Context: an optimization exercise on an open-source flow, tuned for small area and a short achievable clock period. The choices shown serve that exercise and are no tape-out recipe. At most, simulation tests tie the RTL to the original design; equivalence was not proved. Some runs may be left out. An edit can pass the tests and still lose a function that they never use. No functional check of the RTL was part of runs 1 and 13.

## flow/design.v in outline (module list and top-level ports)
// module user_logic: 1583 lines
// module mul_fa: 4 lines
// module mul_ha: 4 lines
// module mul_o22ai: 3 lines
// module mul_ao22: 3 lines
// module mul_x2: 3 lines
// module mul_a22oi: 3 lines
// module mul_nand2: 3 lines
// module mul_a21oi: 3 lines
// module mul_maj3: 3 lines
// module mul_omux: 3 lines
module user_logic
(
  Bus2IP_Clk,                      
  Bus2IP_Reset,                    
  Bus2IP_Data,                     
  Bus2IP_BE,                       
  Bus2IP_RdCE,                     
  Bus2IP_WrCE,                     
  IP2Bus_Data,                     
  IP2Bus_RdAck,                    
  IP2Bus_WrAck,                    
  IP2Bus_Error                     
);
  // ...
==> flow/run.sh <==
#!/bin/bash
# synth_recipe.tcl (not shown) runs the flow's synth.tcl, then flattens the netlist and writes it again
# the make line also repeats each setting of config.mk as NAME=value (left out here)
make -C /OpenROAD-flow-scripts/flow DESIGN_CONFIG=/design/flow/config.mk WORK_HOME=/design/flow/orfs CLKGATE_MAP_FILE= SYNTH_SCRIPT=/design/flow/synth_recipe.tcl finish
==> flow/config.mk <==
export PLATFORM = sky130hd
export DESIGN_NAME = user_logic
export DESIGN_NICKNAME = user_logic
export VERILOG_FILES = /design/flow/design.v
export SDC_FILE = /design/flow/constraint.sdc
export NUM_CORES = 4
export LEC_CHECK = 0
export ABC_AREA = 0
export CAP_MARGIN = 20
export CORE_MARGIN = 2
export CORE_UTILIZATION = 40
export SETUP_SLACK_MARGIN = 4.0
export SLEW_MARGIN = 20
export SYNTH_HIERARCHICAL = 1
export SYNTH_MINIMUM_KEEP_SIZE = 0
==> flow/constraint.sdc <==
create_clock -name core_clock -period 8.0 [get_ports {Bus2IP_Clk}]
set_input_delay 1.6000 -clock core_clock [delete_from_list [all_inputs] [get_ports {Bus2IP_Clk}]]
set_output_delay 1.6000 -clock core_clock [all_outputs]
set_load 0.01 [all_outputs]
==> run_1/gate_families.png <==
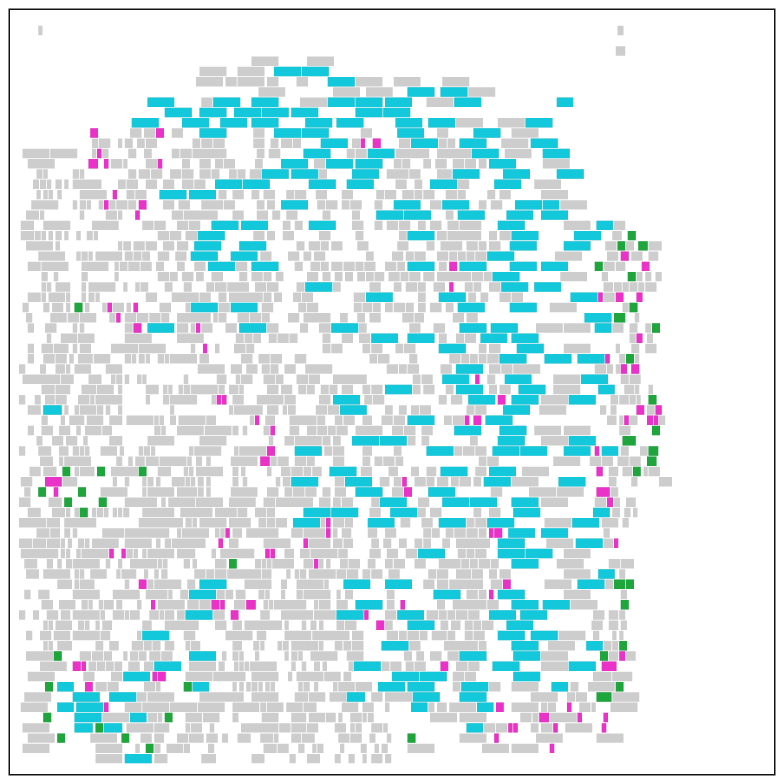
| family | color | cells |
|---|---|---|
| NOR gates | magenta | 96 |
| AND and OR gates | green | 42 |
| adder and majority cells | cyan | 235 |

==> run_1/metal_stack.png <==
The bar under the picture is 50 um long. Only two layers are drawn.
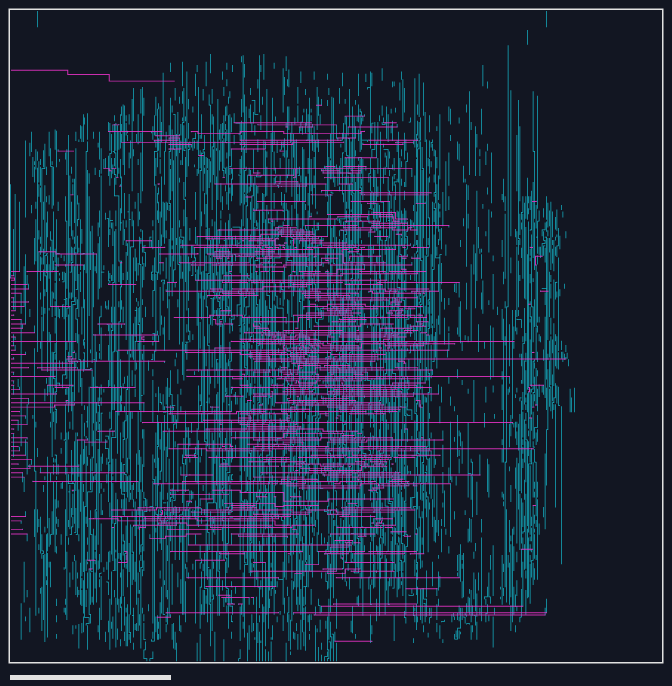
| layer | color | wire length |
|---|---|---|
| met2 | cyan | 25.5 mm |
| met3 | magenta | 7020 um |
via count: 14200
wire length per cell after detailed routing: 25.2 um

==> run_1/zoom.png <==
The bar under the picture is 20 um long. Region (76, 76) to (126, 126) um. Cells in gray, sequential cells in the stronger gray; small squares are vias.
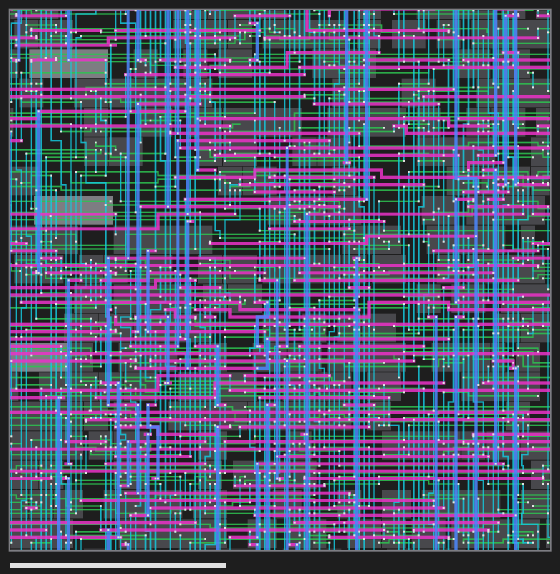
| layer | color |
|---|---|
| met2 | cyan |
| met4 | blue |
| met1 | green |
| met3 | magenta |
cells with their middle in the window: 160
most frequent: o22ai_1 (61), xor2_1 (55), fa_1 (23)
sequential cells in the window: 3

==> run_1/final_all.png <==
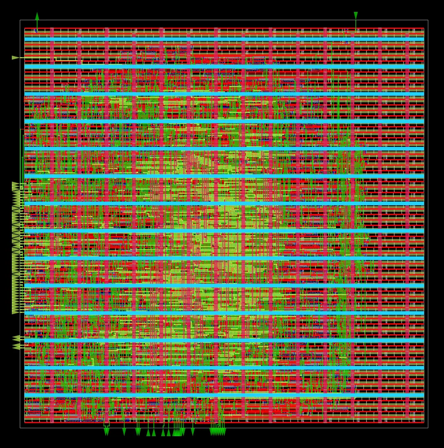
die area: 41100 sq um
Core Rows: 72

==> flow_summary_export.csv, run 1 <==
group,metric,value,unit
yosys,post_synth_and_or_nand_nor_area_fraction,10.3,%
clocking,cts_buffers,17,
yosys,ys_async_sr_fraction,0,%
yosys,synth_top_cell_by_area,"sky130_fd_sc_hd__fa_1",
yosys,synth-compound-area-share,19.9,%
detailed_routing,final_antenna_net_count,0,
worst_setup_path,timing.critical_path.max_delay_family,"buffers and inverters",
final_layout,dominant-cell-class,"multi-input combinational cells",
global_routing,grt_overflow_total,0,
sta,setup_tns,0,ps
final_layout,layout.clock_buffers,18,
status,outcome,"complete, no violations",
final_layout,buffers,170,
floorplan,floorplan.die.width,203,um
global_routing,met1_usage,36.7,%
yosys,synthCells,1623,
final_layout,layout.core_utilization,48.4,%
global_routing,grt_most_used_layer,"met2",
sta,worstMarginPinSlew,1180,ps
clocking,clkSlewWorstSetupHoldPaths,80,ps
hold_path,min_path_cells,1,
yosys,post_synth_mux_area_share,0,%
sta,finalSetupViolCount,0,
final_layout,layout-drive-gt1-share,15.8,%
final_layout,final_cell_mix,"sky130_fd_sc_hd__xor2_1, sky130_fd_sc_hd__o22ai_1, sky130_fd_sc_hd__fa_1",
place,hpwlAfterDp,36700,um
final_layout,inverters,56,
hold_path,hold_path_class,"flip-flop to flip-flop",
yosys,synth_warnings,7,
sta,maxSlewHeadroom,21.0,%
floorplan,die_height,203,um
worst_setup_path,startpoint_type,"input port",
final_layout,final-seq-area,3440,sq um
sta,max_freq,0.236,GHz
detailed_routing,drt_wl_total,58300,um
global_routing,number_of_antenna_violations_at_the_first_check_in_global_routing,0,
detailed_routing,met3_wirelength,7020,um
place,post-place-cells,2207,
final_layout,share_of_the_final_layout_cell_area_in_sequential_cells,18.3,%
detailed_routing,drt_pre_antenna_iters,8,
final_layout,clock_area_share,3.26,%
detailed_routing,average_vias_per_placed_instance,6.15,
yosys,synth_enable_flop_cells,0,
floorplan,ioPinCount,79,
detailed_routing,post-route-drc-count,0,
worst_setup_path,crit_path_max_incr_delay,410,ps
clocking,h-tree-depth,4,
floorplan,initial_core_util,40.7,%
global_routing,first_global_vias,14400,
worst_setup_path,timing.critical_path.required,6400,ps
final_layout,n_fill_cell,3586,
worst_setup_path,critical_path_cell_count,6,
sta,rsz0062_at_grt,"yes",
sta,final_max_slew_viol_count,0,
final_layout,nonClkBufAreaFrac,9.02,%
yosys,synth.most_common_cell,"sky130_fd_sc_hd__xor2_1",
clocking,cts_setup_buffers,36,
clocking,cts_tree,"built",
final_layout,layout_commonest_cell,"sky130_fd_sc_hd__xor2_1",
yosys,synth_cell_type_count,68,
yosys,synth_commonest_cells,"sky130_fd_sc_hd__xor2_1, sky130_fd_sc_hd__o22ai_1, sky130_fd_sc_hd__fa_1, sky130_fd_sc_hd__nand2_1, sky130_fd_sc_hd__dfxtp_1",
yosys,synthesized_area_fraction_occupied_by_adder_cells,28.8,%
yosys,syn_area_per_cell,9.73,sq um
worst_setup_path,cp-end-kind,"output pin",
worst_setup_path,path_common_cell,"sky130_fd_sc_hd__buf_12",
yosys,synthFlopType,"sky130_fd_sc_hd__dfxtp_1",
sta,period_share,52.9,%
global_routing,grt_util_met3,8.91,%
worst_setup_path,r2r_setup_slack,4050,ps
clocking,max-clock-path-buffers,2,
## Run 2: what changed since run 1
--- a/flow/design.v
+++ b/flow/design.v
@@ -1568,7 +1568,10 @@
   generate for (gi = 0; gi < 32; gi = gi + 1) begin : g_rd
     wire many;
     if (gi % 8 == 0) begin : g_dec
-      mul_maj3 u_many (.a(Bus2IP_RdCE[0]), .b(Bus2IP_RdCE[1]), .c(Bus2IP_RdCE[2]), .y(many));
+      wire n01, n2x;
+      mul_nand2 u_n01 (.a(Bus2IP_RdCE[0]), .b(Bus2IP_RdCE[1]), .y(n01));
+      mul_o21ai u_n2x (.a(Bus2IP_RdCE[0]), .b(Bus2IP_RdCE[1]), .c(Bus2IP_RdCE[2]), .y(n2x));
+      mul_nand2 u_many (.a(n01), .b(n2x), .y(many));
     end else begin : g_use
       assign many = g_rd[gi - gi % 8].many;
     end
@@ -1598,6 +1601,9 @@
 module mul_x2 (input a, input b, output y);
   assign y = a ^ b;
 endmodule
+module mul_o21ai (input a, input b, input c, output y);
+  assign y = ~((a | b) & c);
+endmodule
 module mul_a22oi (input a, input b, input c, input d, output y);
   assign y = ~((a & b) | (c & d));
 endmodule
==> run_2/met4.png <==
The bar under the picture is 50 um long. Supply wires on this layer in gray.
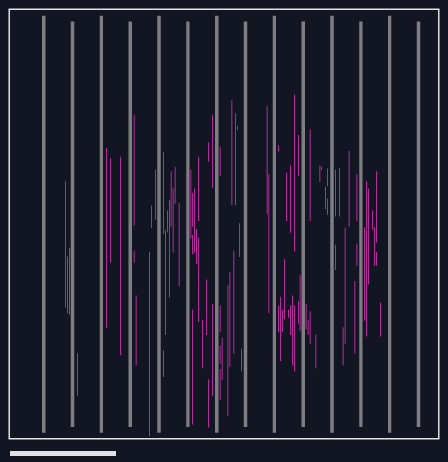
main direction: vertical
longest straight run: 93.2 um
nets with wire on the layer: 72
wire length on this layer: 2620 um
sum of routed wire length over all layers: 58300 um
via count: 13900

==> run_2/gate_families.png <==
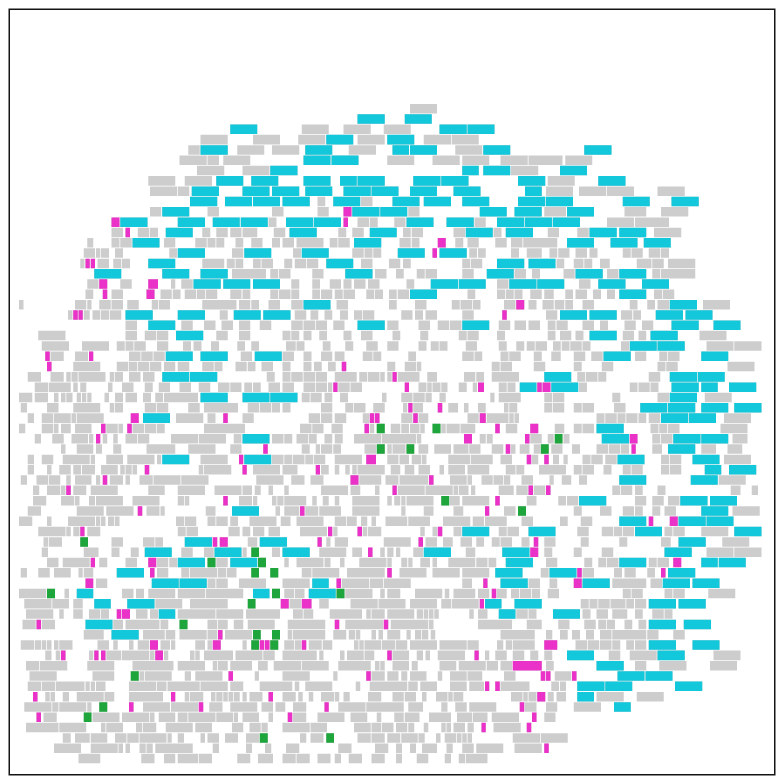
| family | color | cells |
|---|---|---|
| adder and majority cells | cyan | 231 |
| NOR gates | magenta | 133 |
| AND and OR gates | green | 28 |

==> run 2 against run 1 <==
Die area down 1.2%. Count of clock-buffer cells in the layout unchanged. Fmax up 0.99%.
==> flow_summary_export.csv, run 2 <==
group,metric,value,unit
final_layout,finalNonFillerCells,2259,
yosys,synthCells,1560,
clocking,cts_buffers,17,
clocking,h-tree-depth,4,
final_layout,insertedDiodeCount,0,
final_layout,share_of_the_final_layout_cell_area_in_sequential_cells,18.2,%
worst_setup_path,worst-path-max-fanout,5,
clocking,number_of_hold_repair_buffers_added_at_the_cts_stage,0,
detailed_routing,drtIter0Drc,2059,
worst_setup_path,critical_path.slowest_cell,"sky130_fd_sc_hd__a21oi_4",
sta,setup_ws,3810,ps
worst_setup_path,reg2reg_depth,9,
worst_setup_path,critical_path.n_buffers_inverters,4,
clocking,cts_setup_buffers,43,
status,outcome,"complete, no violations",
global_routing,grt_max_degree,71,
yosys,synthesized_area_fraction_occupied_by_adder_cells,28.8,%
yosys,synth.most_common_cell,"sky130_fd_sc_hd__xor2_1",
yosys,synth_enable_flop_cells,0,
sta,setup_tns,0,ps
detailed_routing,post_drt_wl_per_cell,25.8,um
yosys,synth.ff_latch_count,170,
detailed_routing,routed.top_layer,"met4",
floorplan,floorplan.tapcells,518,
yosys,synth_warnings,7,
sta,maxSlewHeadroom,16.7,%
final_layout,n_fill_cell,3622,
detailed_routing,drt_pre_antenna_iters,6,
final_layout,inverters,57,
clocking,max-clock-path-buffers,2,
yosys,post_synth_and_or_nand_nor_area_fraction,8.61,%
detailed_routing,met1Wirelength,22400,um
worst_setup_path,timing.critical_path.required,6400,ps
yosys,postSynthNetCount,1835,
worst_setup_path,critical_path_cell_count,7,
yosys,post_synth_instance_area,15600,sq um
final_layout,area_growth,21.1,%
final_layout,multiInputGateArea,12200,sq um
worst_setup_path,critical_path_class,"input port to output pin",
sta,max_freq,0.239,GHz
final_layout,layout.core_utilization,49.0,%
final_layout,nonClkBufAreaFrac,9.28,%
final_layout,buffers,171,
global_routing,global_router_s_overall_resource_usage,29.0,%
final_layout,dominant-cell-class,"multi-input combinational cells",
floorplan,core.rowCount,72,
sta,rsz0062_at_grt,"yes",
clocking,cts_tree,"built",
worst_setup_path,path_common_cell,"sky130_fd_sc_hd__buf_6",
hold_path,hold_path_class,"flip-flop to flip-flop",
final_layout,layout.clock_buffers,18,
global_routing,grt_most_used_layer,"met2",
final_layout,seq_cells,170,
yosys,ys_seq_area_share,21.8,%
final_layout,layout-drive-gt1-share,16.7,%
global_routing,grt_util_met3,8.52,%
clocking,clock-sinks,170,
global_routing,first_global_vias,14100,
yosys,synth_cell_type_count,54,
place,port_buffers,77,
place,hpwlAfterDp,36200,um
place,post-place-cells,2155,
yosys,synthFlopType,"sky130_fd_sc_hd__dfxtp_1",
yosys,synth_top_cell_area_share,27.5,%
worst_setup_path,crit_path_max_incr_delay,190,ps
sta,fin_crit,4190,ps
final_layout,final_design_area_no_fill,18900,sq um
global_routing,grt_pass1_wl,88000,um
detailed_routing,average_vias_per_placed_instance,6.13,
worst_setup_path,timing.critical_path.cells,"buf_16, buf_12, o21ai_4, nand2_4, buf_6, a21oi_4, buf_6",
yosys,combinational_family_with_the_most_area_after_synthesis,"adder cells",
sta,worst_clock_skew,20.6,ps
yosys,yosys-top-cells-area,"sky130_fd_sc_hd__fa_1, sky130_fd_sc_hd__dfxtp_1, sky130_fd_sc_hd__xor2_1, sky130_fd_sc_hd__o22ai_1, sky130_fd_sc_hd__nand2_1",
final_layout,final-seq-area,3430,sq um
final_layout,clock_area_share,3.32,%
final_layout,design.final.nets,2003,
sta,period_share,52.4,%
final_layout,layout_commonest_cell,"sky130_fd_sc_hd__xor2_1",
floorplan,core_area,38600,sq um
yosys,synth-compound-area-share,18.6,%
place,post-place-ws,2380,ps
global_routing,met1_usage,37.3,%
worst_setup_path,cp-end-kind,"output pin",
detailed_routing,post-route-drc-count,0,
yosys,syn_area_per_cell,10.0,sq um
worst_setup_path,timing.critical_path.max_delay_family,"buffers and inverters",
worst_setup_path,r2r_setup_slack,3970,ps
worst_setup_path,startpoint_type,"input port",
clocking,cts.root.buffer_cell,"sky130_fd_sc_hd__clkbuf_16",
floorplan,die_height,201,um
floorplan,die_area,40600,sq um
sta,final_max_slew_viol_count,0,
yosys,post_synth_xor_area_fraction,18.0,%
run,drv_cap,0,
final_layout,final_cell_mix,"sky130_fd_sc_hd__xor2_1, sky130_fd_sc_hd__o22ai_1, sky130_fd_sc_hd__fa_1",
clocking,cts_repair_resize_count,235,
yosys,ys_async_sr_fraction,0,%
global_routing,number_of_antenna_violations_at_the_first_check_in_global_routing,0,
place,gp_congestion,0.960,
sta,worstMarginPinSlew,1250,ps
sta,finalSetupViolCount,0,
place,detailed_place.area,17200,sq um
floorplan,floorplan.die.width,201,um
detailed_routing,final_antenna_net_count,0,
clocking,insertion_delay,470,ps
global_routing,grt_overflow_total,0,
global_routing,grtUsageMet2,45.2,%
sta,whs,435,ps
sta,hold_viol_final,0,
floorplan,ioPinCount,79,
detailed_routing,met3_wirelength,7160,um
yosys,post_synth_mux_area_share,2.18,%
detailed_routing,met2_wirelength,26200,um
final_layout,layout.comb_gates.multi_input,1311,
clocking,clkSlewWorstSetupHoldPaths,80,ps
hold_path,min_path_cells,1,
worst_setup_path,worst-endpoint-arrival,2590,ps
yosys,synth_commonest_cells,"sky130_fd_sc_hd__xor2_1, sky130_fd_sc_hd__o22ai_1, sky130_fd_sc_hd__fa_1, sky130_fd_sc_hd__dfxtp_1, sky130_fd_sc_hd__nand2_1",
final_layout,fraction_of_standard_cell_area_in_multi_input_logic,64.5,%
floorplan,initial_core_util,40.4,%
yosys,synth_top_cell_by_area,"sky130_fd_sc_hd__fa_1",
## Run 3: what changed since run 2
--- a/flow/config.mk
+++ b/flow/config.mk
@@ -9,7 +9,7 @@
 export CAP_MARGIN = 20
 export CORE_MARGIN = 2
 export CORE_UTILIZATION = 40
-export SETUP_SLACK_MARGIN = 4.0
+export SETUP_SLACK_MARGIN = 3.85
 export SLEW_MARGIN = 20
 export SYNTH_HIERARCHICAL = 1
 export SYNTH_MINIMUM_KEEP_SIZE = 0
==> run_3/gate_families.png <==
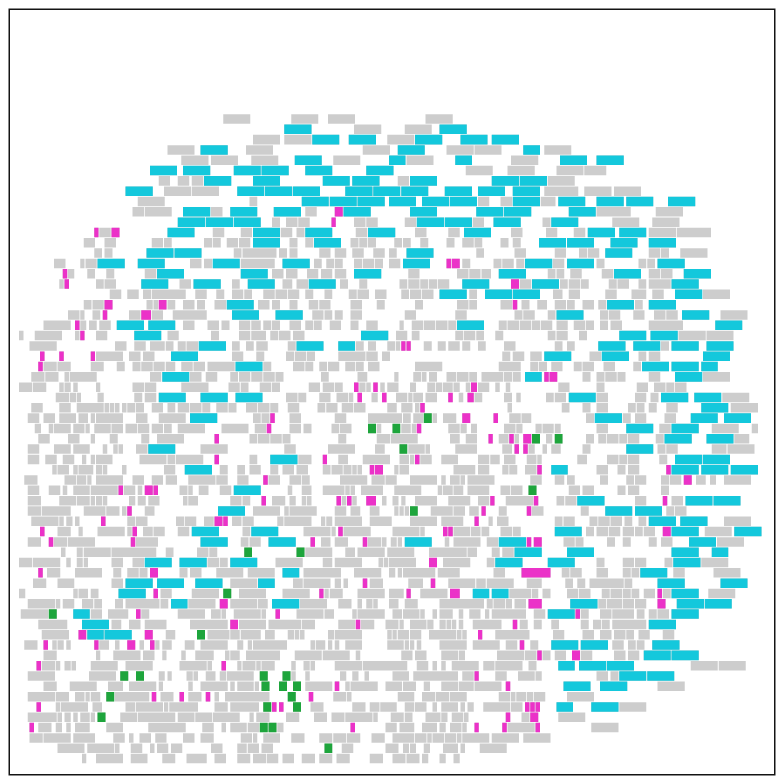
| family | color | cells |
|---|---|---|
| adder and majority cells | cyan | 231 |
| NOR gates | magenta | 133 |
| AND and OR gates | green | 28 |

==> run_3/metal_stack.png <==
The bar under the picture is 50 um long. Only two layers are drawn.
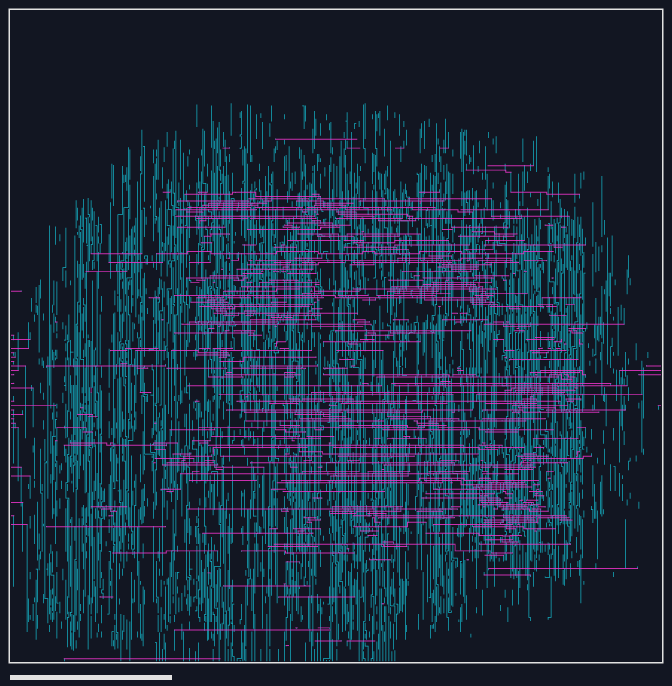
| layer | color | wire length |
|---|---|---|
| met3 | magenta | 6870 um |
| met2 | cyan | 26.0 mm |

==> run 3 against run 2 <==
First-iteration DRC count down 28%. Fmax down 0.56%. Still clean on timing, DRC and antenna. Synthesized cell count unchanged. Largest cell class unchanged. Clock skew about the same. Worst hold slack worse by 1.4 ps. Utilization down 0.64 points. Final cell count down 0.75%.
==> flow_summary_export.csv, run 3 <==
group,metric,value,unit
final_layout,fraction_of_standard_cell_area_in_multi_input_logic,65.2,%
sta,worstMarginPinSlew,980,ps
final_layout,final_cell_mix,"sky130_fd_sc_hd__xor2_1, sky130_fd_sc_hd__o22ai_1, sky130_fd_sc_hd__fa_1",
detailed_routing,drtIter0Drc,1479,
sta,final_max_slew_viol_count,0,
floorplan,core.rowCount,72,
sta,hold_viol_final,0,
detailed_routing,vias,13800,
yosys,synthFlopType,"sky130_fd_sc_hd__dfxtp_1",
final_layout,layout.core_utilization,48.4,%
sta,rsz0062_at_grt,"yes",
worst_setup_path,crit_path_max_incr_delay,170,ps
detailed_routing,drt_wl_total,57800,um
clocking,insertion_delay,470,ps
worst_setup_path,critical_path.slowest_cell,"sky130_fd_sc_hd__a21oi_4",
worst_setup_path,cp-end-kind,"output pin",
clocking,max-clock-path-buffers,2,
sta,worst_clock_skew,21.1,ps
final_layout,area_growth,19.6,%
detailed_routing,average_vias_per_placed_instance,6.14,
final_layout,final-seq-area,3420,sq um
yosys,synth_top_cell_by_area,"sky130_fd_sc_hd__fa_1",
place,hpwlAfterDp,37000,um
run,drv_cap,0,
detailed_routing,met1Wirelength,22300,um
sta,maxSlewHeadroom,34.6,%
detailed_routing,routed.top_layer,"met4",
final_layout,clock_area_share,3.12,%
final_layout,layout.clock_buffers,18,
floorplan,die_area,40600,sq um
floorplan,initial_core_util,40.4,%
yosys,synthesized_area_fraction_occupied_by_adder_cells,28.8,%
sta,finalSetupViolCount,0,
detailed_routing,final_antenna_net_count,0,
global_routing,first_global_vias,14400,
status,outcome,"complete, no violations",
clocking,cts_buffers,17,
sta,period_share,52.6,%
worst_setup_path,reg2reg_depth,10,
detailed_routing,post_drt_wl_per_cell,25.8,um
final_layout,insertedDiodeCount,0,
global_routing,grt_pass1_wl,87900,um
yosys,yosys-top-cells-area,"sky130_fd_sc_hd__fa_1, sky130_fd_sc_hd__dfxtp_1, sky130_fd_sc_hd__xor2_1, sky130_fd_sc_hd__o22ai_1, sky130_fd_sc_hd__nand2_1",
worst_setup_path,worst-path-max-fanout,6,
global_routing,global_router_s_overall_resource_usage,28.9,%
final_layout,n_fill_cell,3685,
detailed_routing,drt_pre_antenna_iters,5,
floorplan,floorplan.die.width,201,um
clocking,clkSlewWorstSetupHoldPaths,70,ps
yosys,postSynthNetCount,1835,
global_routing,grt_most_used_layer,"met2",
sta,setup_ws,3790,ps
yosys,post_synth_instance_area,15600,sq um
final_layout,multiInputGateArea,12200,sq um
final_layout,layout_commonest_cell,"sky130_fd_sc_hd__xor2_1",
yosys,ys_async_sr_fraction,0,%
yosys,synth-compound-area-share,18.6,%
clocking,cts_setup_buffers,36,
yosys,post_synth_and_or_nand_nor_area_fraction,8.61,%
hold_path,min_path_cells,1,
yosys,synth.most_common_cell,"sky130_fd_sc_hd__xor2_1",
final_layout,dominant-cell-class,"multi-input combinational cells",
yosys,synthCells,1560,
final_layout,design.final.nets,1986,
clocking,h-tree-depth,4,
final_layout,share_of_the_final_layout_cell_area_in_sequential_cells,18.3,%
detailed_routing,post-route-drc-count,0,
yosys,synth_enable_flop_cells,0,
worst_setup_path,timing.critical_path.cells,"buf_16, buf_12, o21ai_4, nand2_4, buf_6, a21oi_4, buf_2",
place,post-place-cells,2161,
final_layout,final_design_area_no_fill,18600,sq um
clocking,cts_repair_resize_count,142,
floorplan,core_area,38600,sq um
global_routing,grt_max_degree,71,
yosys,synth_commonest_cells,"sky130_fd_sc_hd__xor2_1, sky130_fd_sc_hd__o22ai_1, sky130_fd_sc_hd__fa_1, sky130_fd_sc_hd__dfxtp_1, sky130_fd_sc_hd__nand2_1",
global_routing,grt_overflow_total,0,
hold_path,hold_path_class,"flip-flop to flip-flop",
detailed_routing,met2_wirelength,26000,um
place,detailed_place.area,17200,sq um
clocking,number_of_hold_repair_buffers_added_at_the_cts_stage,0,
sta,max_freq,0.237,GHz
final_layout,seq_cells,170,
floorplan,die_height,201,um
sta,whs,434,ps
place,gp_congestion,0.951,
worst_setup_path,startpoint_type,"input port",
worst_setup_path,r2r_setup_slack,3840,ps
yosys,combinational_family_with_the_most_area_after_synthesis,"adder cells",
final_layout,buffers,154,
detailed_routing,met3_wirelength,6870,um
yosys,post_synth_mux_area_share,2.18,%
final_layout,layout.comb_gates.multi_input,1311,
sta,setup_tns,0,ps
yosys,synth_top_cell_area_share,27.5,%
clocking,clock-sinks,170,
worst_setup_path,timing.critical_path.max_delay_family,"buffers and inverters",
worst_setup_path,critical_path_cell_count,7,
global_routing,grtUsageMet2,44.6,%
yosys,ys_seq_area_share,21.8,%
final_layout,nonClkBufAreaFrac,8.58,%
worst_setup_path,critical_path.n_buffers_inverters,4,
worst_setup_path,timing.critical_path.required,6400,ps
yosys,synth_cell_type_count,54,
clocking,cts_tree,"built",
final_layout,inverters,57,
worst_setup_path,critical_path_class,"input port to output pin",
place,post-place-ws,2340,ps
clocking,cts.root.buffer_cell,"sky130_fd_sc_hd__clkbuf_16",
yosys,syn_area_per_cell,10.0,sq um
floorplan,ioPinCount,79,
global_routing,grt_util_met3,8.71,%
sta,fin_crit,4210,ps
final_layout,finalNonFillerCells,2242,
place,port_buffers,77,
yosys,synth_warnings,7,
global_routing,number_of_antenna_violations_at_the_first_check_in_global_routing,0,
yosys,synth.ff_latch_count,170,
global_routing,met1_usage,37.2,%
final_layout,layout-drive-gt1-share,14.3,%
worst_setup_path,worst-endpoint-arrival,2610,ps
## Run 4: what changed since run 3
--- a/flow/config.mk
+++ b/flow/config.mk
@@ -9,7 +9,7 @@
 export CAP_MARGIN = 20
 export CORE_MARGIN = 2
 export CORE_UTILIZATION = 40
-export SETUP_SLACK_MARGIN = 3.85
+export SETUP_SLACK_MARGIN = 3.7
 export SLEW_MARGIN = 20
 export SYNTH_HIERARCHICAL = 1
 export SYNTH_MINIMUM_KEEP_SIZE = 0
==> run_4/gate_families.png <==
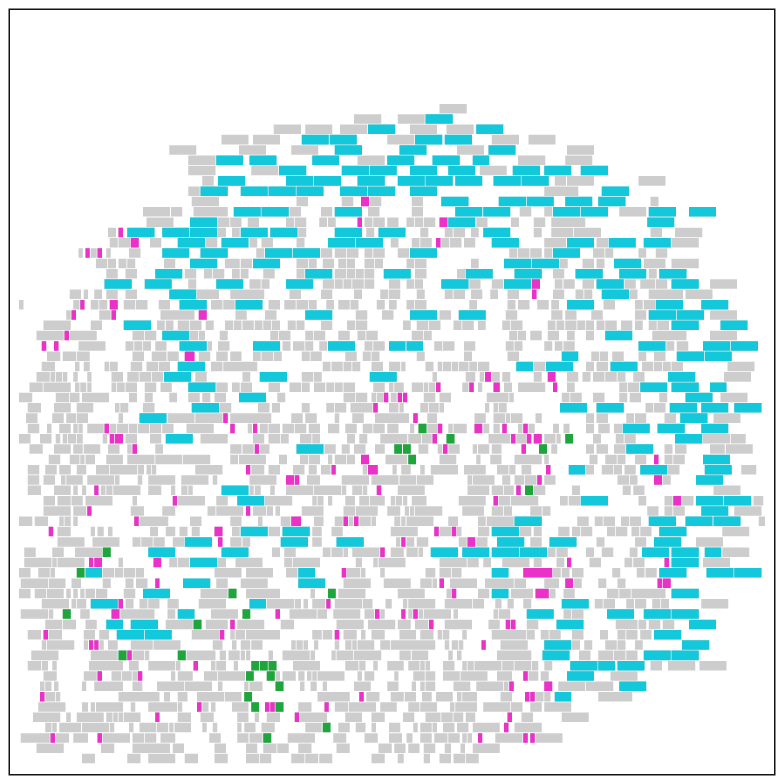
| family | color | cells |
|---|---|---|
| AND and OR gates | green | 28 |
| NOR gates | magenta | 133 |
| adder and majority cells | cyan | 231 |

==> run_4/metal_stack.png <==
The bar under the picture is 50 um long. Only two layers are drawn.
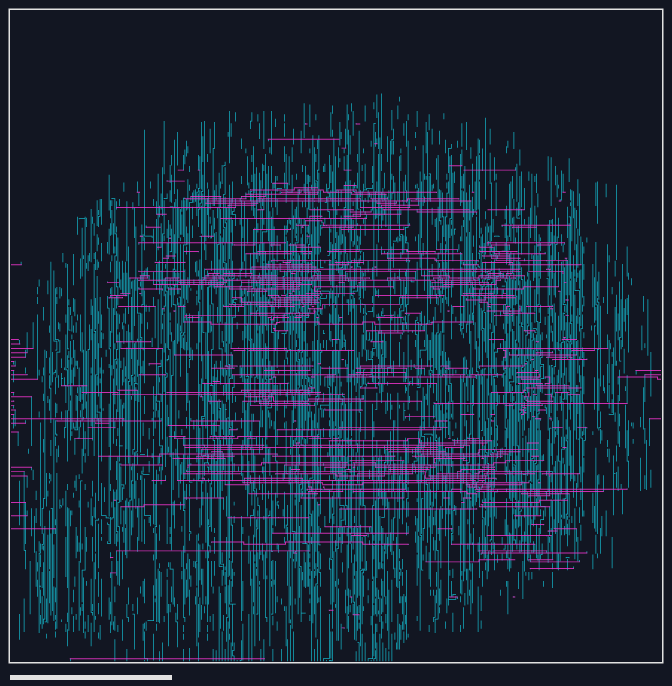
| layer | color | wire length |
|---|---|---|
| met2 | cyan | 24.8 mm |
| met3 | magenta | 5790 um |
global router's overall resource usage: 27.0%
sum of routed wire length over all layers: 54700 um

==> run 4 against run 3 <==
Still clean. Clock skew fell by 2.2 ps. Critical path depth unchanged. Fmax fell by 1.4%. Synthesized cell count unchanged. Sequential share of layout area up 0.28 points. Critical endpoint is now IP2Bus_Data[19]. Largest cell class unchanged. Highest routed layer unchanged.
==> flow_summary_export.csv, run 4 <==
group,metric,value,unit
status,outcome,"complete, no violations",
worst_setup_path,critical_path_cell_count,7,
yosys,synth_cell_type_count,54,
floorplan,initial_core_util,40.4,%
yosys,post_synth_mux_area_share,2.18,%
run,drv_cap,0,
worst_setup_path,startpoint_type,"input port",
final_layout,share_of_the_final_layout_cell_area_in_sequential_cells,18.6,%
clocking,h-tree-depth,4,
clocking,cts.root.buffer_cell,"sky130_fd_sc_hd__clkbuf_16",
sta,finalSetupViolCount,0,
sta,fin_crit,4270,ps
floorplan,die_area,40600,sq um
global_routing,number_of_antenna_violations_at_the_first_check_in_global_routing,0,
place,post-place-cells,2163,
final_layout,dominant-cell-class,"multi-input combinational cells",
final_layout,area_growth,17.6,%
place,gp_congestion,0.944,
worst_setup_path,critical_path_class,"input port to output pin",
clocking,clkSlewWorstSetupHoldPaths,80,ps
yosys,synth_enable_flop_cells,0,
worst_setup_path,timing.critical_path.cells,"buf_16, buf_12, o21ai_4, nand2_4, buf_4, a21oi_2, clkdlybuf4s15_1",
final_layout,seq_cells,170,
final_layout,finalNonFillerCells,2228,
yosys,yosys-top-cells-area,"sky130_fd_sc_hd__fa_1, sky130_fd_sc_hd__dfxtp_1, sky130_fd_sc_hd__xor2_1, sky130_fd_sc_hd__o22ai_1, sky130_fd_sc_hd__nand2_1",
yosys,postSynthNetCount,1835,
sta,hold_viol_final,0,
detailed_routing,post_drt_wl_per_cell,24.5,um
clocking,clock-sinks,170,
final_layout,inverters,54,
yosys,post_synth_instance_area,15600,sq um
yosys,post_synth_and_or_nand_nor_area_fraction,8.61,%
detailed_routing,drtIter0Drc,1463,
global_routing,grt_util_met3,7.34,%
detailed_routing,met2_wirelength,24800,um
yosys,synth_top_cell_area_share,27.5,%
place,hpwlAfterDp,36400,um
worst_setup_path,worst-path-max-fanout,24,
final_layout,final_design_area_no_fill,18300,sq um
sta,period_share,53.4,%
worst_setup_path,worst-endpoint-arrival,2670,ps
yosys,synth_commonest_cells,"sky130_fd_sc_hd__xor2_1, sky130_fd_sc_hd__o22ai_1, sky130_fd_sc_hd__fa_1, sky130_fd_sc_hd__dfxtp_1, sky130_fd_sc_hd__nand2_1",
global_routing,grt_most_used_layer,"met2",
detailed_routing,average_vias_per_placed_instance,6.03,
yosys,combinational_family_with_the_most_area_after_synthesis,"adder cells",
yosys,synth-compound-area-share,18.6,%
sta,worstMarginPinSlew,1140,ps
global_routing,grt_max_degree,71,
yosys,ys_async_sr_fraction,0,%
yosys,synthFlopType,"sky130_fd_sc_hd__dfxtp_1",
clocking,cts_repair_resize_count,95,
yosys,synthesized_area_fraction_occupied_by_adder_cells,28.8,%
final_layout,layout.core_utilization,47.6,%
## Run 5: what changed since run 4
--- a/flow/config.mk
+++ b/flow/config.mk
@@ -8,8 +8,8 @@
 export ABC_AREA = 0
 export CAP_MARGIN = 20
 export CORE_MARGIN = 2
-export CORE_UTILIZATION = 40
-export SETUP_SLACK_MARGIN = 3.7
+export CORE_UTILIZATION = 60
+export SETUP_SLACK_MARGIN = 4.0
 export SLEW_MARGIN = 20
 export SYNTH_HIERARCHICAL = 1
 export SYNTH_MINIMUM_KEEP_SIZE = 0
==> run_5/met4.png <==
The bar under the picture is 50 um long. Supply wires on this layer in gray.
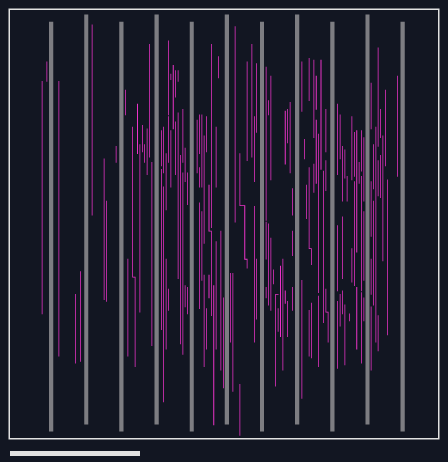
wire length on this layer: 4380 um
main direction: vertical
share of all routed wire: 7.4%

==> run_5/zoom.png <==
The bar under the picture is 20 um long. Region (58, 58) to (108, 108) um. Cells in gray, sequential cells in the stronger gray; small squares are vias.
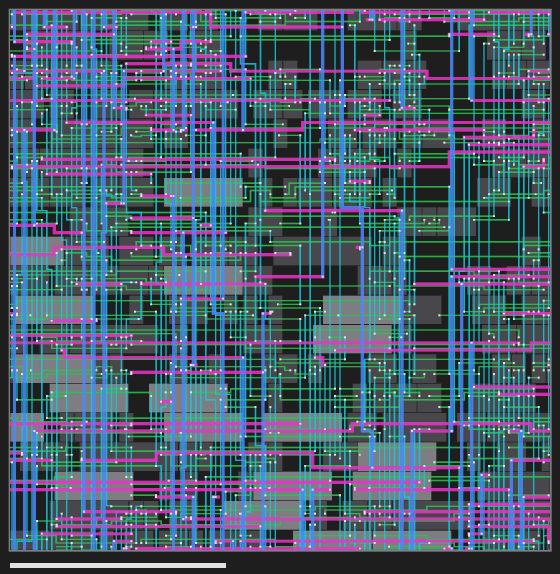
| layer | color |
|---|---|
| met2 | cyan |
| met3 | magenta |
| met4 | blue |
| met1 | green |
most frequent: xor2_1 (27), nand2_1 (22), nor2_1 (20)
sequential cells in the window: 18
cells with their middle in the window: 204

==> run 5 against run 4 <==
Clock skew up 2.7 ps. Register-to-register slack better by 250 ps. Worst hold slack better by 5.5 ps. Area after synthesis unchanged. Non-clock buffer count up 37. Critical path type unchanged.
==> flow_summary_export.csv, run 5 <==
group,metric,value,unit
clocking,cts.root.buffer_cell,"sky130_fd_sc_hd__clkbuf_16",
place,detailed_place.area,17000,sq um
clocking,number_of_hold_repair_buffers_added_at_the_cts_stage,0,
detailed_routing,final_antenna_net_count,0,
worst_setup_path,critical_path_class,"input port to output pin",
clocking,clkSlewWorstSetupHoldPaths,90,ps
final_layout,share_of_the_final_layout_cell_area_in_sequential_cells,18.3,%
worst_setup_path,worst-endpoint-arrival,2620,ps
final_layout,buffers,180,
worst_setup_path,critical_path_cell_count,7,
yosys,post_synth_instance_area,15600,sq um
sta,max_freq,0.237,GHz
yosys,synthCells,1560,
place,post-place-cells,1976,
status,outcome,"complete, no violations",
detailed_routing,drtIter0Drc,2043,
floorplan,die_area,27300,sq um
global_routing,first_global_vias,14500,
floorplan,core_area,25800,sq um
yosys,post_synth_mux_area_share,2.18,%
yosys,synth.ff_latch_count,170,
detailed_routing,vias,14200,
yosys,synthFlopType,"sky130_fd_sc_hd__dfxtp_1",
final_layout,area_growth,20.1,%
global_routing,grt_overflow_total,0,
worst_setup_path,worst-path-max-fanout,7,
global_routing,global_router_s_overall_resource_usage,43.8,%
yosys,synth_commonest_cells,"sky130_fd_sc_hd__xor2_1, sky130_fd_sc_hd__o22ai_1, sky130_fd_sc_hd__fa_1, sky130_fd_sc_hd__dfxtp_1, sky130_fd_sc_hd__nand2_1",
final_layout,nonClkBufAreaFrac,9.75,%
sta,maxSlewHeadroom,18.0,%
sta,final_max_slew_viol_count,0,
clocking,h-tree-depth,4,
detailed_routing,post_drt_wl_per_cell,28.3,um
place,port_buffers,77,
detailed_routing,met2_wirelength,25000,um
sta,fin_crit,4220,ps
worst_setup_path,r2r_setup_slack,4020,ps
final_layout,seq_cells,170,
yosys,ys_async_sr_fraction,0,%
worst_setup_path,critical_path.slowest_cell,"sky130_fd_sc_hd__a21oi_4",
yosys,synth_enable_flop_cells,0,
detailed_routing,drt_wl_total,58900,um
run,drv_cap,0,
yosys,synth-compound-area-share,18.6,%
yosys,synth_top_cell_area_share,27.5,%
final_layout,finalNonFillerCells,2085,
yosys,synth_cell_type_count,54,
sta,setup_tns,0,ps
worst_setup_path,cp-end-kind,"output pin",
final_layout,layout.core_utilization,72.7,%
yosys,combinational_family_with_the_most_area_after_synthesis,"adder cells",
final_layout,n_fill_cell,1905,
yosys,postSynthNetCount,1835,
worst_setup_path,startpoint_type,"input port",
clocking,cts_repair_resize_count,209,
place,gp_congestion,0.933,
global_routing,grt_most_used_layer,"met2",
sta,finalSetupViolCount,0,
final_layout,inverters,57,
final_layout,final_design_area_no_fill,18700,sq um
worst_setup_path,reg2reg_depth,10,
worst_setup_path,timing.critical_path.required,6400,ps
global_routing,grt_util_met3,14.1,%
yosys,post_synth_and_or_nand_nor_area_fraction,8.61,%
final_layout,dominant-cell-class,"multi-input combinational cells",
global_routing,met1_usage,55.7,%
global_routing,number_of_antenna_violations_at_the_first_check_in_global_routing,1,
final_layout,final_cell_mix,"sky130_fd_sc_hd__xor2_1, sky130_fd_sc_hd__o22ai_1, sky130_fd_sc_hd__fa_1",
worst_setup_path,critical_path.n_buffers_inverters,4,
clocking,clock-sinks,170,
yosys,synthesized_area_fraction_occupied_by_adder_cells,28.8,%
detailed_routing,met3_wirelength,8040,um
clocking,cts_tree,"built",
detailed_routing,average_vias_per_placed_instance,6.82,
sta,worstMarginPinSlew,1230,ps
floorplan,initial_core_util,60.5,%
final_layout,design.final.nets,2012,
floorplan,floorplan.die.width,165,um
yosys,synth_top_cell_by_area,"sky130_fd_sc_hd__fa_1",
final_layout,layout.clock_buffers,17,
final_layout,insertedDiodeCount,0,
sta,period_share,52.7,%
sta,hold_viol_final,0,
place,hpwlAfterDp,35500,um
worst_setup_path,timing.critical_path.cells,"buf_16, buf_12, o21ai_4, nand2_4, buf_4, a21oi_4, buf_6",
yosys,yosys-top-cells-area,"sky130_fd_sc_hd__fa_1, sky130_fd_sc_hd__dfxtp_1, sky130_fd_sc_hd__xor2_1, sky130_fd_sc_hd__o22ai_1, sky130_fd_sc_hd__nand2_1",
global_routing,grt_max_degree,71,
## Run 6: what changed since run 5
==> flow/flow/run.sh (new file) <==
#!/bin/bash
set -euo pipefail
bash standard.sh "BUFFER_PORTS_ARGS=-buffer_cell sky130_fd_sc_hd__buf_2" finish > make.log 2>&1
==> flow/standard.sh (new file) <==
#!/bin/bash
# synth_recipe.tcl (not shown) runs the flow's synth.tcl, then flattens the netlist and writes it again
# the make line also repeats each setting of config.mk as NAME=value (left out here)
make -C /OpenROAD-flow-scripts/flow DESIGN_CONFIG=/design/flow/config.mk WORK_HOME=/design/flow/orfs CLKGATE_MAP_FILE= SYNTH_SCRIPT=/design/flow/synth_recipe.tcl "${@:-finish}"
--- a/flow/config.mk
+++ b/flow/config.mk
@@ -8,7 +8,7 @@
 export ABC_AREA = 0
 export CAP_MARGIN = 20
 export CORE_MARGIN = 2
-export CORE_UTILIZATION = 60
+export CORE_UTILIZATION = 40
 export SETUP_SLACK_MARGIN = 4.0
 export SLEW_MARGIN = 20
 export SYNTH_HIERARCHICAL = 1
removed: flow/run.sh
==> run_6/metal_stack.png <==
The bar under the picture is 50 um long. Only two layers are drawn.
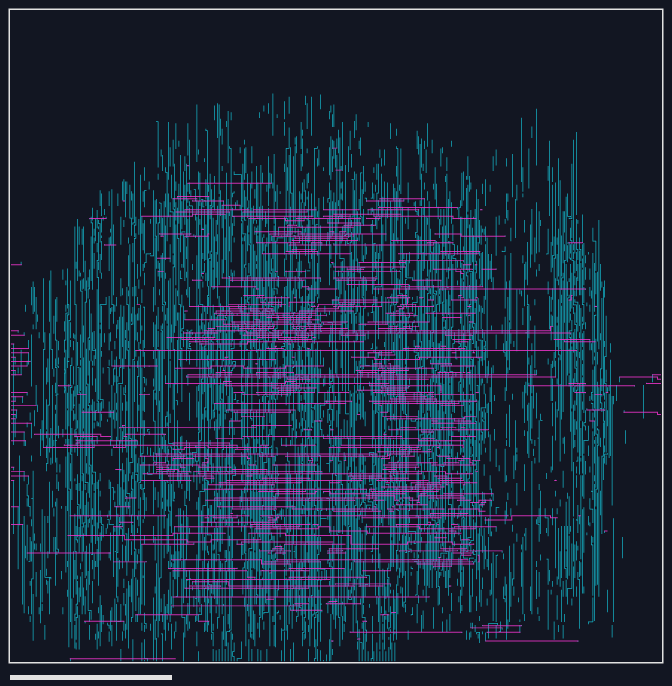
| layer | color | wire length |
|---|---|---|
| met3 | magenta | 6570 um |
| met2 | cyan | 26.0 mm |
global router's overall resource usage: 27.9%
wire length per cell after detailed routing: 25.6 um
sum of routed wire length over all layers: 57500 um
via count: 13700

==> run_6/final_all.png <==
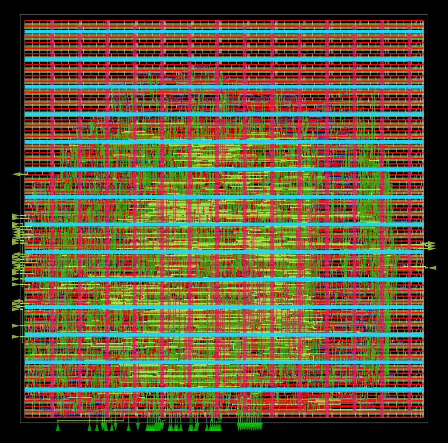
die height: 201 um
final design utilization: 48.1%

==> run 6 against run 5 <==
Still clean on timing, DRC and antenna. Die area rose by 49%. Routed wire length fell by 2.4%. Flip-flop and latch count did not move.
==> flow_summary_export.csv, run 6 <==
group,metric,value,unit
yosys,synth_enable_flop_cells,0,
final_layout,layout.clock_buffers,18,
final_layout,seq_cells,170,
worst_setup_path,critical_path_class,"input port to output pin",
clocking,cts_tree,"built",
sta,setup_tns,0,ps
yosys,combinational_family_with_the_most_area_after_synthesis,"adder cells",
clocking,number_of_hold_repair_buffers_added_at_the_cts_stage,0,
run,drv_cap,0,
final_layout,final_design_area_no_fill,18500,sq um
yosys,synthFlopType,"sky130_fd_sc_hd__dfxtp_1",
worst_setup_path,critical_path.slowest_cell,"sky130_fd_sc_hd__a22oi_2",
final_layout,dominant-cell-class,"multi-input combinational cells",
yosys,post_synth_and_or_nand_nor_area_fraction,8.61,%
global_routing,number_of_antenna_violations_at_the_first_check_in_global_routing,2,
final_layout,finalNonFillerCells,2246,
yosys,post_synth_instance_area,15600,sq um
yosys,synth-compound-area-share,18.6,%
sta,hold_viol_final,0,
worst_setup_path,worst-path-max-fanout,5,
worst_setup_path,cp-end-kind,"output pin",
clocking,h-tree-depth,4,
final_layout,area_growth,18.9,%
yosys,synth_cell_type_count,54,
sta,final_max_slew_viol_count,0,
global_routing,first_global_vias,13900,
sta,finalSetupViolCount,0,
final_layout,design.final.nets,1988,
place,post-place-cells,2155,
floorplan,core_area,38600,sq um
final_layout,nonClkBufAreaFrac,7.50,%
place,gp_congestion,0.885,
yosys,synthesized_area_fraction_occupied_by_adder_cells,28.8,%
global_routing,grt_overflow_total,0,
clocking,cts.root.buffer_cell,"sky130_fd_sc_hd__clkbuf_16",
yosys,synthCells,1560,
worst_setup_path,r2r_setup_slack,4040,ps
detailed_routing,final_antenna_net_count,0,
status,outcome,"complete, no violations",
yosys,synth.ff_latch_count,170,
worst_setup_path,reg2reg_depth,9,
final_layout,final_cell_mix,"sky130_fd_sc_hd__xor2_1, sky130_fd_sc_hd__o22ai_1, sky130_fd_sc_hd__fa_1",
yosys,synth_top_cell_by_area,"sky130_fd_sc_hd__fa_1",
worst_setup_path,critical_path_cell_count,6,
yosys,post_synth_mux_area_share,2.18,%
clocking,cts_repair_resize_count,76,
sta,period_share,51.6,%
detailed_routing,average_vias_per_placed_instance,6.11,
global_routing,grt_util_met3,8.05,%
place,hpwlAfterDp,36000,um
detailed_routing,met2_wirelength,26000,um
clocking,clock-sinks,170,
final_layout,inverters,57,
floorplan,die_area,40600,sq um
worst_setup_path,startpoint_type,"input port",
## Run 7: what changed since run 6
==> flow/flow/run.sh (replaced) <==
#!/bin/bash
set -euo pipefail
bash standard.sh "BUFFER_PORTS_ARGS=-buffer_cell sky130_fd_sc_hd__buf_1" finish > make.log 2>&1
==> run_7/final_all.png <==
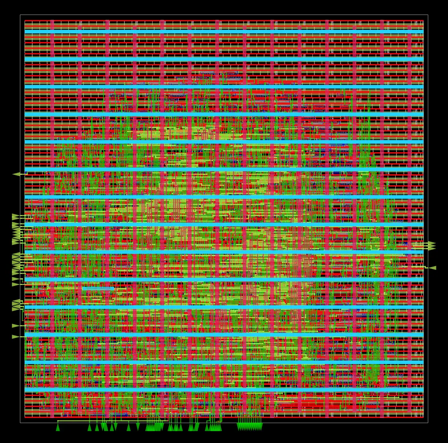
final design utilization: 47.9%
DIE WIDTH: 201 um
die area: 40600 sq um

==> run_7/gate_families.png <==
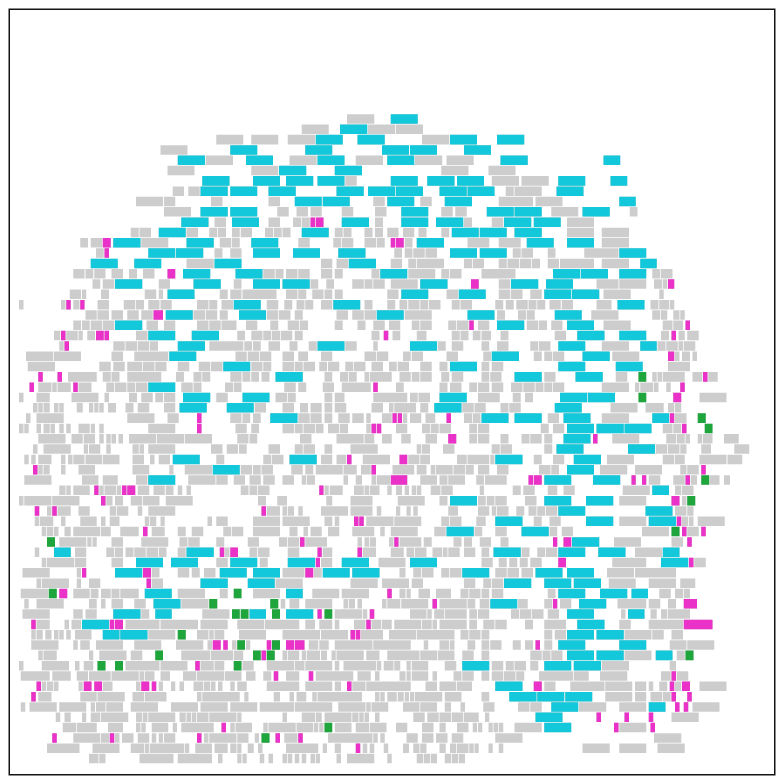
| family | color | cells |
|---|---|---|
| AND and OR gates | green | 28 |
| NOR gates | magenta | 133 |
| adder and majority cells | cyan | 231 |

==> run 7 against run 6 <==
Still clean on timing, DRC and antenna. Die area did not move. Utilization fell by 0.15 points. Count of clock-buffer cells in the layout decreased by 1. Routed wire length down 0.45%. First-iteration DRC count is 4.6% lower. Area after synthesis stayed put. Register-to-register slack better by 20 ps. Sequential share of layout area increased by 0.064 points. Synthesized cell count stayed put. Fmax down 0.67%. Critical path type unchanged. Critical endpoint unchanged. Highest routed layer is now met5.
==> flow_summary_export.csv, run 7 <==
group,metric,value,unit
yosys,synthCells,1560,
worst_setup_path,worst-path-max-fanout,8,
detailed_routing,met2_wirelength,25800,um
floorplan,core_area,38600,sq um
clocking,number_of_hold_repair_buffers_added_at_the_cts_stage,0,
detailed_routing,average_vias_per_placed_instance,6.14,
place,gp_congestion,0.892,
worst_setup_path,cp-end-kind,"output pin",
final_layout,design.final.nets,1986,
final_layout,layout.clock_buffers,17,
global_routing,number_of_antenna_violations_at_the_first_check_in_global_routing,4,
yosys,synth_top_cell_by_area,"sky130_fd_sc_hd__fa_1",
clocking,cts.root.buffer_cell,"sky130_fd_sc_hd__clkbuf_16",
final_layout,final_design_area_no_fill,18500,sq um
yosys,synthFlopType,"sky130_fd_sc_hd__dfxtp_1",
final_layout,inverters,56,
global_routing,grt_overflow_total,0,
clocking,cts_repair_resize_count,77,
worst_setup_path,critical_path_class,"input port to output pin",
place,post-place-cells,2155,
worst_setup_path,startpoint_type,"input port",
detailed_routing,final_antenna_net_count,0,
yosys,post_synth_and_or_nand_nor_area_fraction,8.61,%
run,drv_cap,0,
yosys,post_synth_mux_area_share,2.18,%
final_layout,area_growth,18.5,%
sta,period_share,52.0,%
yosys,combinational_family_with_the_most_area_after_synthesis,"adder cells",
status,outcome,"complete, no violations",
yosys,synth.ff_latch_count,170,
clocking,insertion_delay,470,ps
final_layout,final_cell_mix,"sky130_fd_sc_hd__xor2_1, sky130_fd_sc_hd__o22ai_1, sky130_fd_sc_hd__fa_1",
yosys,synth-compound-area-share,18.6,%
clocking,cts_tree,"built",
worst_setup_path,r2r_setup_slack,4060,ps
final_layout,seq_cells,170,
worst_setup_path,reg2reg_depth,10,
detailed_routing,vias,13800,
final_layout,finalNonFillerCells,2242,
yosys,synth_enable_flop_cells,0,
global_routing,grt_util_met3,7.81,%
global_routing,global_router_s_overall_resource_usage,27.9,%
global_routing,first_global_vias,13800,
clocking,clock-sinks,170,
detailed_routing,post_drt_wl_per_cell,25.5,um
yosys,synth_warnings,7,
detailed_routing,drt_wl_total,57200,um
yosys,post_synth_instance_area,15600,sq um
final_layout,layout_commonest_cell,"sky130_fd_sc_hd__xor2_1",
yosys,synth_cell_type_count,54,
place,hpwlAfterDp,36100,um
worst_setup_path,critical_path_cell_count,6,
yosys,synthesized_area_fraction_occupied_by_adder_cells,28.8,%
final_layout,dominant-cell-class,"multi-input combinational cells",
clocking,h-tree-depth,4,
worst_setup_path,crit_path_max_incr_delay,200,ps
final_layout,nonClkBufAreaFrac,7.48,%
sta,finalSetupViolCount,0,
## Run 8: what changed since run 7
==> flow/flow/run.sh (replaced) <==
#!/bin/bash
set -euo pipefail
bash standard.sh "BUFFER_PORTS_ARGS=-buffer_cell sky130_fd_sc_hd__buf_2" \
  "CTS_ARGS=-sink_clustering_enable -repair_clock_nets -dont_use_dummy_load -sink_clustering_size 14 -buf_list sky130_fd_sc_hd__clkbuf_8 -root_buf sky130_fd_sc_hd__clkbuf_16" \
  finish > make.log 2>&1
==> run_8/metal_stack.png <==
The bar under the picture is 50 um long. Only two layers are drawn.
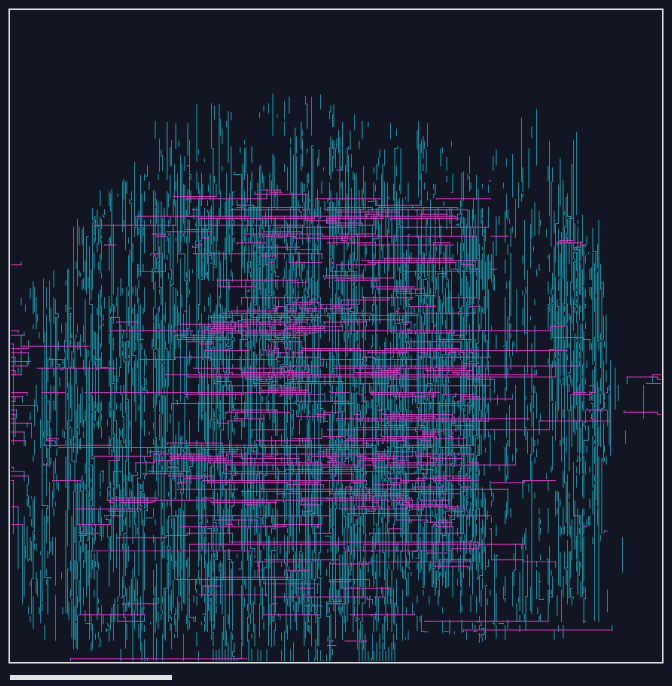
| layer | color | wire length |
|---|---|---|
| met3 | magenta | 6520 um |
| met2 | cyan | 25.5 mm |
wire length per cell after detailed routing: 25.5 um
global router's overall resource usage: 27.7%
sum of routed wire length over all layers: 56700 um

==> run_8/met4.png <==
The bar under the picture is 50 um long. Supply wires on this layer in gray.
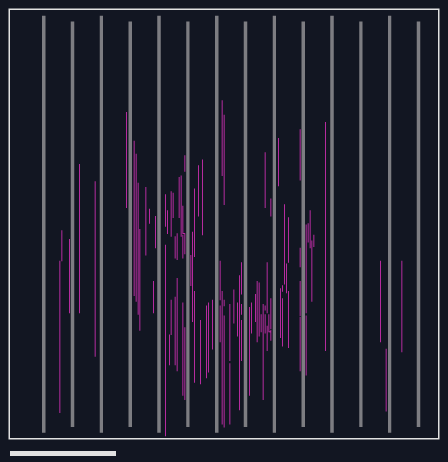
longest straight run: 107 um
nets with wire on the layer: 71
main direction: vertical
share of all routed wire: 4.7%
wire length on this layer: 2690 um
via count: 13600

==> run 8 against run 7 <==
Still clean. Non-clock buffer count fell by 5. Critical path depth is the same. Global-route usage down 0.20 points. First-iteration DRC count grew 4.5%. Register-to-register slack gained 20 ps. Area after synthesis is the same. Final cell count down 0.85%. Fmax grew 0.78%.
==> flow_summary_export.csv, run 8 <==
group,metric,value,unit
status,outcome,"complete, no violations",
final_layout,final_cell_mix,"sky130_fd_sc_hd__xor2_1, sky130_fd_sc_hd__o22ai_1, sky130_fd_sc_hd__fa_1",
yosys,synthCells,1560,
detailed_routing,met2_wirelength,25500,um
sta,rsz0062_at_grt,"yes",
place,detailed_place.area,16800,sq um
global_routing,first_global_vias,13800,
detailed_routing,final_antenna_net_count,0,
global_routing,grt_max_degree,71,
place,gp_congestion,0.885,
final_layout,dominant-cell-class,"multi-input combinational cells",
detailed_routing,met1Wirelength,22000,um
floorplan,die_area,40600,sq um
sta,whs,444,ps
clocking,number_of_hold_repair_buffers_added_at_the_cts_stage,0,
final_layout,area_growth,16.1,%
yosys,combinational_family_with_the_most_area_after_synthesis,"adder cells",
detailed_routing,met3_wirelength,6520,um
yosys,synthFlopType,"sky130_fd_sc_hd__dfxtp_1",
floorplan,ioPinCount,79,
place,hpwlAfterDp,36000,um
final_layout,multiInputGateArea,12200,sq um
worst_setup_path,timing.critical_path.required,6400,ps
final_layout,design.final.nets,1982,
worst_setup_path,critical_path_cell_count,6,
clocking,cts_repair_resize_count,62,
global_routing,number_of_antenna_violations_at_the_first_check_in_global_routing,1,
final_layout,final-seq-area,3430,sq um
yosys,post_synth_and_or_nand_nor_area_fraction,8.61,%
final_layout,layout.clock_buffers,17,
sta,maxSlewHeadroom,35.2,%
clocking,cts_tree,"built",
yosys,synth_top_cell_area_share,27.5,%
global_routing,grt_most_used_layer,"met2",
yosys,synth_warnings,7,
global_routing,grtUsageMet2,43.1,%
worst_setup_path,r2r_setup_slack,4080,ps
final_layout,inverters,57,
global_routing,grt_overflow_total,0,
final_layout,buffers,149,
worst_setup_path,crit_path_max_incr_delay,280,ps
yosys,ys_seq_area_share,21.8,%
sta,finalSetupViolCount,0,
detailed_routing,drtIter0Drc,1682,
worst_setup_path,startpoint_type,"input port",
yosys,synth.ff_latch_count,170,
floorplan,core.rowCount,72,
clocking,clkSlewWorstSetupHoldPaths,100,ps
yosys,post_synth_instance_area,15600,sq um
yosys,yosys-top-cells-area,"sky130_fd_sc_hd__fa_1, sky130_fd_sc_hd__dfxtp_1, sky130_fd_sc_hd__xor2_1, sky130_fd_sc_hd__o22ai_1, sky130_fd_sc_hd__nand2_1",
final_layout,layout_commonest_cell,"sky130_fd_sc_hd__xor2_1",
detailed_routing,post-route-drc-count,0,
hold_path,hold_path_class,"flip-flop to flip-flop",
detailed_routing,average_vias_per_placed_instance,6.13,
floorplan,floorplan.die.width,201,um
final_layout,nonClkBufAreaFrac,7.45,%
sta,max_freq,0.242,GHz
worst_setup_path,worst-path-max-fanout,8,
global_routing,met1_usage,35.7,%
yosys,synth-compound-area-share,18.6,%
final_layout,layout.comb_gates.multi_input,1312,
yosys,postSynthNetCount,1835,
clocking,h-tree-depth,4,
floorplan,core_area,38600,sq um
clocking,max-clock-path-buffers,2,
sta,worstMarginPinSlew,971,ps
yosys,post_synth_mux_area_share,2.18,%
final_layout,layout.core_utilization,47.0,%
worst_setup_path,critical_path.n_buffers_inverters,4,
clocking,insertion_delay,430,ps
sta,setup_tns,0,ps
worst_setup_path,worst-endpoint-arrival,2520,ps
clocking,cts.root.buffer_cell,"sky130_fd_sc_hd__clkbuf_16",
worst_setup_path,cp-end-kind,"output pin",
yosys,synth_top_cell_by_area,"sky130_fd_sc_hd__fa_1",
clocking,cts_buffers,17,
sta,fin_crit,4120,ps
floorplan,initial_core_util,40.4,%
clocking,clock-sinks,170,
final_layout,layout-drive-gt1-share,17.1,%
run,drv_cap,0,
worst_setup_path,critical_path_class,"input port to output pin",
yosys,synth.most_common_cell,"sky130_fd_sc_hd__xor2_1",
final_layout,finalNonFillerCells,2223,
final_layout,fraction_of_standard_cell_area_in_multi_input_logic,67.3,%
hold_path,min_path_cells,1,
place,post-place-cells,2155,
global_routing,grt_util_met3,7.95,%
yosys,synth_commonest_cells,"sky130_fd_sc_hd__xor2_1, sky130_fd_sc_hd__o22ai_1, sky130_fd_sc_hd__fa_1, sky130_fd_sc_hd__dfxtp_1, sky130_fd_sc_hd__nand2_1",
final_layout,share_of_the_final_layout_cell_area_in_sequential_cells,18.9,%
place,port_buffers,77,
yosys,synth_enable_flop_cells,0,
final_layout,seq_cells,170,
yosys,synth_cell_type_count,54,
worst_setup_path,reg2reg_depth,8,
yosys,post_synth_xor_area_fraction,18.0,%
yosys,synthesized_area_fraction_occupied_by_adder_cells,28.8,%
final_layout,final_design_area_no_fill,18100,sq um
sta,period_share,51.6,%
## Run 9: what changed since run 8
==> flow/flow/run.sh (replaced) <==
#!/bin/bash
set -euo pipefail
bash standard.sh "BUFFER_PORTS_ARGS=-buffer_cell sky130_fd_sc_hd__buf_2" \
  "CTS_ARGS=-sink_clustering_enable -repair_clock_nets -dont_use_dummy_load -sink_clustering_size 20" \
  finish > make.log 2>&1
==> run_9/gate_families.png <==
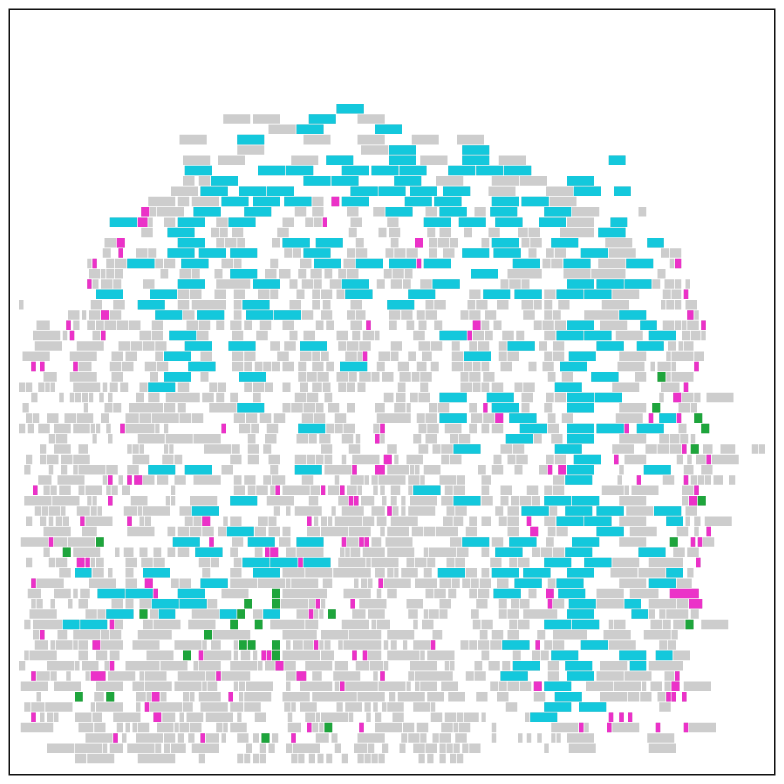
| family | color | cells |
|---|---|---|
| AND and OR gates | green | 28 |
| NOR gates | magenta | 133 |
| adder and majority cells | cyan | 231 |
post-route non-filler standard cell count: 2224
most common cell after layout, fill and taps aside: sky130_fd_sc_hd__xor2_1

==> run_9/zoom.png <==
The bar under the picture is 20 um long. Region (76, 76) to (126, 126) um. Cells in gray, sequential cells in the stronger gray; small squares are vias.
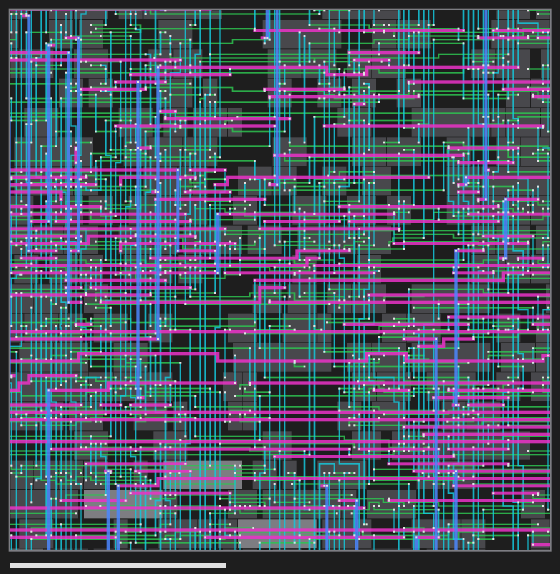
| layer | color |
|---|---|
| met3 | magenta |
| met4 | blue |
| met1 | green |
| met2 | cyan |
cells with their middle in the window: 182
sequential cells in the window: 3
most frequent: o22ai_1 (65), xor2_1 (61)

==> run 9 against run 8 <==
Global-route usage rose by 0.20 points. Worst setup slack got worse by 5.2 ps. First-iteration DRC count shrank 2.3%. Via count is 0.18% higher. Utilization is 0.25 points higher. Area after synthesis is the same. Register-to-register slack got worse by 60 ps. Clock skew decreased by 20 ps. Final area up 0.53%. Critical path type unchanged. Critical endpoint unchanged. Largest cell class unchanged.
==> flow_summary_export.csv, run 9 <==
group,metric,value,unit
global_routing,number_of_antenna_violations_at_the_first_check_in_global_routing,3,
yosys,postSynthNetCount,1835,
yosys,synth_warnings,7,
final_layout,layout.comb_gates.multi_input,1312,
worst_setup_path,timing.critical_path.required,6400,ps
final_layout,seq_cells,170,
clocking,clock-sinks,170,
sta,worstMarginPinSlew,1010,ps
floorplan,ioPinCount,79,
worst_setup_path,cp-end-kind,"output pin",
final_layout,final-seq-area,3430,sq um
yosys,post_synth_and_or_nand_nor_area_fraction,8.61,%
yosys,synthesized_area_fraction_occupied_by_adder_cells,28.8,%
clocking,max-clock-path-buffers,2,
hold_path,hold_path_class,"flip-flop to flip-flop",
worst_setup_path,critical_path_class,"input port to output pin",
worst_setup_path,crit_path_max_incr_delay,290,ps
final_layout,share_of_the_final_layout_cell_area_in_sequential_cells,18.8,%
yosys,yosys-top-cells-area,"sky130_fd_sc_hd__fa_1, sky130_fd_sc_hd__dfxtp_1, sky130_fd_sc_hd__xor2_1, sky130_fd_sc_hd__o22ai_1, sky130_fd_sc_hd__nand2_1",
clocking,cts.root.buffer_cell,"sky130_fd_sc_hd__clkbuf_16",
floorplan,core.rowCount,72,
global_routing,grt_util_met3,8.71,%
yosys,synth.most_common_cell,"sky130_fd_sc_hd__xor2_1",
worst_setup_path,critical_path.n_buffers_inverters,3,
yosys,synth_top_cell_area_share,27.5,%
status,outcome,"complete, no violations",
sta,setup_tns,0,ps
place,hpwlAfterDp,36000,um
detailed_routing,met1Wirelength,22100,um
yosys,synth-compound-area-share,18.6,%
worst_setup_path,r2r_setup_slack,4020,ps
yosys,ys_seq_area_share,21.8,%
floorplan,die_area,40600,sq um
final_layout,final_cell_mix,"sky130_fd_sc_hd__xor2_1, sky130_fd_sc_hd__o22ai_1, sky130_fd_sc_hd__fa_1",
sta,finalSetupViolCount,0,
detailed_routing,post-route-drc-count,0,
yosys,combinational_family_with_the_most_area_after_synthesis,"adder cells",
worst_setup_path,reg2reg_depth,9,
worst_setup_path,worst-endpoint-arrival,2530,ps
clocking,number_of_hold_repair_buffers_added_at_the_cts_stage,0,
detailed_routing,met2_wirelength,25600,um
clocking,clkSlewWorstSetupHoldPaths,70,ps
global_routing,grt_overflow_total,0,
sta,maxSlewHeadroom,32.4,%
clocking,cts_repair_resize_count,62,
place,post-place-cells,2155,
sta,rsz0062_at_grt,"yes",
final_layout,inverters,57,
yosys,synth_cell_type_count,54,
yosys,synthFlopType,"sky130_fd_sc_hd__dfxtp_1",
sta,period_share,51.6,%
clocking,h-tree-depth,4,
clocking,cts_tree,"built",
floorplan,core_area,38600,sq um
yosys,synth.ff_latch_count,170,
clocking,insertion_delay,470,ps
global_routing,grt_most_used_layer,"met2",
yosys,synth_top_cell_by_area,"sky130_fd_sc_hd__fa_1",
## Run 10: what changed since run 9
--- a/flow/design.v
+++ b/flow/design.v
@@ -1575,10 +1575,11 @@
     end else begin : g_use
       assign many = g_rd[gi - gi % 8].many;
     end
-    wire t01, t2;
-    mul_a22oi u_t01 (.a(Bus2IP_RdCE[0]), .b(slv_reg0[gi]), .c(Bus2IP_RdCE[1]), .d(slv_reg1[gi]), .y(t01));
-    mul_nand2 u_t2 (.a(Bus2IP_RdCE[2]), .b(slv_reg2[gi]), .y(t2));
-    mul_a21oi u_y (.a(t01), .b(t2), .c(many), .y(IP2Bus_Data[gi]));
+    wire n0, n1, n2;
+    mul_nand2 u_n0 (.a(Bus2IP_RdCE[0]), .b(slv_reg0[gi]), .y(n0));
+    mul_nand2 u_n1 (.a(Bus2IP_RdCE[1]), .b(slv_reg1[gi]), .y(n1));
+    mul_nand2 u_n2 (.a(Bus2IP_RdCE[2]), .b(slv_reg2[gi]), .y(n2));
+    mul_a31oi u_y (.a(n0), .b(n1), .c(n2), .d(many), .y(IP2Bus_Data[gi]));
   end endgenerate
   assign IP2Bus_WrAck = Bus2IP_WrCE[0] | Bus2IP_WrCE[1] | Bus2IP_WrCE[2];
   assign IP2Bus_RdAck = Bus2IP_RdCE[0] | Bus2IP_RdCE[1] | Bus2IP_RdCE[2];
@@ -1604,14 +1605,11 @@
 module mul_o21ai (input a, input b, input c, output y);
   assign y = ~((a | b) & c);
 endmodule
-module mul_a22oi (input a, input b, input c, input d, output y);
-  assign y = ~((a & b) | (c & d));
-endmodule
 module mul_nand2 (input a, input b, output y);
   assign y = ~(a & b);
 endmodule
-module mul_a21oi (input a, input b, input c, output y);
-  assign y = ~((a & b) | c);
+module mul_a31oi (input a, input b, input c, input d, output y);
+  assign y = ~((a & b & c) | d);
 endmodule
 module mul_maj3 (input a, input b, input c, output y);
   assign y = (a & b) | (a & c) | (b & c);
--- a/flow/config.mk
+++ b/flow/config.mk
@@ -9,6 +9,7 @@
 export CAP_MARGIN = 20
 export CORE_MARGIN = 2
 export CORE_UTILIZATION = 40
+export PLACE_DENSITY = 0.75
 export SETUP_SLACK_MARGIN = 4.0
 export SLEW_MARGIN = 20
 export SYNTH_HIERARCHICAL = 1
==> run_10/metal_stack.png <==
The bar under the picture is 50 um long. Only two layers are drawn.
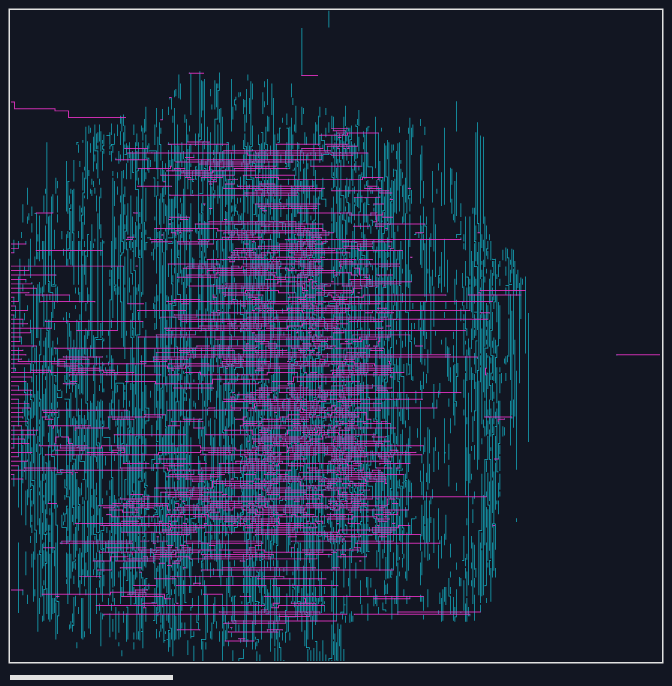
| layer | color | wire length |
|---|---|---|
| met3 | magenta | 8620 um |
| met2 | cyan | 24.3 mm |
via count: 14500
global router's overall resource usage: 29.0%
sum of routed wire length over all layers: 57700 um
wire length per cell after detailed routing: 25.6 um

==> run_10/zoom.png <==
The bar under the picture is 20 um long. Region (75, 75) to (125, 125) um. Cells in gray, sequential cells in the stronger gray; small squares are vias.
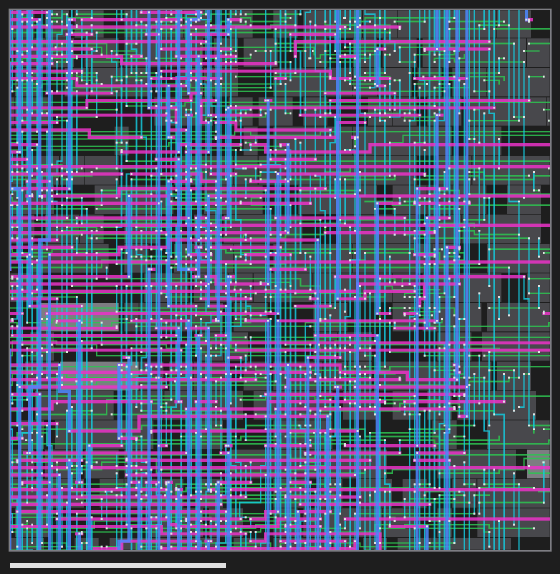
| layer | color |
|---|---|
| met3 | magenta |
| met2 | cyan |
| met4 | blue |
| met1 | green |
cells with their middle in the window: 170
sequential cells in the window: 2
most frequent: o22ai_1 (60), xor2_1 (57), fa_1 (35)

==> run 10 against run 9 <==
Still clean on timing, DRC and antenna. Non-clock buffer count down 1. Die area fell by 1.5%. Critical path depth is 1 higher. Worst hold slack got worse by 7.9 ps. Count of clock-buffer cells in the layout did not move. Utilization is 0.91 points higher. Area after synthesis decreased by 1.6%. Critical path type unchanged. Critical endpoint is now IP2Bus_Data[29].
==> flow_summary_export.csv, run 10 <==
group,metric,value,unit
status,outcome,"complete, no violations",
floorplan,initial_core_util,40.7,%
worst_setup_path,timing.critical_path.cells,"buf_16, buf_8, nand2_1, nand2_4, a31oi_2, buf_2",
detailed_routing,post-route-drc-count,0,
yosys,ys_seq_area_share,22.2,%
global_routing,grt_overflow_total,0,
place,hpwlAfterDp,34800,um
clocking,cts.root.buffer_cell,"sky130_fd_sc_hd__clkbuf_16",
detailed_routing,average_vias_per_placed_instance,6.47,
clocking,cts_repair_resize_count,64,
yosys,synth_warnings,7,
clocking,clkSlewWorstSetupHoldPaths,80,ps
yosys,combinational_family_with_the_most_area_after_synthesis,"adder cells",
floorplan,core.rowCount,71,
worst_setup_path,worst-path-max-fanout,8,
yosys,synth_top_cell_area_share,27.9,%
yosys,synth_commonest_cells,"sky130_fd_sc_hd__xor2_1, sky130_fd_sc_hd__o22ai_1, sky130_fd_sc_hd__fa_1, sky130_fd_sc_hd__nand2_1, sky130_fd_sc_hd__dfxtp_1",
worst_setup_path,timing.critical_path.max_delay_family,"buffers and inverters",
worst_setup_path,worst-endpoint-arrival,2480,ps
floorplan,floorplan.tapcells,511,
sta,whs,429,ps
worst_setup_path,critical_path_cell_count,6,
sta,finalSetupViolCount,0,
sta,period_share,51.0,%
clocking,h-tree-depth,4,
final_layout,clock_area_share,2.34,%
final_layout,area_growth,18.4,%
floorplan,die_area,40000,sq um
final_layout,multiInputGateArea,12100,sq um
sta,setup_tns,0,ps
clocking,max-clock-path-buffers,2,
yosys,syn_area_per_cell,9.65,sq um
detailed_routing,routed.top_layer,"met4",
global_routing,grt_max_degree,71,
sta,hold_viol_final,0,
final_layout,final_cell_mix,"sky130_fd_sc_hd__xor2_1, sky130_fd_sc_hd__o22ai_1, sky130_fd_sc_hd__fa_1",
floorplan,core_area,37800,sq um
final_layout,n_fill_cell,3381,
final_layout,fraction_of_standard_cell_area_in_multi_input_logic,66.7,%
yosys,synthesized_area_fraction_occupied_by_adder_cells,29.3,%
yosys,synth_enable_flop_cells,0,
worst_setup_path,crit_path_max_incr_delay,210,ps
final_layout,layout.core_utilization,48.1,%
clocking,insertion_delay,460,ps
yosys,post_synth_instance_area,15400,sq um
worst_setup_path,r2r_setup_slack,3920,ps
global_routing,met1_usage,36.1,%
clocking,clock-sinks,170,
yosys,post_synth_xor_area_fraction,18.3,%
worst_setup_path,critical_path_class,"input port to output pin",
yosys,postSynthNetCount,1866,
place,post-place-ws,3150,ps
final_layout,nonClkBufAreaFrac,7.08,%
floorplan,ioPinCount,79,
yosys,synth.ff_latch_count,170,
global_routing,grt_pass1_wl,85700,um
place,post-place-cells,2169,
final_layout,dominant-cell-class,"multi-input combinational cells",
yosys,post_synth_and_or_nand_nor_area_fraction,10.3,%
yosys,synth_cell_type_count,52,
detailed_routing,drtIter0Drc,2432,
final_layout,insertedDiodeCount,0,
floorplan,floorplan.die.width,200,um
global_routing,grtUsageMet2,43.4,%
final_layout,seq_cells,170,
final_layout,layout.clock_buffers,17,
worst_setup_path,critical_path.slowest_cell,"sky130_fd_sc_hd__a31oi_2",
worst_setup_path,critical_path.n_buffers_inverters,3,
run,drv_cap,0,
yosys,synth-compound-area-share,15.7,%
worst_setup_path,cp-end-kind,"output pin",
floorplan,die_height,200,um
clocking,cts_setup_buffers,21,
worst_setup_path,startpoint_type,"input port",
final_layout,layout-drive-gt1-share,14.3,%
worst_setup_path,reg2reg_depth,9,
global_routing,number_of_antenna_violations_at_the_first_check_in_global_routing,1,
detailed_routing,drt_pre_antenna_iters,8,
yosys,synth.most_common_cell,"sky130_fd_sc_hd__xor2_1",
final_layout,layout.comb_gates.multi_input,1344,
yosys,post_synth_mux_area_share,2.22,%
final_layout,inverters,58,
global_routing,grt_util_met3,11.0,%
detailed_routing,met3_wirelength,8620,um
place,gp_congestion,0.979,
clocking,cts_buffers,17,
final_layout,design.final.nets,2015,
clocking,cts_tree,"built",
sta,max_freq,0.245,GHz
hold_path,min_path_cells,1,
final_layout,layout_commonest_cell,"sky130_fd_sc_hd__xor2_1",
final_layout,buffers,149,
final_layout,final-seq-area,3430,sq um
place,port_buffers,77,
global_routing,grt_most_used_layer,"met2",
final_layout,final_design_area_no_fill,18200,sq um
detailed_routing,met1Wirelength,20600,um
clocking,number_of_hold_repair_buffers_added_at_the_cts_stage,0,
sta,fin_crit,4080,ps
sta,rsz0062_at_grt,"yes",
yosys,ys_async_sr_fraction,0,%
final_layout,share_of_the_final_layout_cell_area_in_sequential_cells,18.9,%
detailed_routing,met2_wirelength,24300,um
detailed_routing,final_antenna_net_count,0,
global_routing,first_global_vias,14600,
sta,final_max_slew_viol_count,0,
sta,setup_ws,3920,ps
final_layout,finalNonFillerCells,2249,
sta,worst_clock_skew,31.6,ps
yosys,yosys-top-cells-area,"sky130_fd_sc_hd__fa_1, sky130_fd_sc_hd__dfxtp_1, sky130_fd_sc_hd__xor2_1, sky130_fd_sc_hd__o22ai_1, sky130_fd_sc_hd__nand2_1",
sta,worstMarginPinSlew,1290,ps
yosys,synth_top_cell_by_area,"sky130_fd_sc_hd__fa_1",
sta,maxSlewHeadroom,13.8,%
hold_path,hold_path_class,"flip-flop to flip-flop",
yosys,synthFlopType,"sky130_fd_sc_hd__dfxtp_1",
yosys,synthCells,1591,
worst_setup_path,timing.critical_path.required,6400,ps
place,detailed_place.area,16500,sq um
## Run 11: what changed since run 10
--- a/flow/config.mk
+++ b/flow/config.mk
@@ -9,7 +9,6 @@
 export CAP_MARGIN = 20
 export CORE_MARGIN = 2
 export CORE_UTILIZATION = 40
-export PLACE_DENSITY = 0.75
 export SETUP_SLACK_MARGIN = 4.0
 export SLEW_MARGIN = 20
 export SYNTH_HIERARCHICAL = 1
==> run_11/met4.png <==
The bar under the picture is 50 um long. Supply wires on this layer in gray.
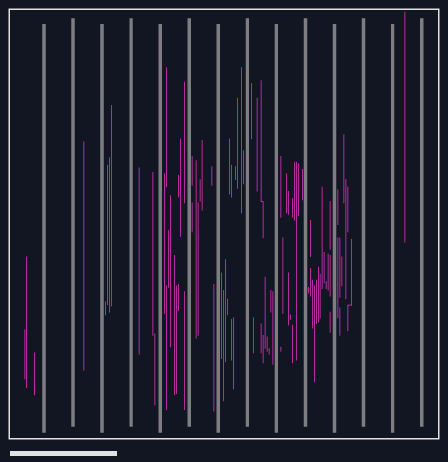
wire length on this layer: 3120 um
nets with wire on the layer: 65
main direction: vertical
share of all routed wire: 5.4%
longest straight run: 107 um
via count: 13800
sum of routed wire length over all layers: 58100 um

==> run_11/zoom.png <==
The bar under the picture is 20 um long. Region (75, 75) to (125, 125) um. Cells in gray, sequential cells in the stronger gray; small squares are vias.
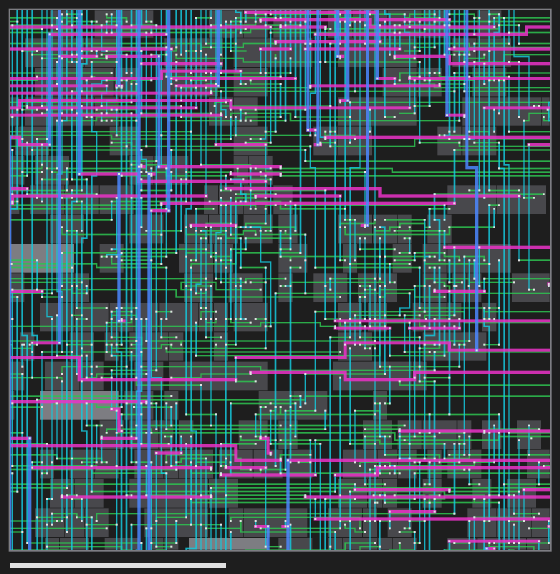
| layer | color |
|---|---|
| met1 | green |
| met4 | blue |
| met3 | magenta |
| met2 | cyan |
most frequent: xor2_1 (34), o22ai_1 (22), nor2_1 (14)
sequential cells in the window: 2
cells with their middle in the window: 169

==> run 11 against run 10 <==
Die area unchanged. Routed wire length grew 0.82%. Critical path depth down 1. Non-clock buffer count is 8 lower. Count of clock-buffer cells in the layout stayed put. Via count fell by 5.3%. Final area shrank 1.5%.
==> flow_summary_export.csv, run 11 <==
group,metric,value,unit
clocking,clock-sinks,170,
yosys,ys_async_sr_fraction,0,%
yosys,post_synth_xor_area_fraction,18.3,%
place,hpwlAfterDp,36000,um
global_routing,grtUsageMet2,45.3,%
final_layout,nonClkBufAreaFrac,6.95,%
yosys,synth_commonest_cells,"sky130_fd_sc_hd__xor2_1, sky130_fd_sc_hd__o22ai_1, sky130_fd_sc_hd__fa_1, sky130_fd_sc_hd__nand2_1, sky130_fd_sc_hd__dfxtp_1",
worst_setup_path,critical_path_cell_count,5,
worst_setup_path,r2r_setup_slack,4050,ps
yosys,synthFlopType,"sky130_fd_sc_hd__dfxtp_1",
yosys,post_synth_instance_area,15400,sq um
detailed_routing,post-route-drc-count,0,
place,detailed_place.area,16500,sq um
final_layout,dominant-cell-class,"multi-input combinational cells",
global_routing,grt_max_degree,71,
clocking,number_of_hold_repair_buffers_added_at_the_cts_stage,0,
yosys,combinational_family_with_the_most_area_after_synthesis,"adder cells",
hold_path,min_path_cells,1,
clocking,cts_buffers,17,
yosys,postSynthNetCount,1866,
detailed_routing,drtIter0Drc,1633,
sta,final_max_slew_viol_count,0,
final_layout,clock_area_share,2.38,%
floorplan,floorplan.tapcells,511,
final_layout,n_fill_cell,3579,
sta,hold_viol_final,0,
worst_setup_path,critical_path.n_buffers_inverters,2,
final_layout,layout_commonest_cell,"sky130_fd_sc_hd__xor2_1",
final_layout,buffers,141,
yosys,synth_top_cell_by_area,"sky130_fd_sc_hd__fa_1",
detailed_routing,final_antenna_net_count,0,
detailed_routing,average_vias_per_placed_instance,6.16,
clocking,clkSlewWorstSetupHoldPaths,70,ps
sta,period_share,49.8,%
final_layout,fraction_of_standard_cell_area_in_multi_input_logic,66.6,%
yosys,synth_top_cell_area_share,27.9,%
sta,worst_clock_skew,36.2,ps
clocking,insertion_delay,460,ps
hold_path,hold_path_class,"flip-flop to flip-flop",
final_layout,design.final.nets,2003,
final_layout,seq_cells,170,
worst_setup_path,cp-end-kind,"output pin",
final_layout,layout.comb_gates.multi_input,1342,
detailed_routing,met3_wirelength,6360,um
worst_setup_path,critical_path_class,"input port to output pin",
place,port_buffers,77,
global_routing,global_router_s_overall_resource_usage,29.4,%
sta,max_freq,0.251,GHz
worst_setup_path,worst-endpoint-arrival,2380,ps
sta,rsz0062_at_grt,"yes",
worst_setup_path,worst-path-max-fanout,8,
global_routing,met1_usage,39.1,%
yosys,synth.ff_latch_count,170,
detailed_routing,post_drt_wl_per_cell,26.0,um
floorplan,core_area,37800,sq um
global_routing,first_global_vias,14000,
final_layout,layout.core_utilization,47.4,%
run,drv_cap,0,
status,outcome,"complete, no violations",
detailed_routing,routed.top_layer,"met4",
final_layout,insertedDiodeCount,0,
sta,whs,441,ps
yosys,synth_warnings,7,
yosys,synth_enable_flop_cells,0,
floorplan,die_area,40000,sq um
clocking,cts.root.buffer_cell,"sky130_fd_sc_hd__clkbuf_16",
floorplan,initial_core_util,40.7,%
worst_setup_path,timing.critical_path.max_delay_family,"compound AO/OA/AOI/OAI gates",
yosys,post_synth_and_or_nand_nor_area_fraction,10.3,%
final_layout,area_growth,16.6,%
global_routing,grt_most_used_layer,"met2",
final_layout,share_of_the_final_layout_cell_area_in_sequential_cells,19.2,%
global_routing,grt_overflow_total,0,
clocking,h-tree-depth,4,
sta,setup_ws,4020,ps
yosys,synth.most_common_cell,"sky130_fd_sc_hd__xor2_1",
place,gp_congestion,0.912,
clocking,max-clock-path-buffers,2,
floorplan,die_height,200,um
yosys,synth-compound-area-share,15.7,%
yosys,yosys-top-cells-area,"sky130_fd_sc_hd__fa_1, sky130_fd_sc_hd__dfxtp_1, sky130_fd_sc_hd__xor2_1, sky130_fd_sc_hd__o22ai_1, sky130_fd_sc_hd__nand2_1",
final_layout,final_design_area_no_fill,17900,sq um
global_routing,grt_util_met3,6.52,%
clocking,cts_tree,"built",
yosys,syn_area_per_cell,9.65,sq um
final_layout,final-seq-area,3430,sq um
sta,setup_tns,0,ps
final_layout,layout-drive-gt1-share,13.0,%
final_layout,inverters,56,
floorplan,ioPinCount,79,
final_layout,finalNonFillerCells,2237,
floorplan,core.rowCount,71,
yosys,synth_cell_type_count,52,
floorplan,floorplan.die.width,200,um
yosys,synthCells,1591,
worst_setup_path,critical_path.slowest_cell,"sky130_fd_sc_hd__a31oi_1",
yosys,synthesized_area_fraction_occupied_by_adder_cells,29.3,%
worst_setup_path,reg2reg_depth,10,
sta,maxSlewHeadroom,20.0,%
place,post-place-ws,3380,ps
worst_setup_path,timing.critical_path.required,6400,ps
detailed_routing,met1Wirelength,23000,um
detailed_routing,drt_pre_antenna_iters,6,
detailed_routing,met2_wirelength,25700,um
final_layout,final_cell_mix,"sky130_fd_sc_hd__xor2_1, sky130_fd_sc_hd__o22ai_1, sky130_fd_sc_hd__fa_1",
final_layout,multiInputGateArea,11900,sq um
worst_setup_path,timing.critical_path.cells,"buf_16, o21ai_4, nand2_4, a31oi_1, buf_2",
yosys,ys_seq_area_share,22.2,%
sta,fin_crit,3980,ps
clocking,cts_setup_buffers,13,
sta,worstMarginPinSlew,1200,ps
clocking,cts_repair_resize_count,48,
global_routing,number_of_antenna_violations_at_the_first_check_in_global_routing,0,
## Run 12: what changed since run 11
--- a/flow/config.mk
+++ b/flow/config.mk
@@ -9,7 +9,7 @@
 export CAP_MARGIN = 20
 export CORE_MARGIN = 2
 export CORE_UTILIZATION = 40
-export SETUP_SLACK_MARGIN = 4.0
+export SETUP_SLACK_MARGIN = 4.25
 export SLEW_MARGIN = 20
 export SYNTH_HIERARCHICAL = 1
 export SYNTH_MINIMUM_KEEP_SIZE = 0
==> run_12/final_all.png <==
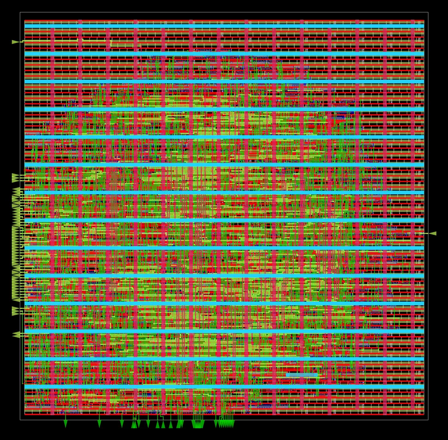
Core Rows: 71
die area: 40000 sq um
num ports: 79

==> run_12/metal_stack.png <==
The bar under the picture is 50 um long. Only two layers are drawn.
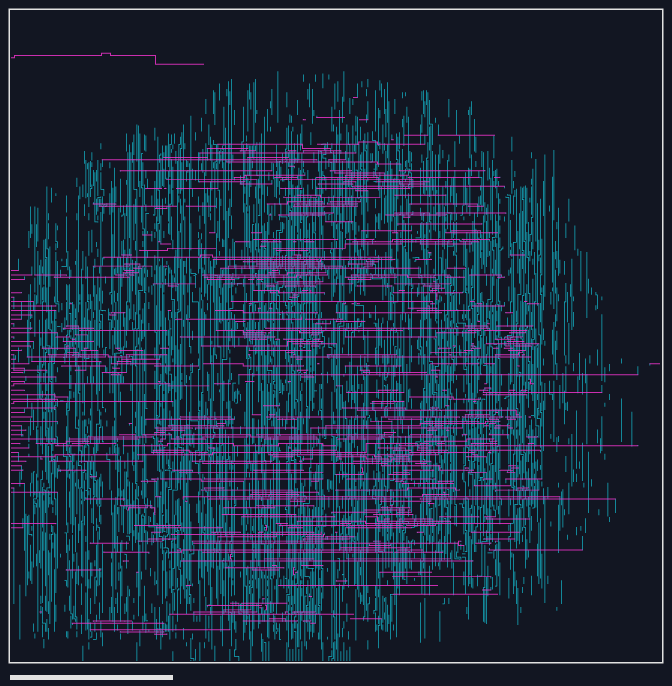
| layer | color | wire length |
|---|---|---|
| met2 | cyan | 26.2 mm |
| met3 | magenta | 7450 um |

==> run 12 against run 11 <==
Still clean on timing, DRC and antenna. Utilization increased by 2.6 points. Sequential share of layout area decreased by 0.94 points. Worst setup slack got worse by 48 ps. Via count increased by 2.4%. Global-route usage increased by 1.1 points.
==> flow_summary_export.csv, run 12 <==
group,metric,value,unit
clocking,cts.root.buffer_cell,"sky130_fd_sc_hd__clkbuf_16",
yosys,synth_top_cell_by_area,"sky130_fd_sc_hd__fa_1",
sta,setup_tns,0,ps
detailed_routing,met2_wirelength,26200,um
hold_path,min_path_cells,1,
yosys,synthCells,1591,
detailed_routing,met1Wirelength,23100,um
final_layout,insertedDiodeCount,2,
global_routing,global_router_s_overall_resource_usage,30.6,%
yosys,post_synth_and_or_nand_nor_area_fraction,10.3,%
yosys,post_synth_xor_area_fraction,18.3,%
yosys,synth-compound-area-share,15.7,%
sta,final_max_slew_viol_count,0,
final_layout,share_of_the_final_layout_cell_area_in_sequential_cells,18.2,%
floorplan,floorplan.die.width,200,um
global_routing,grtUsageMet2,46.1,%
floorplan,floorplan.tapcells,511,
final_layout,clock_area_share,2.25,%
worst_setup_path,critical_path.slowest_cell,"sky130_fd_sc_hd__o21ai_4",
worst_setup_path,critical_path_cell_count,5,
final_layout,layout.core_utilization,50.1,%
detailed_routing,drtIter0Drc,1913,
global_routing,met1_usage,39.5,%
worst_setup_path,critical_path_class,"input port to output pin",
detailed_routing,drt_wl_total,60200,um
detailed_routing,post_drt_wl_per_cell,26.4,um
sta,maxSlewHeadroom,35.0,%
sta,fin_crit,4030,ps
worst_setup_path,critical_path.n_buffers_inverters,2,
worst_setup_path,worst-endpoint-arrival,2430,ps
sta,worst_clock_skew,31.6,ps
final_layout,area_growth,23.1,%
yosys,synthFlopType,"sky130_fd_sc_hd__dfxtp_1",
clocking,cts_setup_buffers,50,
yosys,postSynthNetCount,1866,
worst_setup_path,worst-path-max-fanout,8,
sta,worstMarginPinSlew,974,ps
worst_setup_path,r2r_setup_slack,4350,ps
yosys,synth_cell_type_count,52,
final_layout,final-seq-area,3450,sq um
global_routing,grt_most_used_layer,"met2",
status,outcome,"complete, no violations",
yosys,synth_top_cell_area_share,27.9,%
yosys,synth_enable_flop_cells,0,
clocking,clkSlewWorstSetupHoldPaths,70,ps
yosys,yosys-top-cells-area,"sky130_fd_sc_hd__fa_1, sky130_fd_sc_hd__dfxtp_1, sky130_fd_sc_hd__xor2_1, sky130_fd_sc_hd__o22ai_1, sky130_fd_sc_hd__nand2_1",
floorplan,die_height,200,um
global_routing,grt_util_met3,9.49,%
yosys,synth.ff_latch_count,170,
yosys,syn_area_per_cell,9.65,sq um
final_layout,n_fill_cell,3428,
yosys,ys_seq_area_share,22.2,%
sta,max_freq,0.248,GHz
clocking,cts_tree,"built",
final_layout,seq_cells,170,
clocking,insertion_delay,470,ps
clocking,cts_repair_resize_count,98,
worst_setup_path,timing.critical_path.required,6400,ps
sta,setup_ws,3970,ps
place,post-place-ws,3440,ps
floorplan,core_area,37800,sq um
final_layout,layout_commonest_cell,"sky130_fd_sc_hd__xor2_1",
place,gp_congestion,0.878,
place,detailed_place.area,16500,sq um
global_routing,number_of_antenna_violations_at_the_first_check_in_global_routing,3,
yosys,ys_async_sr_fraction,0,%
final_layout,finalNonFillerCells,2283,
final_layout,final_cell_mix,"sky130_fd_sc_hd__xor2_1, sky130_fd_sc_hd__o22ai_1, sky130_fd_sc_hd__fa_1",
floorplan,initial_core_util,40.7,%
detailed_routing,average_vias_per_placed_instance,6.17,
yosys,combinational_family_with_the_most_area_after_synthesis,"adder cells",
final_layout,inverters,56,
final_layout,layout.comb_gates.multi_input,1345,
worst_setup_path,timing.critical_path.cells,"buf_16, o21ai_4, nand2_8, a31oi_4, buf_2",
detailed_routing,met3_wirelength,7450,um
clocking,h-tree-depth,4,
final_layout,nonClkBufAreaFrac,9.50,%
sta,period_share,50.3,%
clocking,clock-sinks,170,
clocking,max-clock-path-buffers,2,
yosys,synth_commonest_cells,"sky130_fd_sc_hd__xor2_1, sky130_fd_sc_hd__o22ai_1, sky130_fd_sc_hd__fa_1, sky130_fd_sc_hd__nand2_1, sky130_fd_sc_hd__dfxtp_1",
detailed_routing,vias,14100,
## Run 13: what changed since run 12
--- a/flow/design.v
+++ b/flow/design.v
@@ -1567,13 +1567,13 @@
   genvar gi;
   generate for (gi = 0; gi < 32; gi = gi + 1) begin : g_rd
     wire many;
-    if (gi % 8 == 0) begin : g_dec
+    if (gi % 4 == 0) begin : g_dec
       wire n01, n2x;
       mul_nand2 u_n01 (.a(Bus2IP_RdCE[0]), .b(Bus2IP_RdCE[1]), .y(n01));
       mul_o21ai u_n2x (.a(Bus2IP_RdCE[0]), .b(Bus2IP_RdCE[1]), .c(Bus2IP_RdCE[2]), .y(n2x));
       mul_nand2 u_many (.a(n01), .b(n2x), .y(many));
     end else begin : g_use
-      assign many = g_rd[gi - gi % 8].many;
+      assign many = g_rd[gi - gi % 4].many;
     end
     wire n0, n1, n2;
     mul_nand2 u_n0 (.a(Bus2IP_RdCE[0]), .b(slv_reg0[gi]), .y(n0));
--- a/flow/config.mk
+++ b/flow/config.mk
@@ -9,7 +9,7 @@
 export CAP_MARGIN = 20
 export CORE_MARGIN = 2
 export CORE_UTILIZATION = 40
-export SETUP_SLACK_MARGIN = 4.25
+export SETUP_SLACK_MARGIN = 4.0
 export SLEW_MARGIN = 20
 export SYNTH_HIERARCHICAL = 1
 export SYNTH_MINIMUM_KEEP_SIZE = 0
==> run_13/met4.png <==
The bar under the picture is 50 um long. Supply wires on this layer in gray.
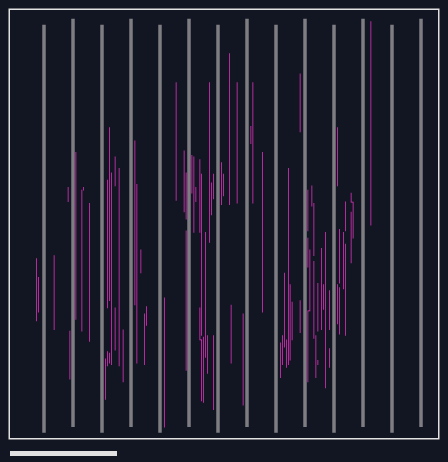
share of all routed wire: 5.2%
longest straight run: 95.2 um
nets with wire on the layer: 53
via count: 13600
sum of routed wire length over all layers: 56500 um

==> run_13/gate_families.png <==
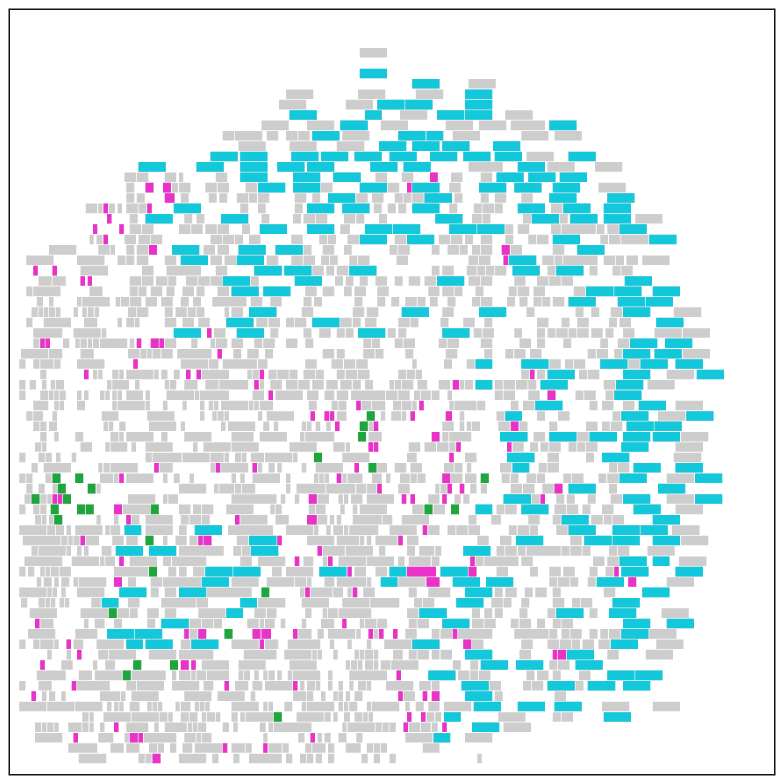
| family | color | cells |
|---|---|---|
| NOR gates | magenta | 133 |
| AND and OR gates | green | 28 |
| adder and majority cells | cyan | 231 |

==> run 13 against run 12 <==
Final area is 5.3% lower. First-iteration DRC count is 7.4% lower. Critical path type unchanged. Flip-flop and latch count stayed put. Worst hold slack worse by 4.3 ps. Via count is 3.5% lower.
==> flow_summary_export.csv, run 13 <==
group,metric,value,unit
global_routing,grt_most_used_layer,"met2",
floorplan,floorplan.die.width,200,um
sta,setup_tns,0,ps
clocking,cts_tree,"built",
clocking,cts_setup_buffers,7,
worst_setup_path,critical_path_cell_count,5,
sta,maxSlewHeadroom,24.8,%
clocking,max-clock-path-buffers,2,
final_layout,final-seq-area,3430,sq um
worst_setup_path,r2r_setup_slack,4120,ps
final_layout,layout.comb_gates.multi_input,1354,
worst_setup_path,critical_path.slowest_cell,"sky130_fd_sc_hd__a31oi_4",
global_routing,grtUsageMet2,41.8,%
worst_setup_path,timing.critical_path.max_delay_family,"compound AO/OA/AOI/OAI gates",
final_layout,insertedDiodeCount,2,
detailed_routing,drtIter0Drc,1771,
final_layout,final_cell_mix,"sky130_fd_sc_hd__xor2_1, sky130_fd_sc_hd__o22ai_1, sky130_fd_sc_hd__fa_1",
clocking,clkSlewWorstSetupHoldPaths,70,ps
place,post-place-ws,3370,ps
place,detailed_place.area,16600,sq um
yosys,postSynthNetCount,1878,
yosys,ys_async_sr_fraction,0,%
hold_path,min_path_cells,1,
yosys,synthFlopType,"sky130_fd_sc_hd__dfxtp_1",
yosys,synth-compound-area-share,15.8,%
global_routing,global_router_s_overall_resource_usage,28.1,%
floorplan,core_area,37800,sq um
detailed_routing,met3_wirelength,6430,um
final_layout,seq_cells,170,
yosys,combinational_family_with_the_most_area_after_synthesis,"adder cells",
final_layout,multiInputGateArea,12000,sq um
final_layout,buffers,133,
yosys,post_synth_xor_area_fraction,18.2,%
global_routing,grt_util_met3,7.96,%
detailed_routing,met1Wirelength,22700,um
worst_setup_path,startpoint_type,"input port",
sta,max_freq,0.248,GHz
global_routing,number_of_antenna_violations_at_the_first_check_in_global_routing,3,
worst_setup_path,worst-endpoint-arrival,2430,ps
worst_setup_path,timing.critical_path.required,6400,ps
place,gp_congestion,0.871,
global_routing,grt_max_degree,71,
yosys,synth_commonest_cells,"sky130_fd_sc_hd__xor2_1, sky130_fd_sc_hd__o22ai_1, sky130_fd_sc_hd__fa_1, sky130_fd_sc_hd__nand2_1, sky130_fd_sc_hd__dfxtp_1",
clocking,h-tree-depth,4,
floorplan,ioPinCount,79,
clocking,insertion_delay,460,ps
floorplan,die_area,40100,sq um
yosys,syn_area_per_cell,9.61,sq um
sta,fin_crit,4030,ps
worst_setup_path,crit_path_max_incr_delay,230,ps
global_routing,met1_usage,37.3,%
final_layout,clock_area_share,2.38,%
sta,worstMarginPinSlew,1130,ps
yosys,synthesized_area_fraction_occupied_by_adder_cells,29.2,%
final_layout,area_growth,16.2,%
detailed_routing,post_drt_wl_per_cell,25.2,um
floorplan,core.rowCount,71,
final_layout,layout-drive-gt1-share,12.7,%
final_layout,share_of_the_final_layout_cell_area_in_sequential_cells,19.2,%
yosys,synth.most_common_cell,"sky130_fd_sc_hd__xor2_1",
clocking,clock-sinks,170,
worst_setup_path,worst-path-max-fanout,7,
final_layout,layout.core_utilization,47.4,%
worst_setup_path,critical_path.n_buffers_inverters,2,
floorplan,die_height,200,um
final_layout,nonClkBufAreaFrac,6.34,%
yosys,post_synth_and_or_nand_nor_area_fraction,10.4,%
worst_setup_path,critical_path_class,"input port to output pin",
final_layout,n_fill_cell,3566,
detailed_routing,average_vias_per_placed_instance,6.07,
sta,worst_clock_skew,33.0,ps
yosys,synth_top_cell_by_area,"sky130_fd_sc_hd__fa_1",
sta,period_share,50.4,%
yosys,synth_cell_type_count,52,
status,outcome,"complete, no violations",
sta,final_max_slew_viol_count,0,
worst_setup_path,timing.critical_path.cells,"buf_16, o21ai_4, nand2_4, a31oi_4, buf_2",
yosys,synth.ff_latch_count,170,
sta,finalSetupViolCount,0,
place,port_buffers,77,
yosys,synth_top_cell_area_share,27.8,%
sta,hold_viol_final,0,
floorplan,floorplan.tapcells,511,
final_layout,final_design_area_no_fill,17900,sq um
detailed_routing,met2_wirelength,24500,um
place,post-place-cells,2192,
yosys,synth_enable_flop_cells,0,
final_layout,fraction_of_standard_cell_area_in_multi_input_logic,67.2,%
sta,setup_ws,3970,ps
final_layout,finalNonFillerCells,2242,
final_layout,inverters,55,
yosys,ys_seq_area_share,22.1,%
hold_path,hold_path_class,"flip-flop to flip-flop",
yosys,yosys-top-cells-area,"sky130_fd_sc_hd__fa_1, sky130_fd_sc_hd__dfxtp_1, sky130_fd_sc_hd__xor2_1, sky130_fd_sc_hd__o22ai_1, sky130_fd_sc_hd__nand2_1",
clocking,cts.root.buffer_cell,"sky130_fd_sc_hd__clkbuf_16",
final_layout,layout_commonest_cell,"sky130_fd_sc_hd__xor2_1",
yosys,synthCells,1603,
clocking,cts_repair_resize_count,58,
floorplan,initial_core_util,40.8,%
place,hpwlAfterDp,34700,um
## Run 14: what changed since run 13
--- a/flow/design.v
+++ b/flow/design.v
@@ -1567,13 +1567,13 @@
   genvar gi;
   generate for (gi = 0; gi < 32; gi = gi + 1) begin : g_rd
     wire many;
-    if (gi % 4 == 0) begin : g_dec
+    if (gi % 8 == 0) begin : g_dec
       wire n01, n2x;
       mul_nand2 u_n01 (.a(Bus2IP_RdCE[0]), .b(Bus2IP_RdCE[1]), .y(n01));
       mul_o21ai u_n2x (.a(Bus2IP_RdCE[0]), .b(Bus2IP_RdCE[1]), .c(Bus2IP_RdCE[2]), .y(n2x));
       mul_nand2 u_many (.a(n01), .b(n2x), .y(many));
     end else begin : g_use
-      assign many = g_rd[gi - gi % 4].many;
+      assign many = g_rd[gi - gi % 8].many;
     end
     wire n0, n1, n2;
     mul_nand2 u_n0 (.a(Bus2IP_RdCE[0]), .b(slv_reg0[gi]), .y(n0));
==> flow/flow/run.sh (replaced) <==
#!/bin/bash
set -euo pipefail
bash standard.sh "BUFFER_PORTS_ARGS=-buffer_cell sky130_fd_sc_hd__buf_2" \
  "CTS_ARGS=-sink_clustering_enable -repair_clock_nets -dont_use_dummy_load -sink_clustering_size 40 -sink_clustering_max_diameter 150" \
  finish > make.log 2>&1
==> run_14/gate_families.png <==
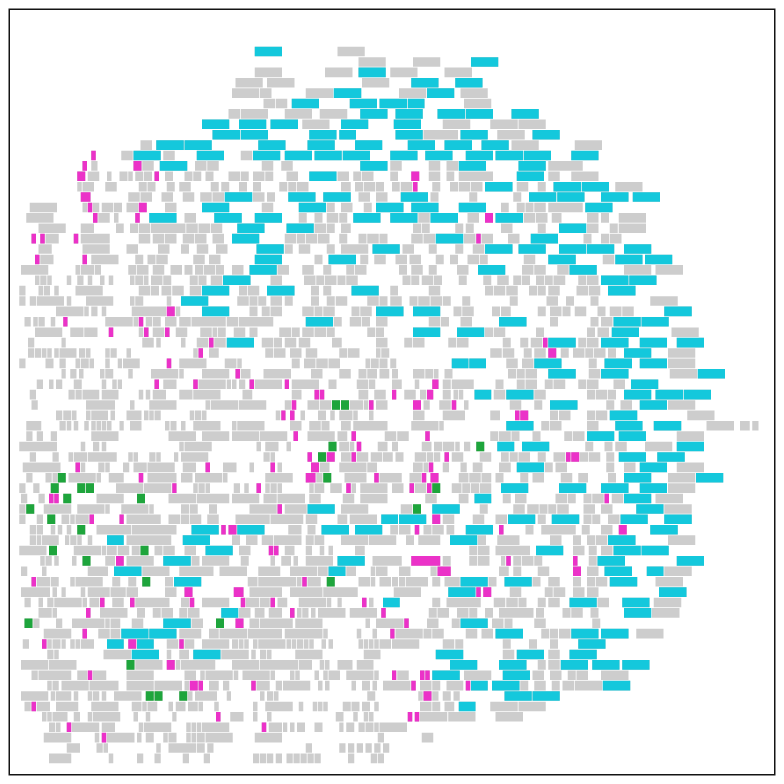
| family | color | cells |
|---|---|---|
| adder and majority cells | cyan | 231 |
| AND and OR gates | green | 28 |
| NOR gates | magenta | 133 |
fraction of standard cell area in multi-input logic: 66.6%
post-route non-filler standard cell count: 2237

==> run_14/metal_stack.png <==
The bar under the picture is 50 um long. Only two layers are drawn.
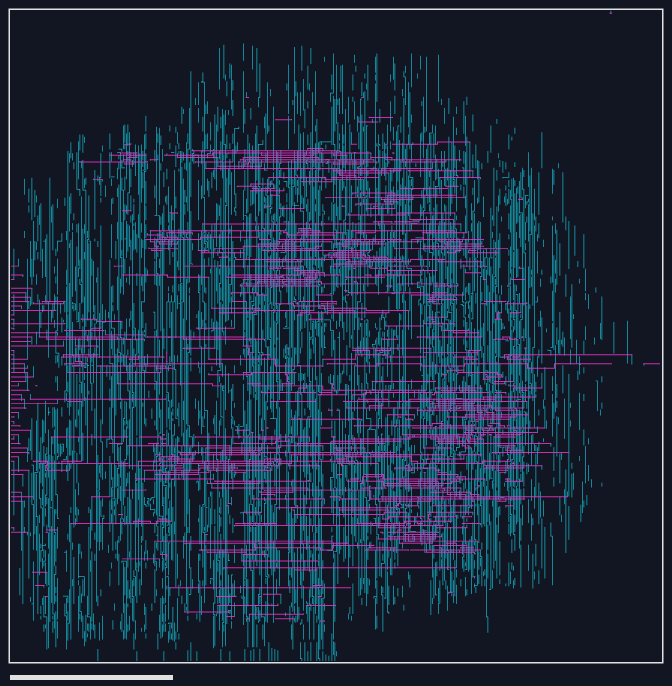
| layer | color | wire length |
|---|---|---|
| met2 | cyan | 25.7 mm |
| met3 | magenta | 6360 um |
sum of routed wire length over all layers: 58100 um
wire length per cell after detailed routing: 26.0 um
global router's overall resource usage: 29.4%

==> run 14 against run 13 <==
Fmax rose by 1.4%. Global-route usage rose by 1.3 points. First-iteration DRC count fell by 7.8%. Count of clock-buffer cells in the layout did not move. Highest routed layer is now met4. Critical path type unchanged. Final cell count fell by 0.22%. Register-to-register slack got worse by 70 ps. Via count rose by 1.3%. Area after synthesis fell by 0.32%.
==> flow_summary_export.csv, run 14 <==
group,metric,value,unit
sta,worst_clock_skew,36.2,ps
detailed_routing,vias,13800,
sta,max_freq,0.251,GHz
global_routing,grt_util_met3,6.52,%
detailed_routing,met2_wirelength,25700,um
global_routing,grt_max_degree,71,
hold_path,hold_path_class,"flip-flop to flip-flop",
yosys,post_synth_instance_area,15400,sq um
detailed_routing,final_antenna_net_count,0,
worst_setup_path,timing.critical_path.cells,"buf_16, o21ai_4, nand2_4, a31oi_1, buf_2",
final_layout,layout.core_utilization,47.4,%
floorplan,core.rowCount,71,
yosys,post_synth_mux_area_share,2.22,%
detailed_routing,drt_pre_antenna_iters,6,
global_routing,met1_usage,39.1,%
global_routing,grt_pass1_wl,85700,um
detailed_routing,met3_wirelength,6360,um
yosys,ys_async_sr_fraction,0,%
floorplan,ioPinCount,79,
final_layout,dominant-cell-class,"multi-input combinational cells",
final_layout,area_growth,16.6,%
yosys,synth_cell_type_count,52,
clocking,cts_setup_buffers,13,
yosys,synth_commonest_cells,"sky130_fd_sc_hd__xor2_1, sky130_fd_sc_hd__o22ai_1, sky130_fd_sc_hd__fa_1, sky130_fd_sc_hd__nand2_1, sky130_fd_sc_hd__dfxtp_1",
final_layout,final_design_area_no_fill,17900,sq um
yosys,synth_top_cell_by_area,"sky130_fd_sc_hd__fa_1",
yosys,postSynthNetCount,1866,
yosys,synth-compound-area-share,15.7,%
worst_setup_path,r2r_setup_slack,4050,ps
floorplan,initial_core_util,40.7,%
final_layout,final_cell_mix,"sky130_fd_sc_hd__xor2_1, sky130_fd_sc_hd__o22ai_1, sky130_fd_sc_hd__fa_1",
global_routing,number_of_antenna_violations_at_the_first_check_in_global_routing,0,
sta,final_max_slew_viol_count,0,
sta,maxSlewHeadroom,20.0,%
final_layout,buffers,141,
final_layout,multiInputGateArea,11900,sq um
yosys,synthesized_area_fraction_occupied_by_adder_cells,29.3,%
final_layout,layout.clock_buffers,17,
floorplan,floorplan.tapcells,511,
sta,rsz0062_at_grt,"yes",
worst_setup_path,startpoint_type,"input port",
worst_setup_path,worst-path-max-fanout,8,
sta,whs,441,ps
global_routing,grtUsageMet2,45.3,%
yosys,synth.most_common_cell,"sky130_fd_sc_hd__xor2_1",
detailed_routing,post-route-drc-count,0,
place,detailed_place.area,16500,sq um
global_routing,grt_most_used_layer,"met2",
sta,hold_viol_final,0,
hold_path,min_path_cells,1,
yosys,post_synth_xor_area_fraction,18.3,%
yosys,ys_seq_area_share,22.2,%
yosys,yosys-top-cells-area,"sky130_fd_sc_hd__fa_1, sky130_fd_sc_hd__dfxtp_1, sky130_fd_sc_hd__xor2_1, sky130_fd_sc_hd__o22ai_1, sky130_fd_sc_hd__nand2_1",
worst_setup_path,critical_path.n_buffers_inverters,2,
yosys,synth_top_cell_area_share,27.9,%
clocking,insertion_delay,460,ps
detailed_routing,met1Wirelength,23000,um
floorplan,die_height,200,um
final_layout,layout.comb_gates.multi_input,1342,
final_layout,clock_area_share,2.38,%
clocking,h-tree-depth,4,
final_layout,n_fill_cell,3579,
worst_setup_path,worst-endpoint-arrival,2380,ps
place,port_buffers,77,
detailed_routing,drtIter0Drc,1633,
yosys,combinational_family_with_the_most_area_after_synthesis,"adder cells",
yosys,synth_enable_flop_cells,0,
worst_setup_path,timing.critical_path.max_delay_family,"compound AO/OA/AOI/OAI gates",
floorplan,floorplan.die.width,200,um
yosys,synthCells,1591,
place,hpwlAfterDp,36000,um
sta,finalSetupViolCount,0,
sta,setup_ws,4020,ps
final_layout,layout_commonest_cell,"sky130_fd_sc_hd__xor2_1",
clocking,cts.root.buffer_cell,"sky130_fd_sc_hd__clkbuf_16",
run,drv_cap,0,
place,post-place-cells,2176,
clocking,cts_tree,"built",
worst_setup_path,reg2reg_depth,10,
final_layout,inverters,56,
worst_setup_path,critical_path_cell_count,5,
sta,setup_tns,0,ps
final_layout,share_of_the_final_layout_cell_area_in_sequential_cells,19.2,%
floorplan,core_area,37800,sq um
place,post-place-ws,3380,ps
clocking,clkSlewWorstSetupHoldPaths,70,ps
clocking,cts_buffers,17,
clocking,clock-sinks,170,
yosys,synth_warnings,7,
final_layout,insertedDiodeCount,0,
yosys,synthFlopType,"sky130_fd_sc_hd__dfxtp_1",
global_routing,grt_overflow_total,0,
yosys,post_synth_and_or_nand_nor_area_fraction,10.3,%
clocking,cts_repair_resize_count,48,
global_routing,first_global_vias,14000,
place,gp_congestion,0.912,
detailed_routing,routed.top_layer,"met4",
worst_setup_path,cp-end-kind,"output pin",
final_layout,final-seq-area,3430,sq um
clocking,number_of_hold_repair_buffers_added_at_the_cts_stage,0,
final_layout,design.final.nets,2003,
sta,worstMarginPinSlew,1200,ps
yosys,synth.ff_latch_count,170,
worst_setup_path,critical_path.slowest_cell,"sky130_fd_sc_hd__a31oi_1",
yosys,syn_area_per_cell,9.65,sq um
sta,period_share,49.8,%
worst_setup_path,timing.critical_path.required,6400,ps
worst_setup_path,crit_path_max_incr_delay,180,ps
sta,fin_crit,3980,ps
floorplan,die_area,40000,sq um
worst_setup_path,critical_path_class,"input port to output pin",
status,outcome,"complete, no violations",
clocking,max-clock-path-buffers,2,
final_layout,seq_cells,170,
detailed_routing,average_vias_per_placed_instance,6.16,
final_layout,nonClkBufAreaFrac,6.95,%
final_layout,layout-drive-gt1-share,13.0,%

## Gallery

Logic cells by family.
shot_01.png
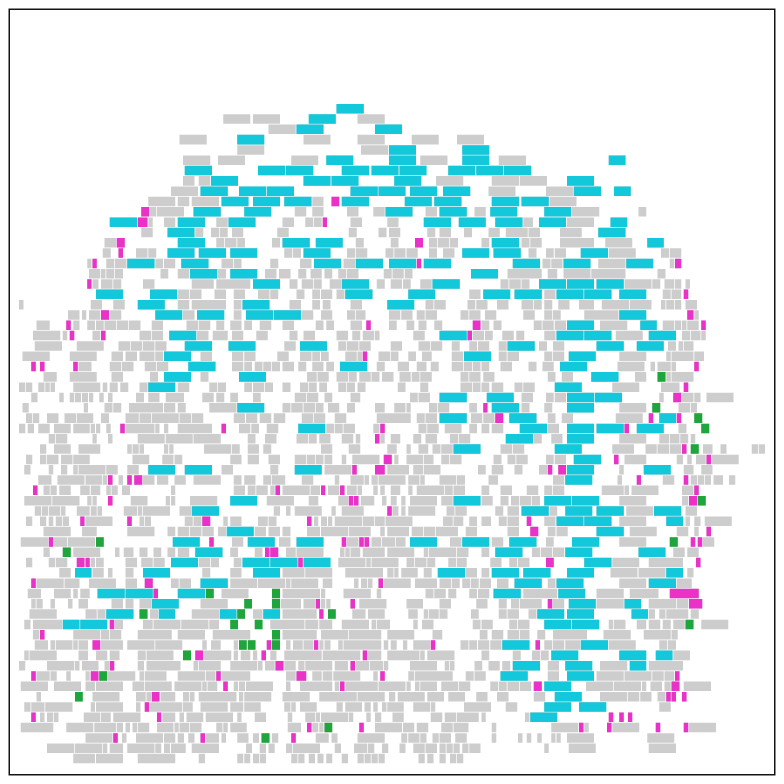
shot_02.png
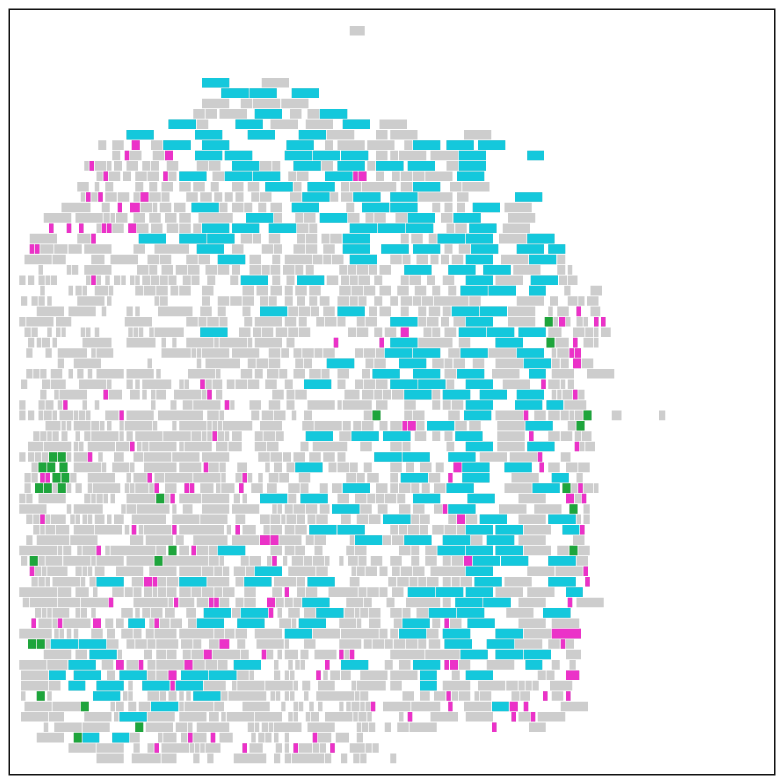
shot_03.png
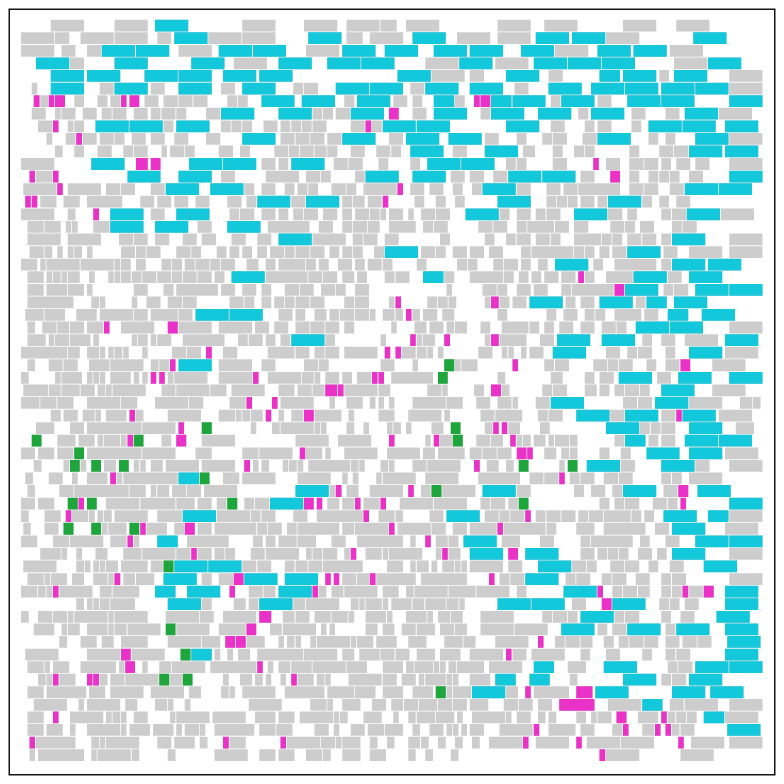
shot_03.png -> run 5
shot_02.png -> run 10
shot_01.png -> run 6


## Gallery

Full-chip view from the flow's report step.
image #1
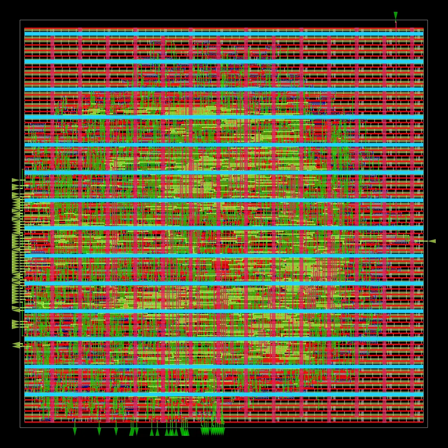
image #2
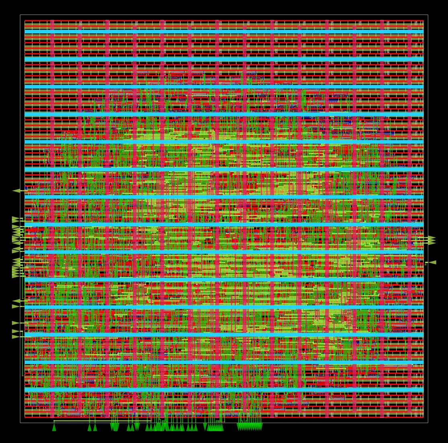
image #3
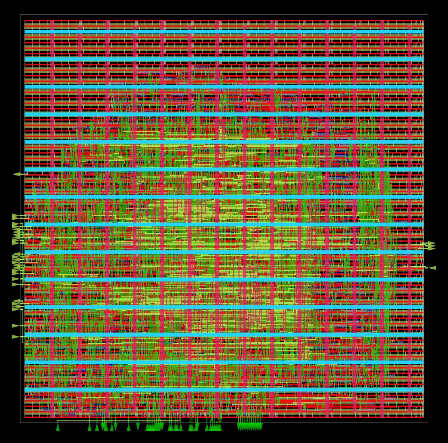
image #4
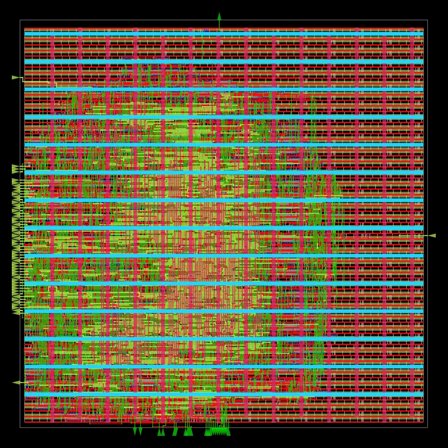
image #5
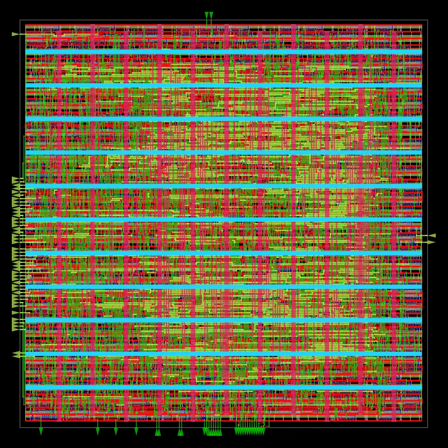
Run 5 is image #5.
Run 10 is image #4.
Run 11 is image #1.
Run 3 is image #2.
Run 9 is image #3.
- smallest die: image #5
- highest utilization: image #5

==> port drivers added, routing unchanged <==
The results above use ideal ports. As a check the final layouts listed here were re-extracted and re-timed, cells and wires unchanged. Step 1 (the two cells are an assumption about what drives the block):
set clk [get_ports {Bus2IP_Clk}]
set_driving_cell -lib_cell sky130_fd_sc_hd__clkbuf_16 $clk
set_driving_cell -lib_cell sky130_fd_sc_hd__buf_2 [delete_from_list [all_inputs] $clk]
Step 2, shift: input delay + t, output delay - t, t = (earliest + latest rising clock arrival at the registers) / 2. This alone moves slack from input paths to output paths. a / b / c = no drivers / after step 1 / after step 2; a / b = the first two.
run	shift t [ns]	setup WS [ns]	worst hold slack (ns)	worst setup path at the end	cell pins on the clock port's net
run 1	0.502	3.770 / 3.725 / 3.725	0.433 / 0.433 / 0.433	input to output	1
run 2	0.514	3.812 / 3.752 / 3.752	0.435 / 0.435 / 0.435	input to output	1
run 3	0.514	3.788 / 3.634 / 3.634	0.434 / 0.434 / 0.434	input to output	1
run 4	0.516	3.726 / 3.651 / 3.651	0.429 / 0.429 / 0.429	input to output	1
run 5	0.499	3.783 / 3.694 / 3.694	0.435 / 0.435 / 0.435	input to output	1
run 6	0.514	3.872 / 3.813 / 3.813	0.438 / 0.438 / 0.438	input to output	1
run 7	0.514	3.844 / 3.763 / 3.763	0.421 / 0.421 / 0.421	input to output	1
run 8	0.454	3.876 / 3.817 / 3.817	0.444 / 0.444 / 0.444	input to output	1
run 9	0.499	3.871 / 3.822 / 3.822	0.437 / 0.437 / 0.437	input to output	1
run 10	0.495	3.917 / 3.761 / 3.761	0.429 / 0.429 / 0.429	input to output	1
run 11	0.502	4.020 / 3.879 / 3.879	0.441 / 0.441 / 0.441	input to output	1
run 12	0.504	3.972 / 3.848 / 3.848	0.432 / 0.432 / 0.432	input to output	1
run 13	0.497	3.965 / 3.782 / 3.782	0.428 / 0.428 / 0.428	input to output	1
run 14	0.502	4.020 / 3.879 / 3.879	0.441 / 0.441 / 0.441	input to output	1
After both steps setup and hold are still met in every run listed. For run 13, which loses most, drivers alone change the setup slack by -0.183 ns; drivers and shift together by -0.183 ns.
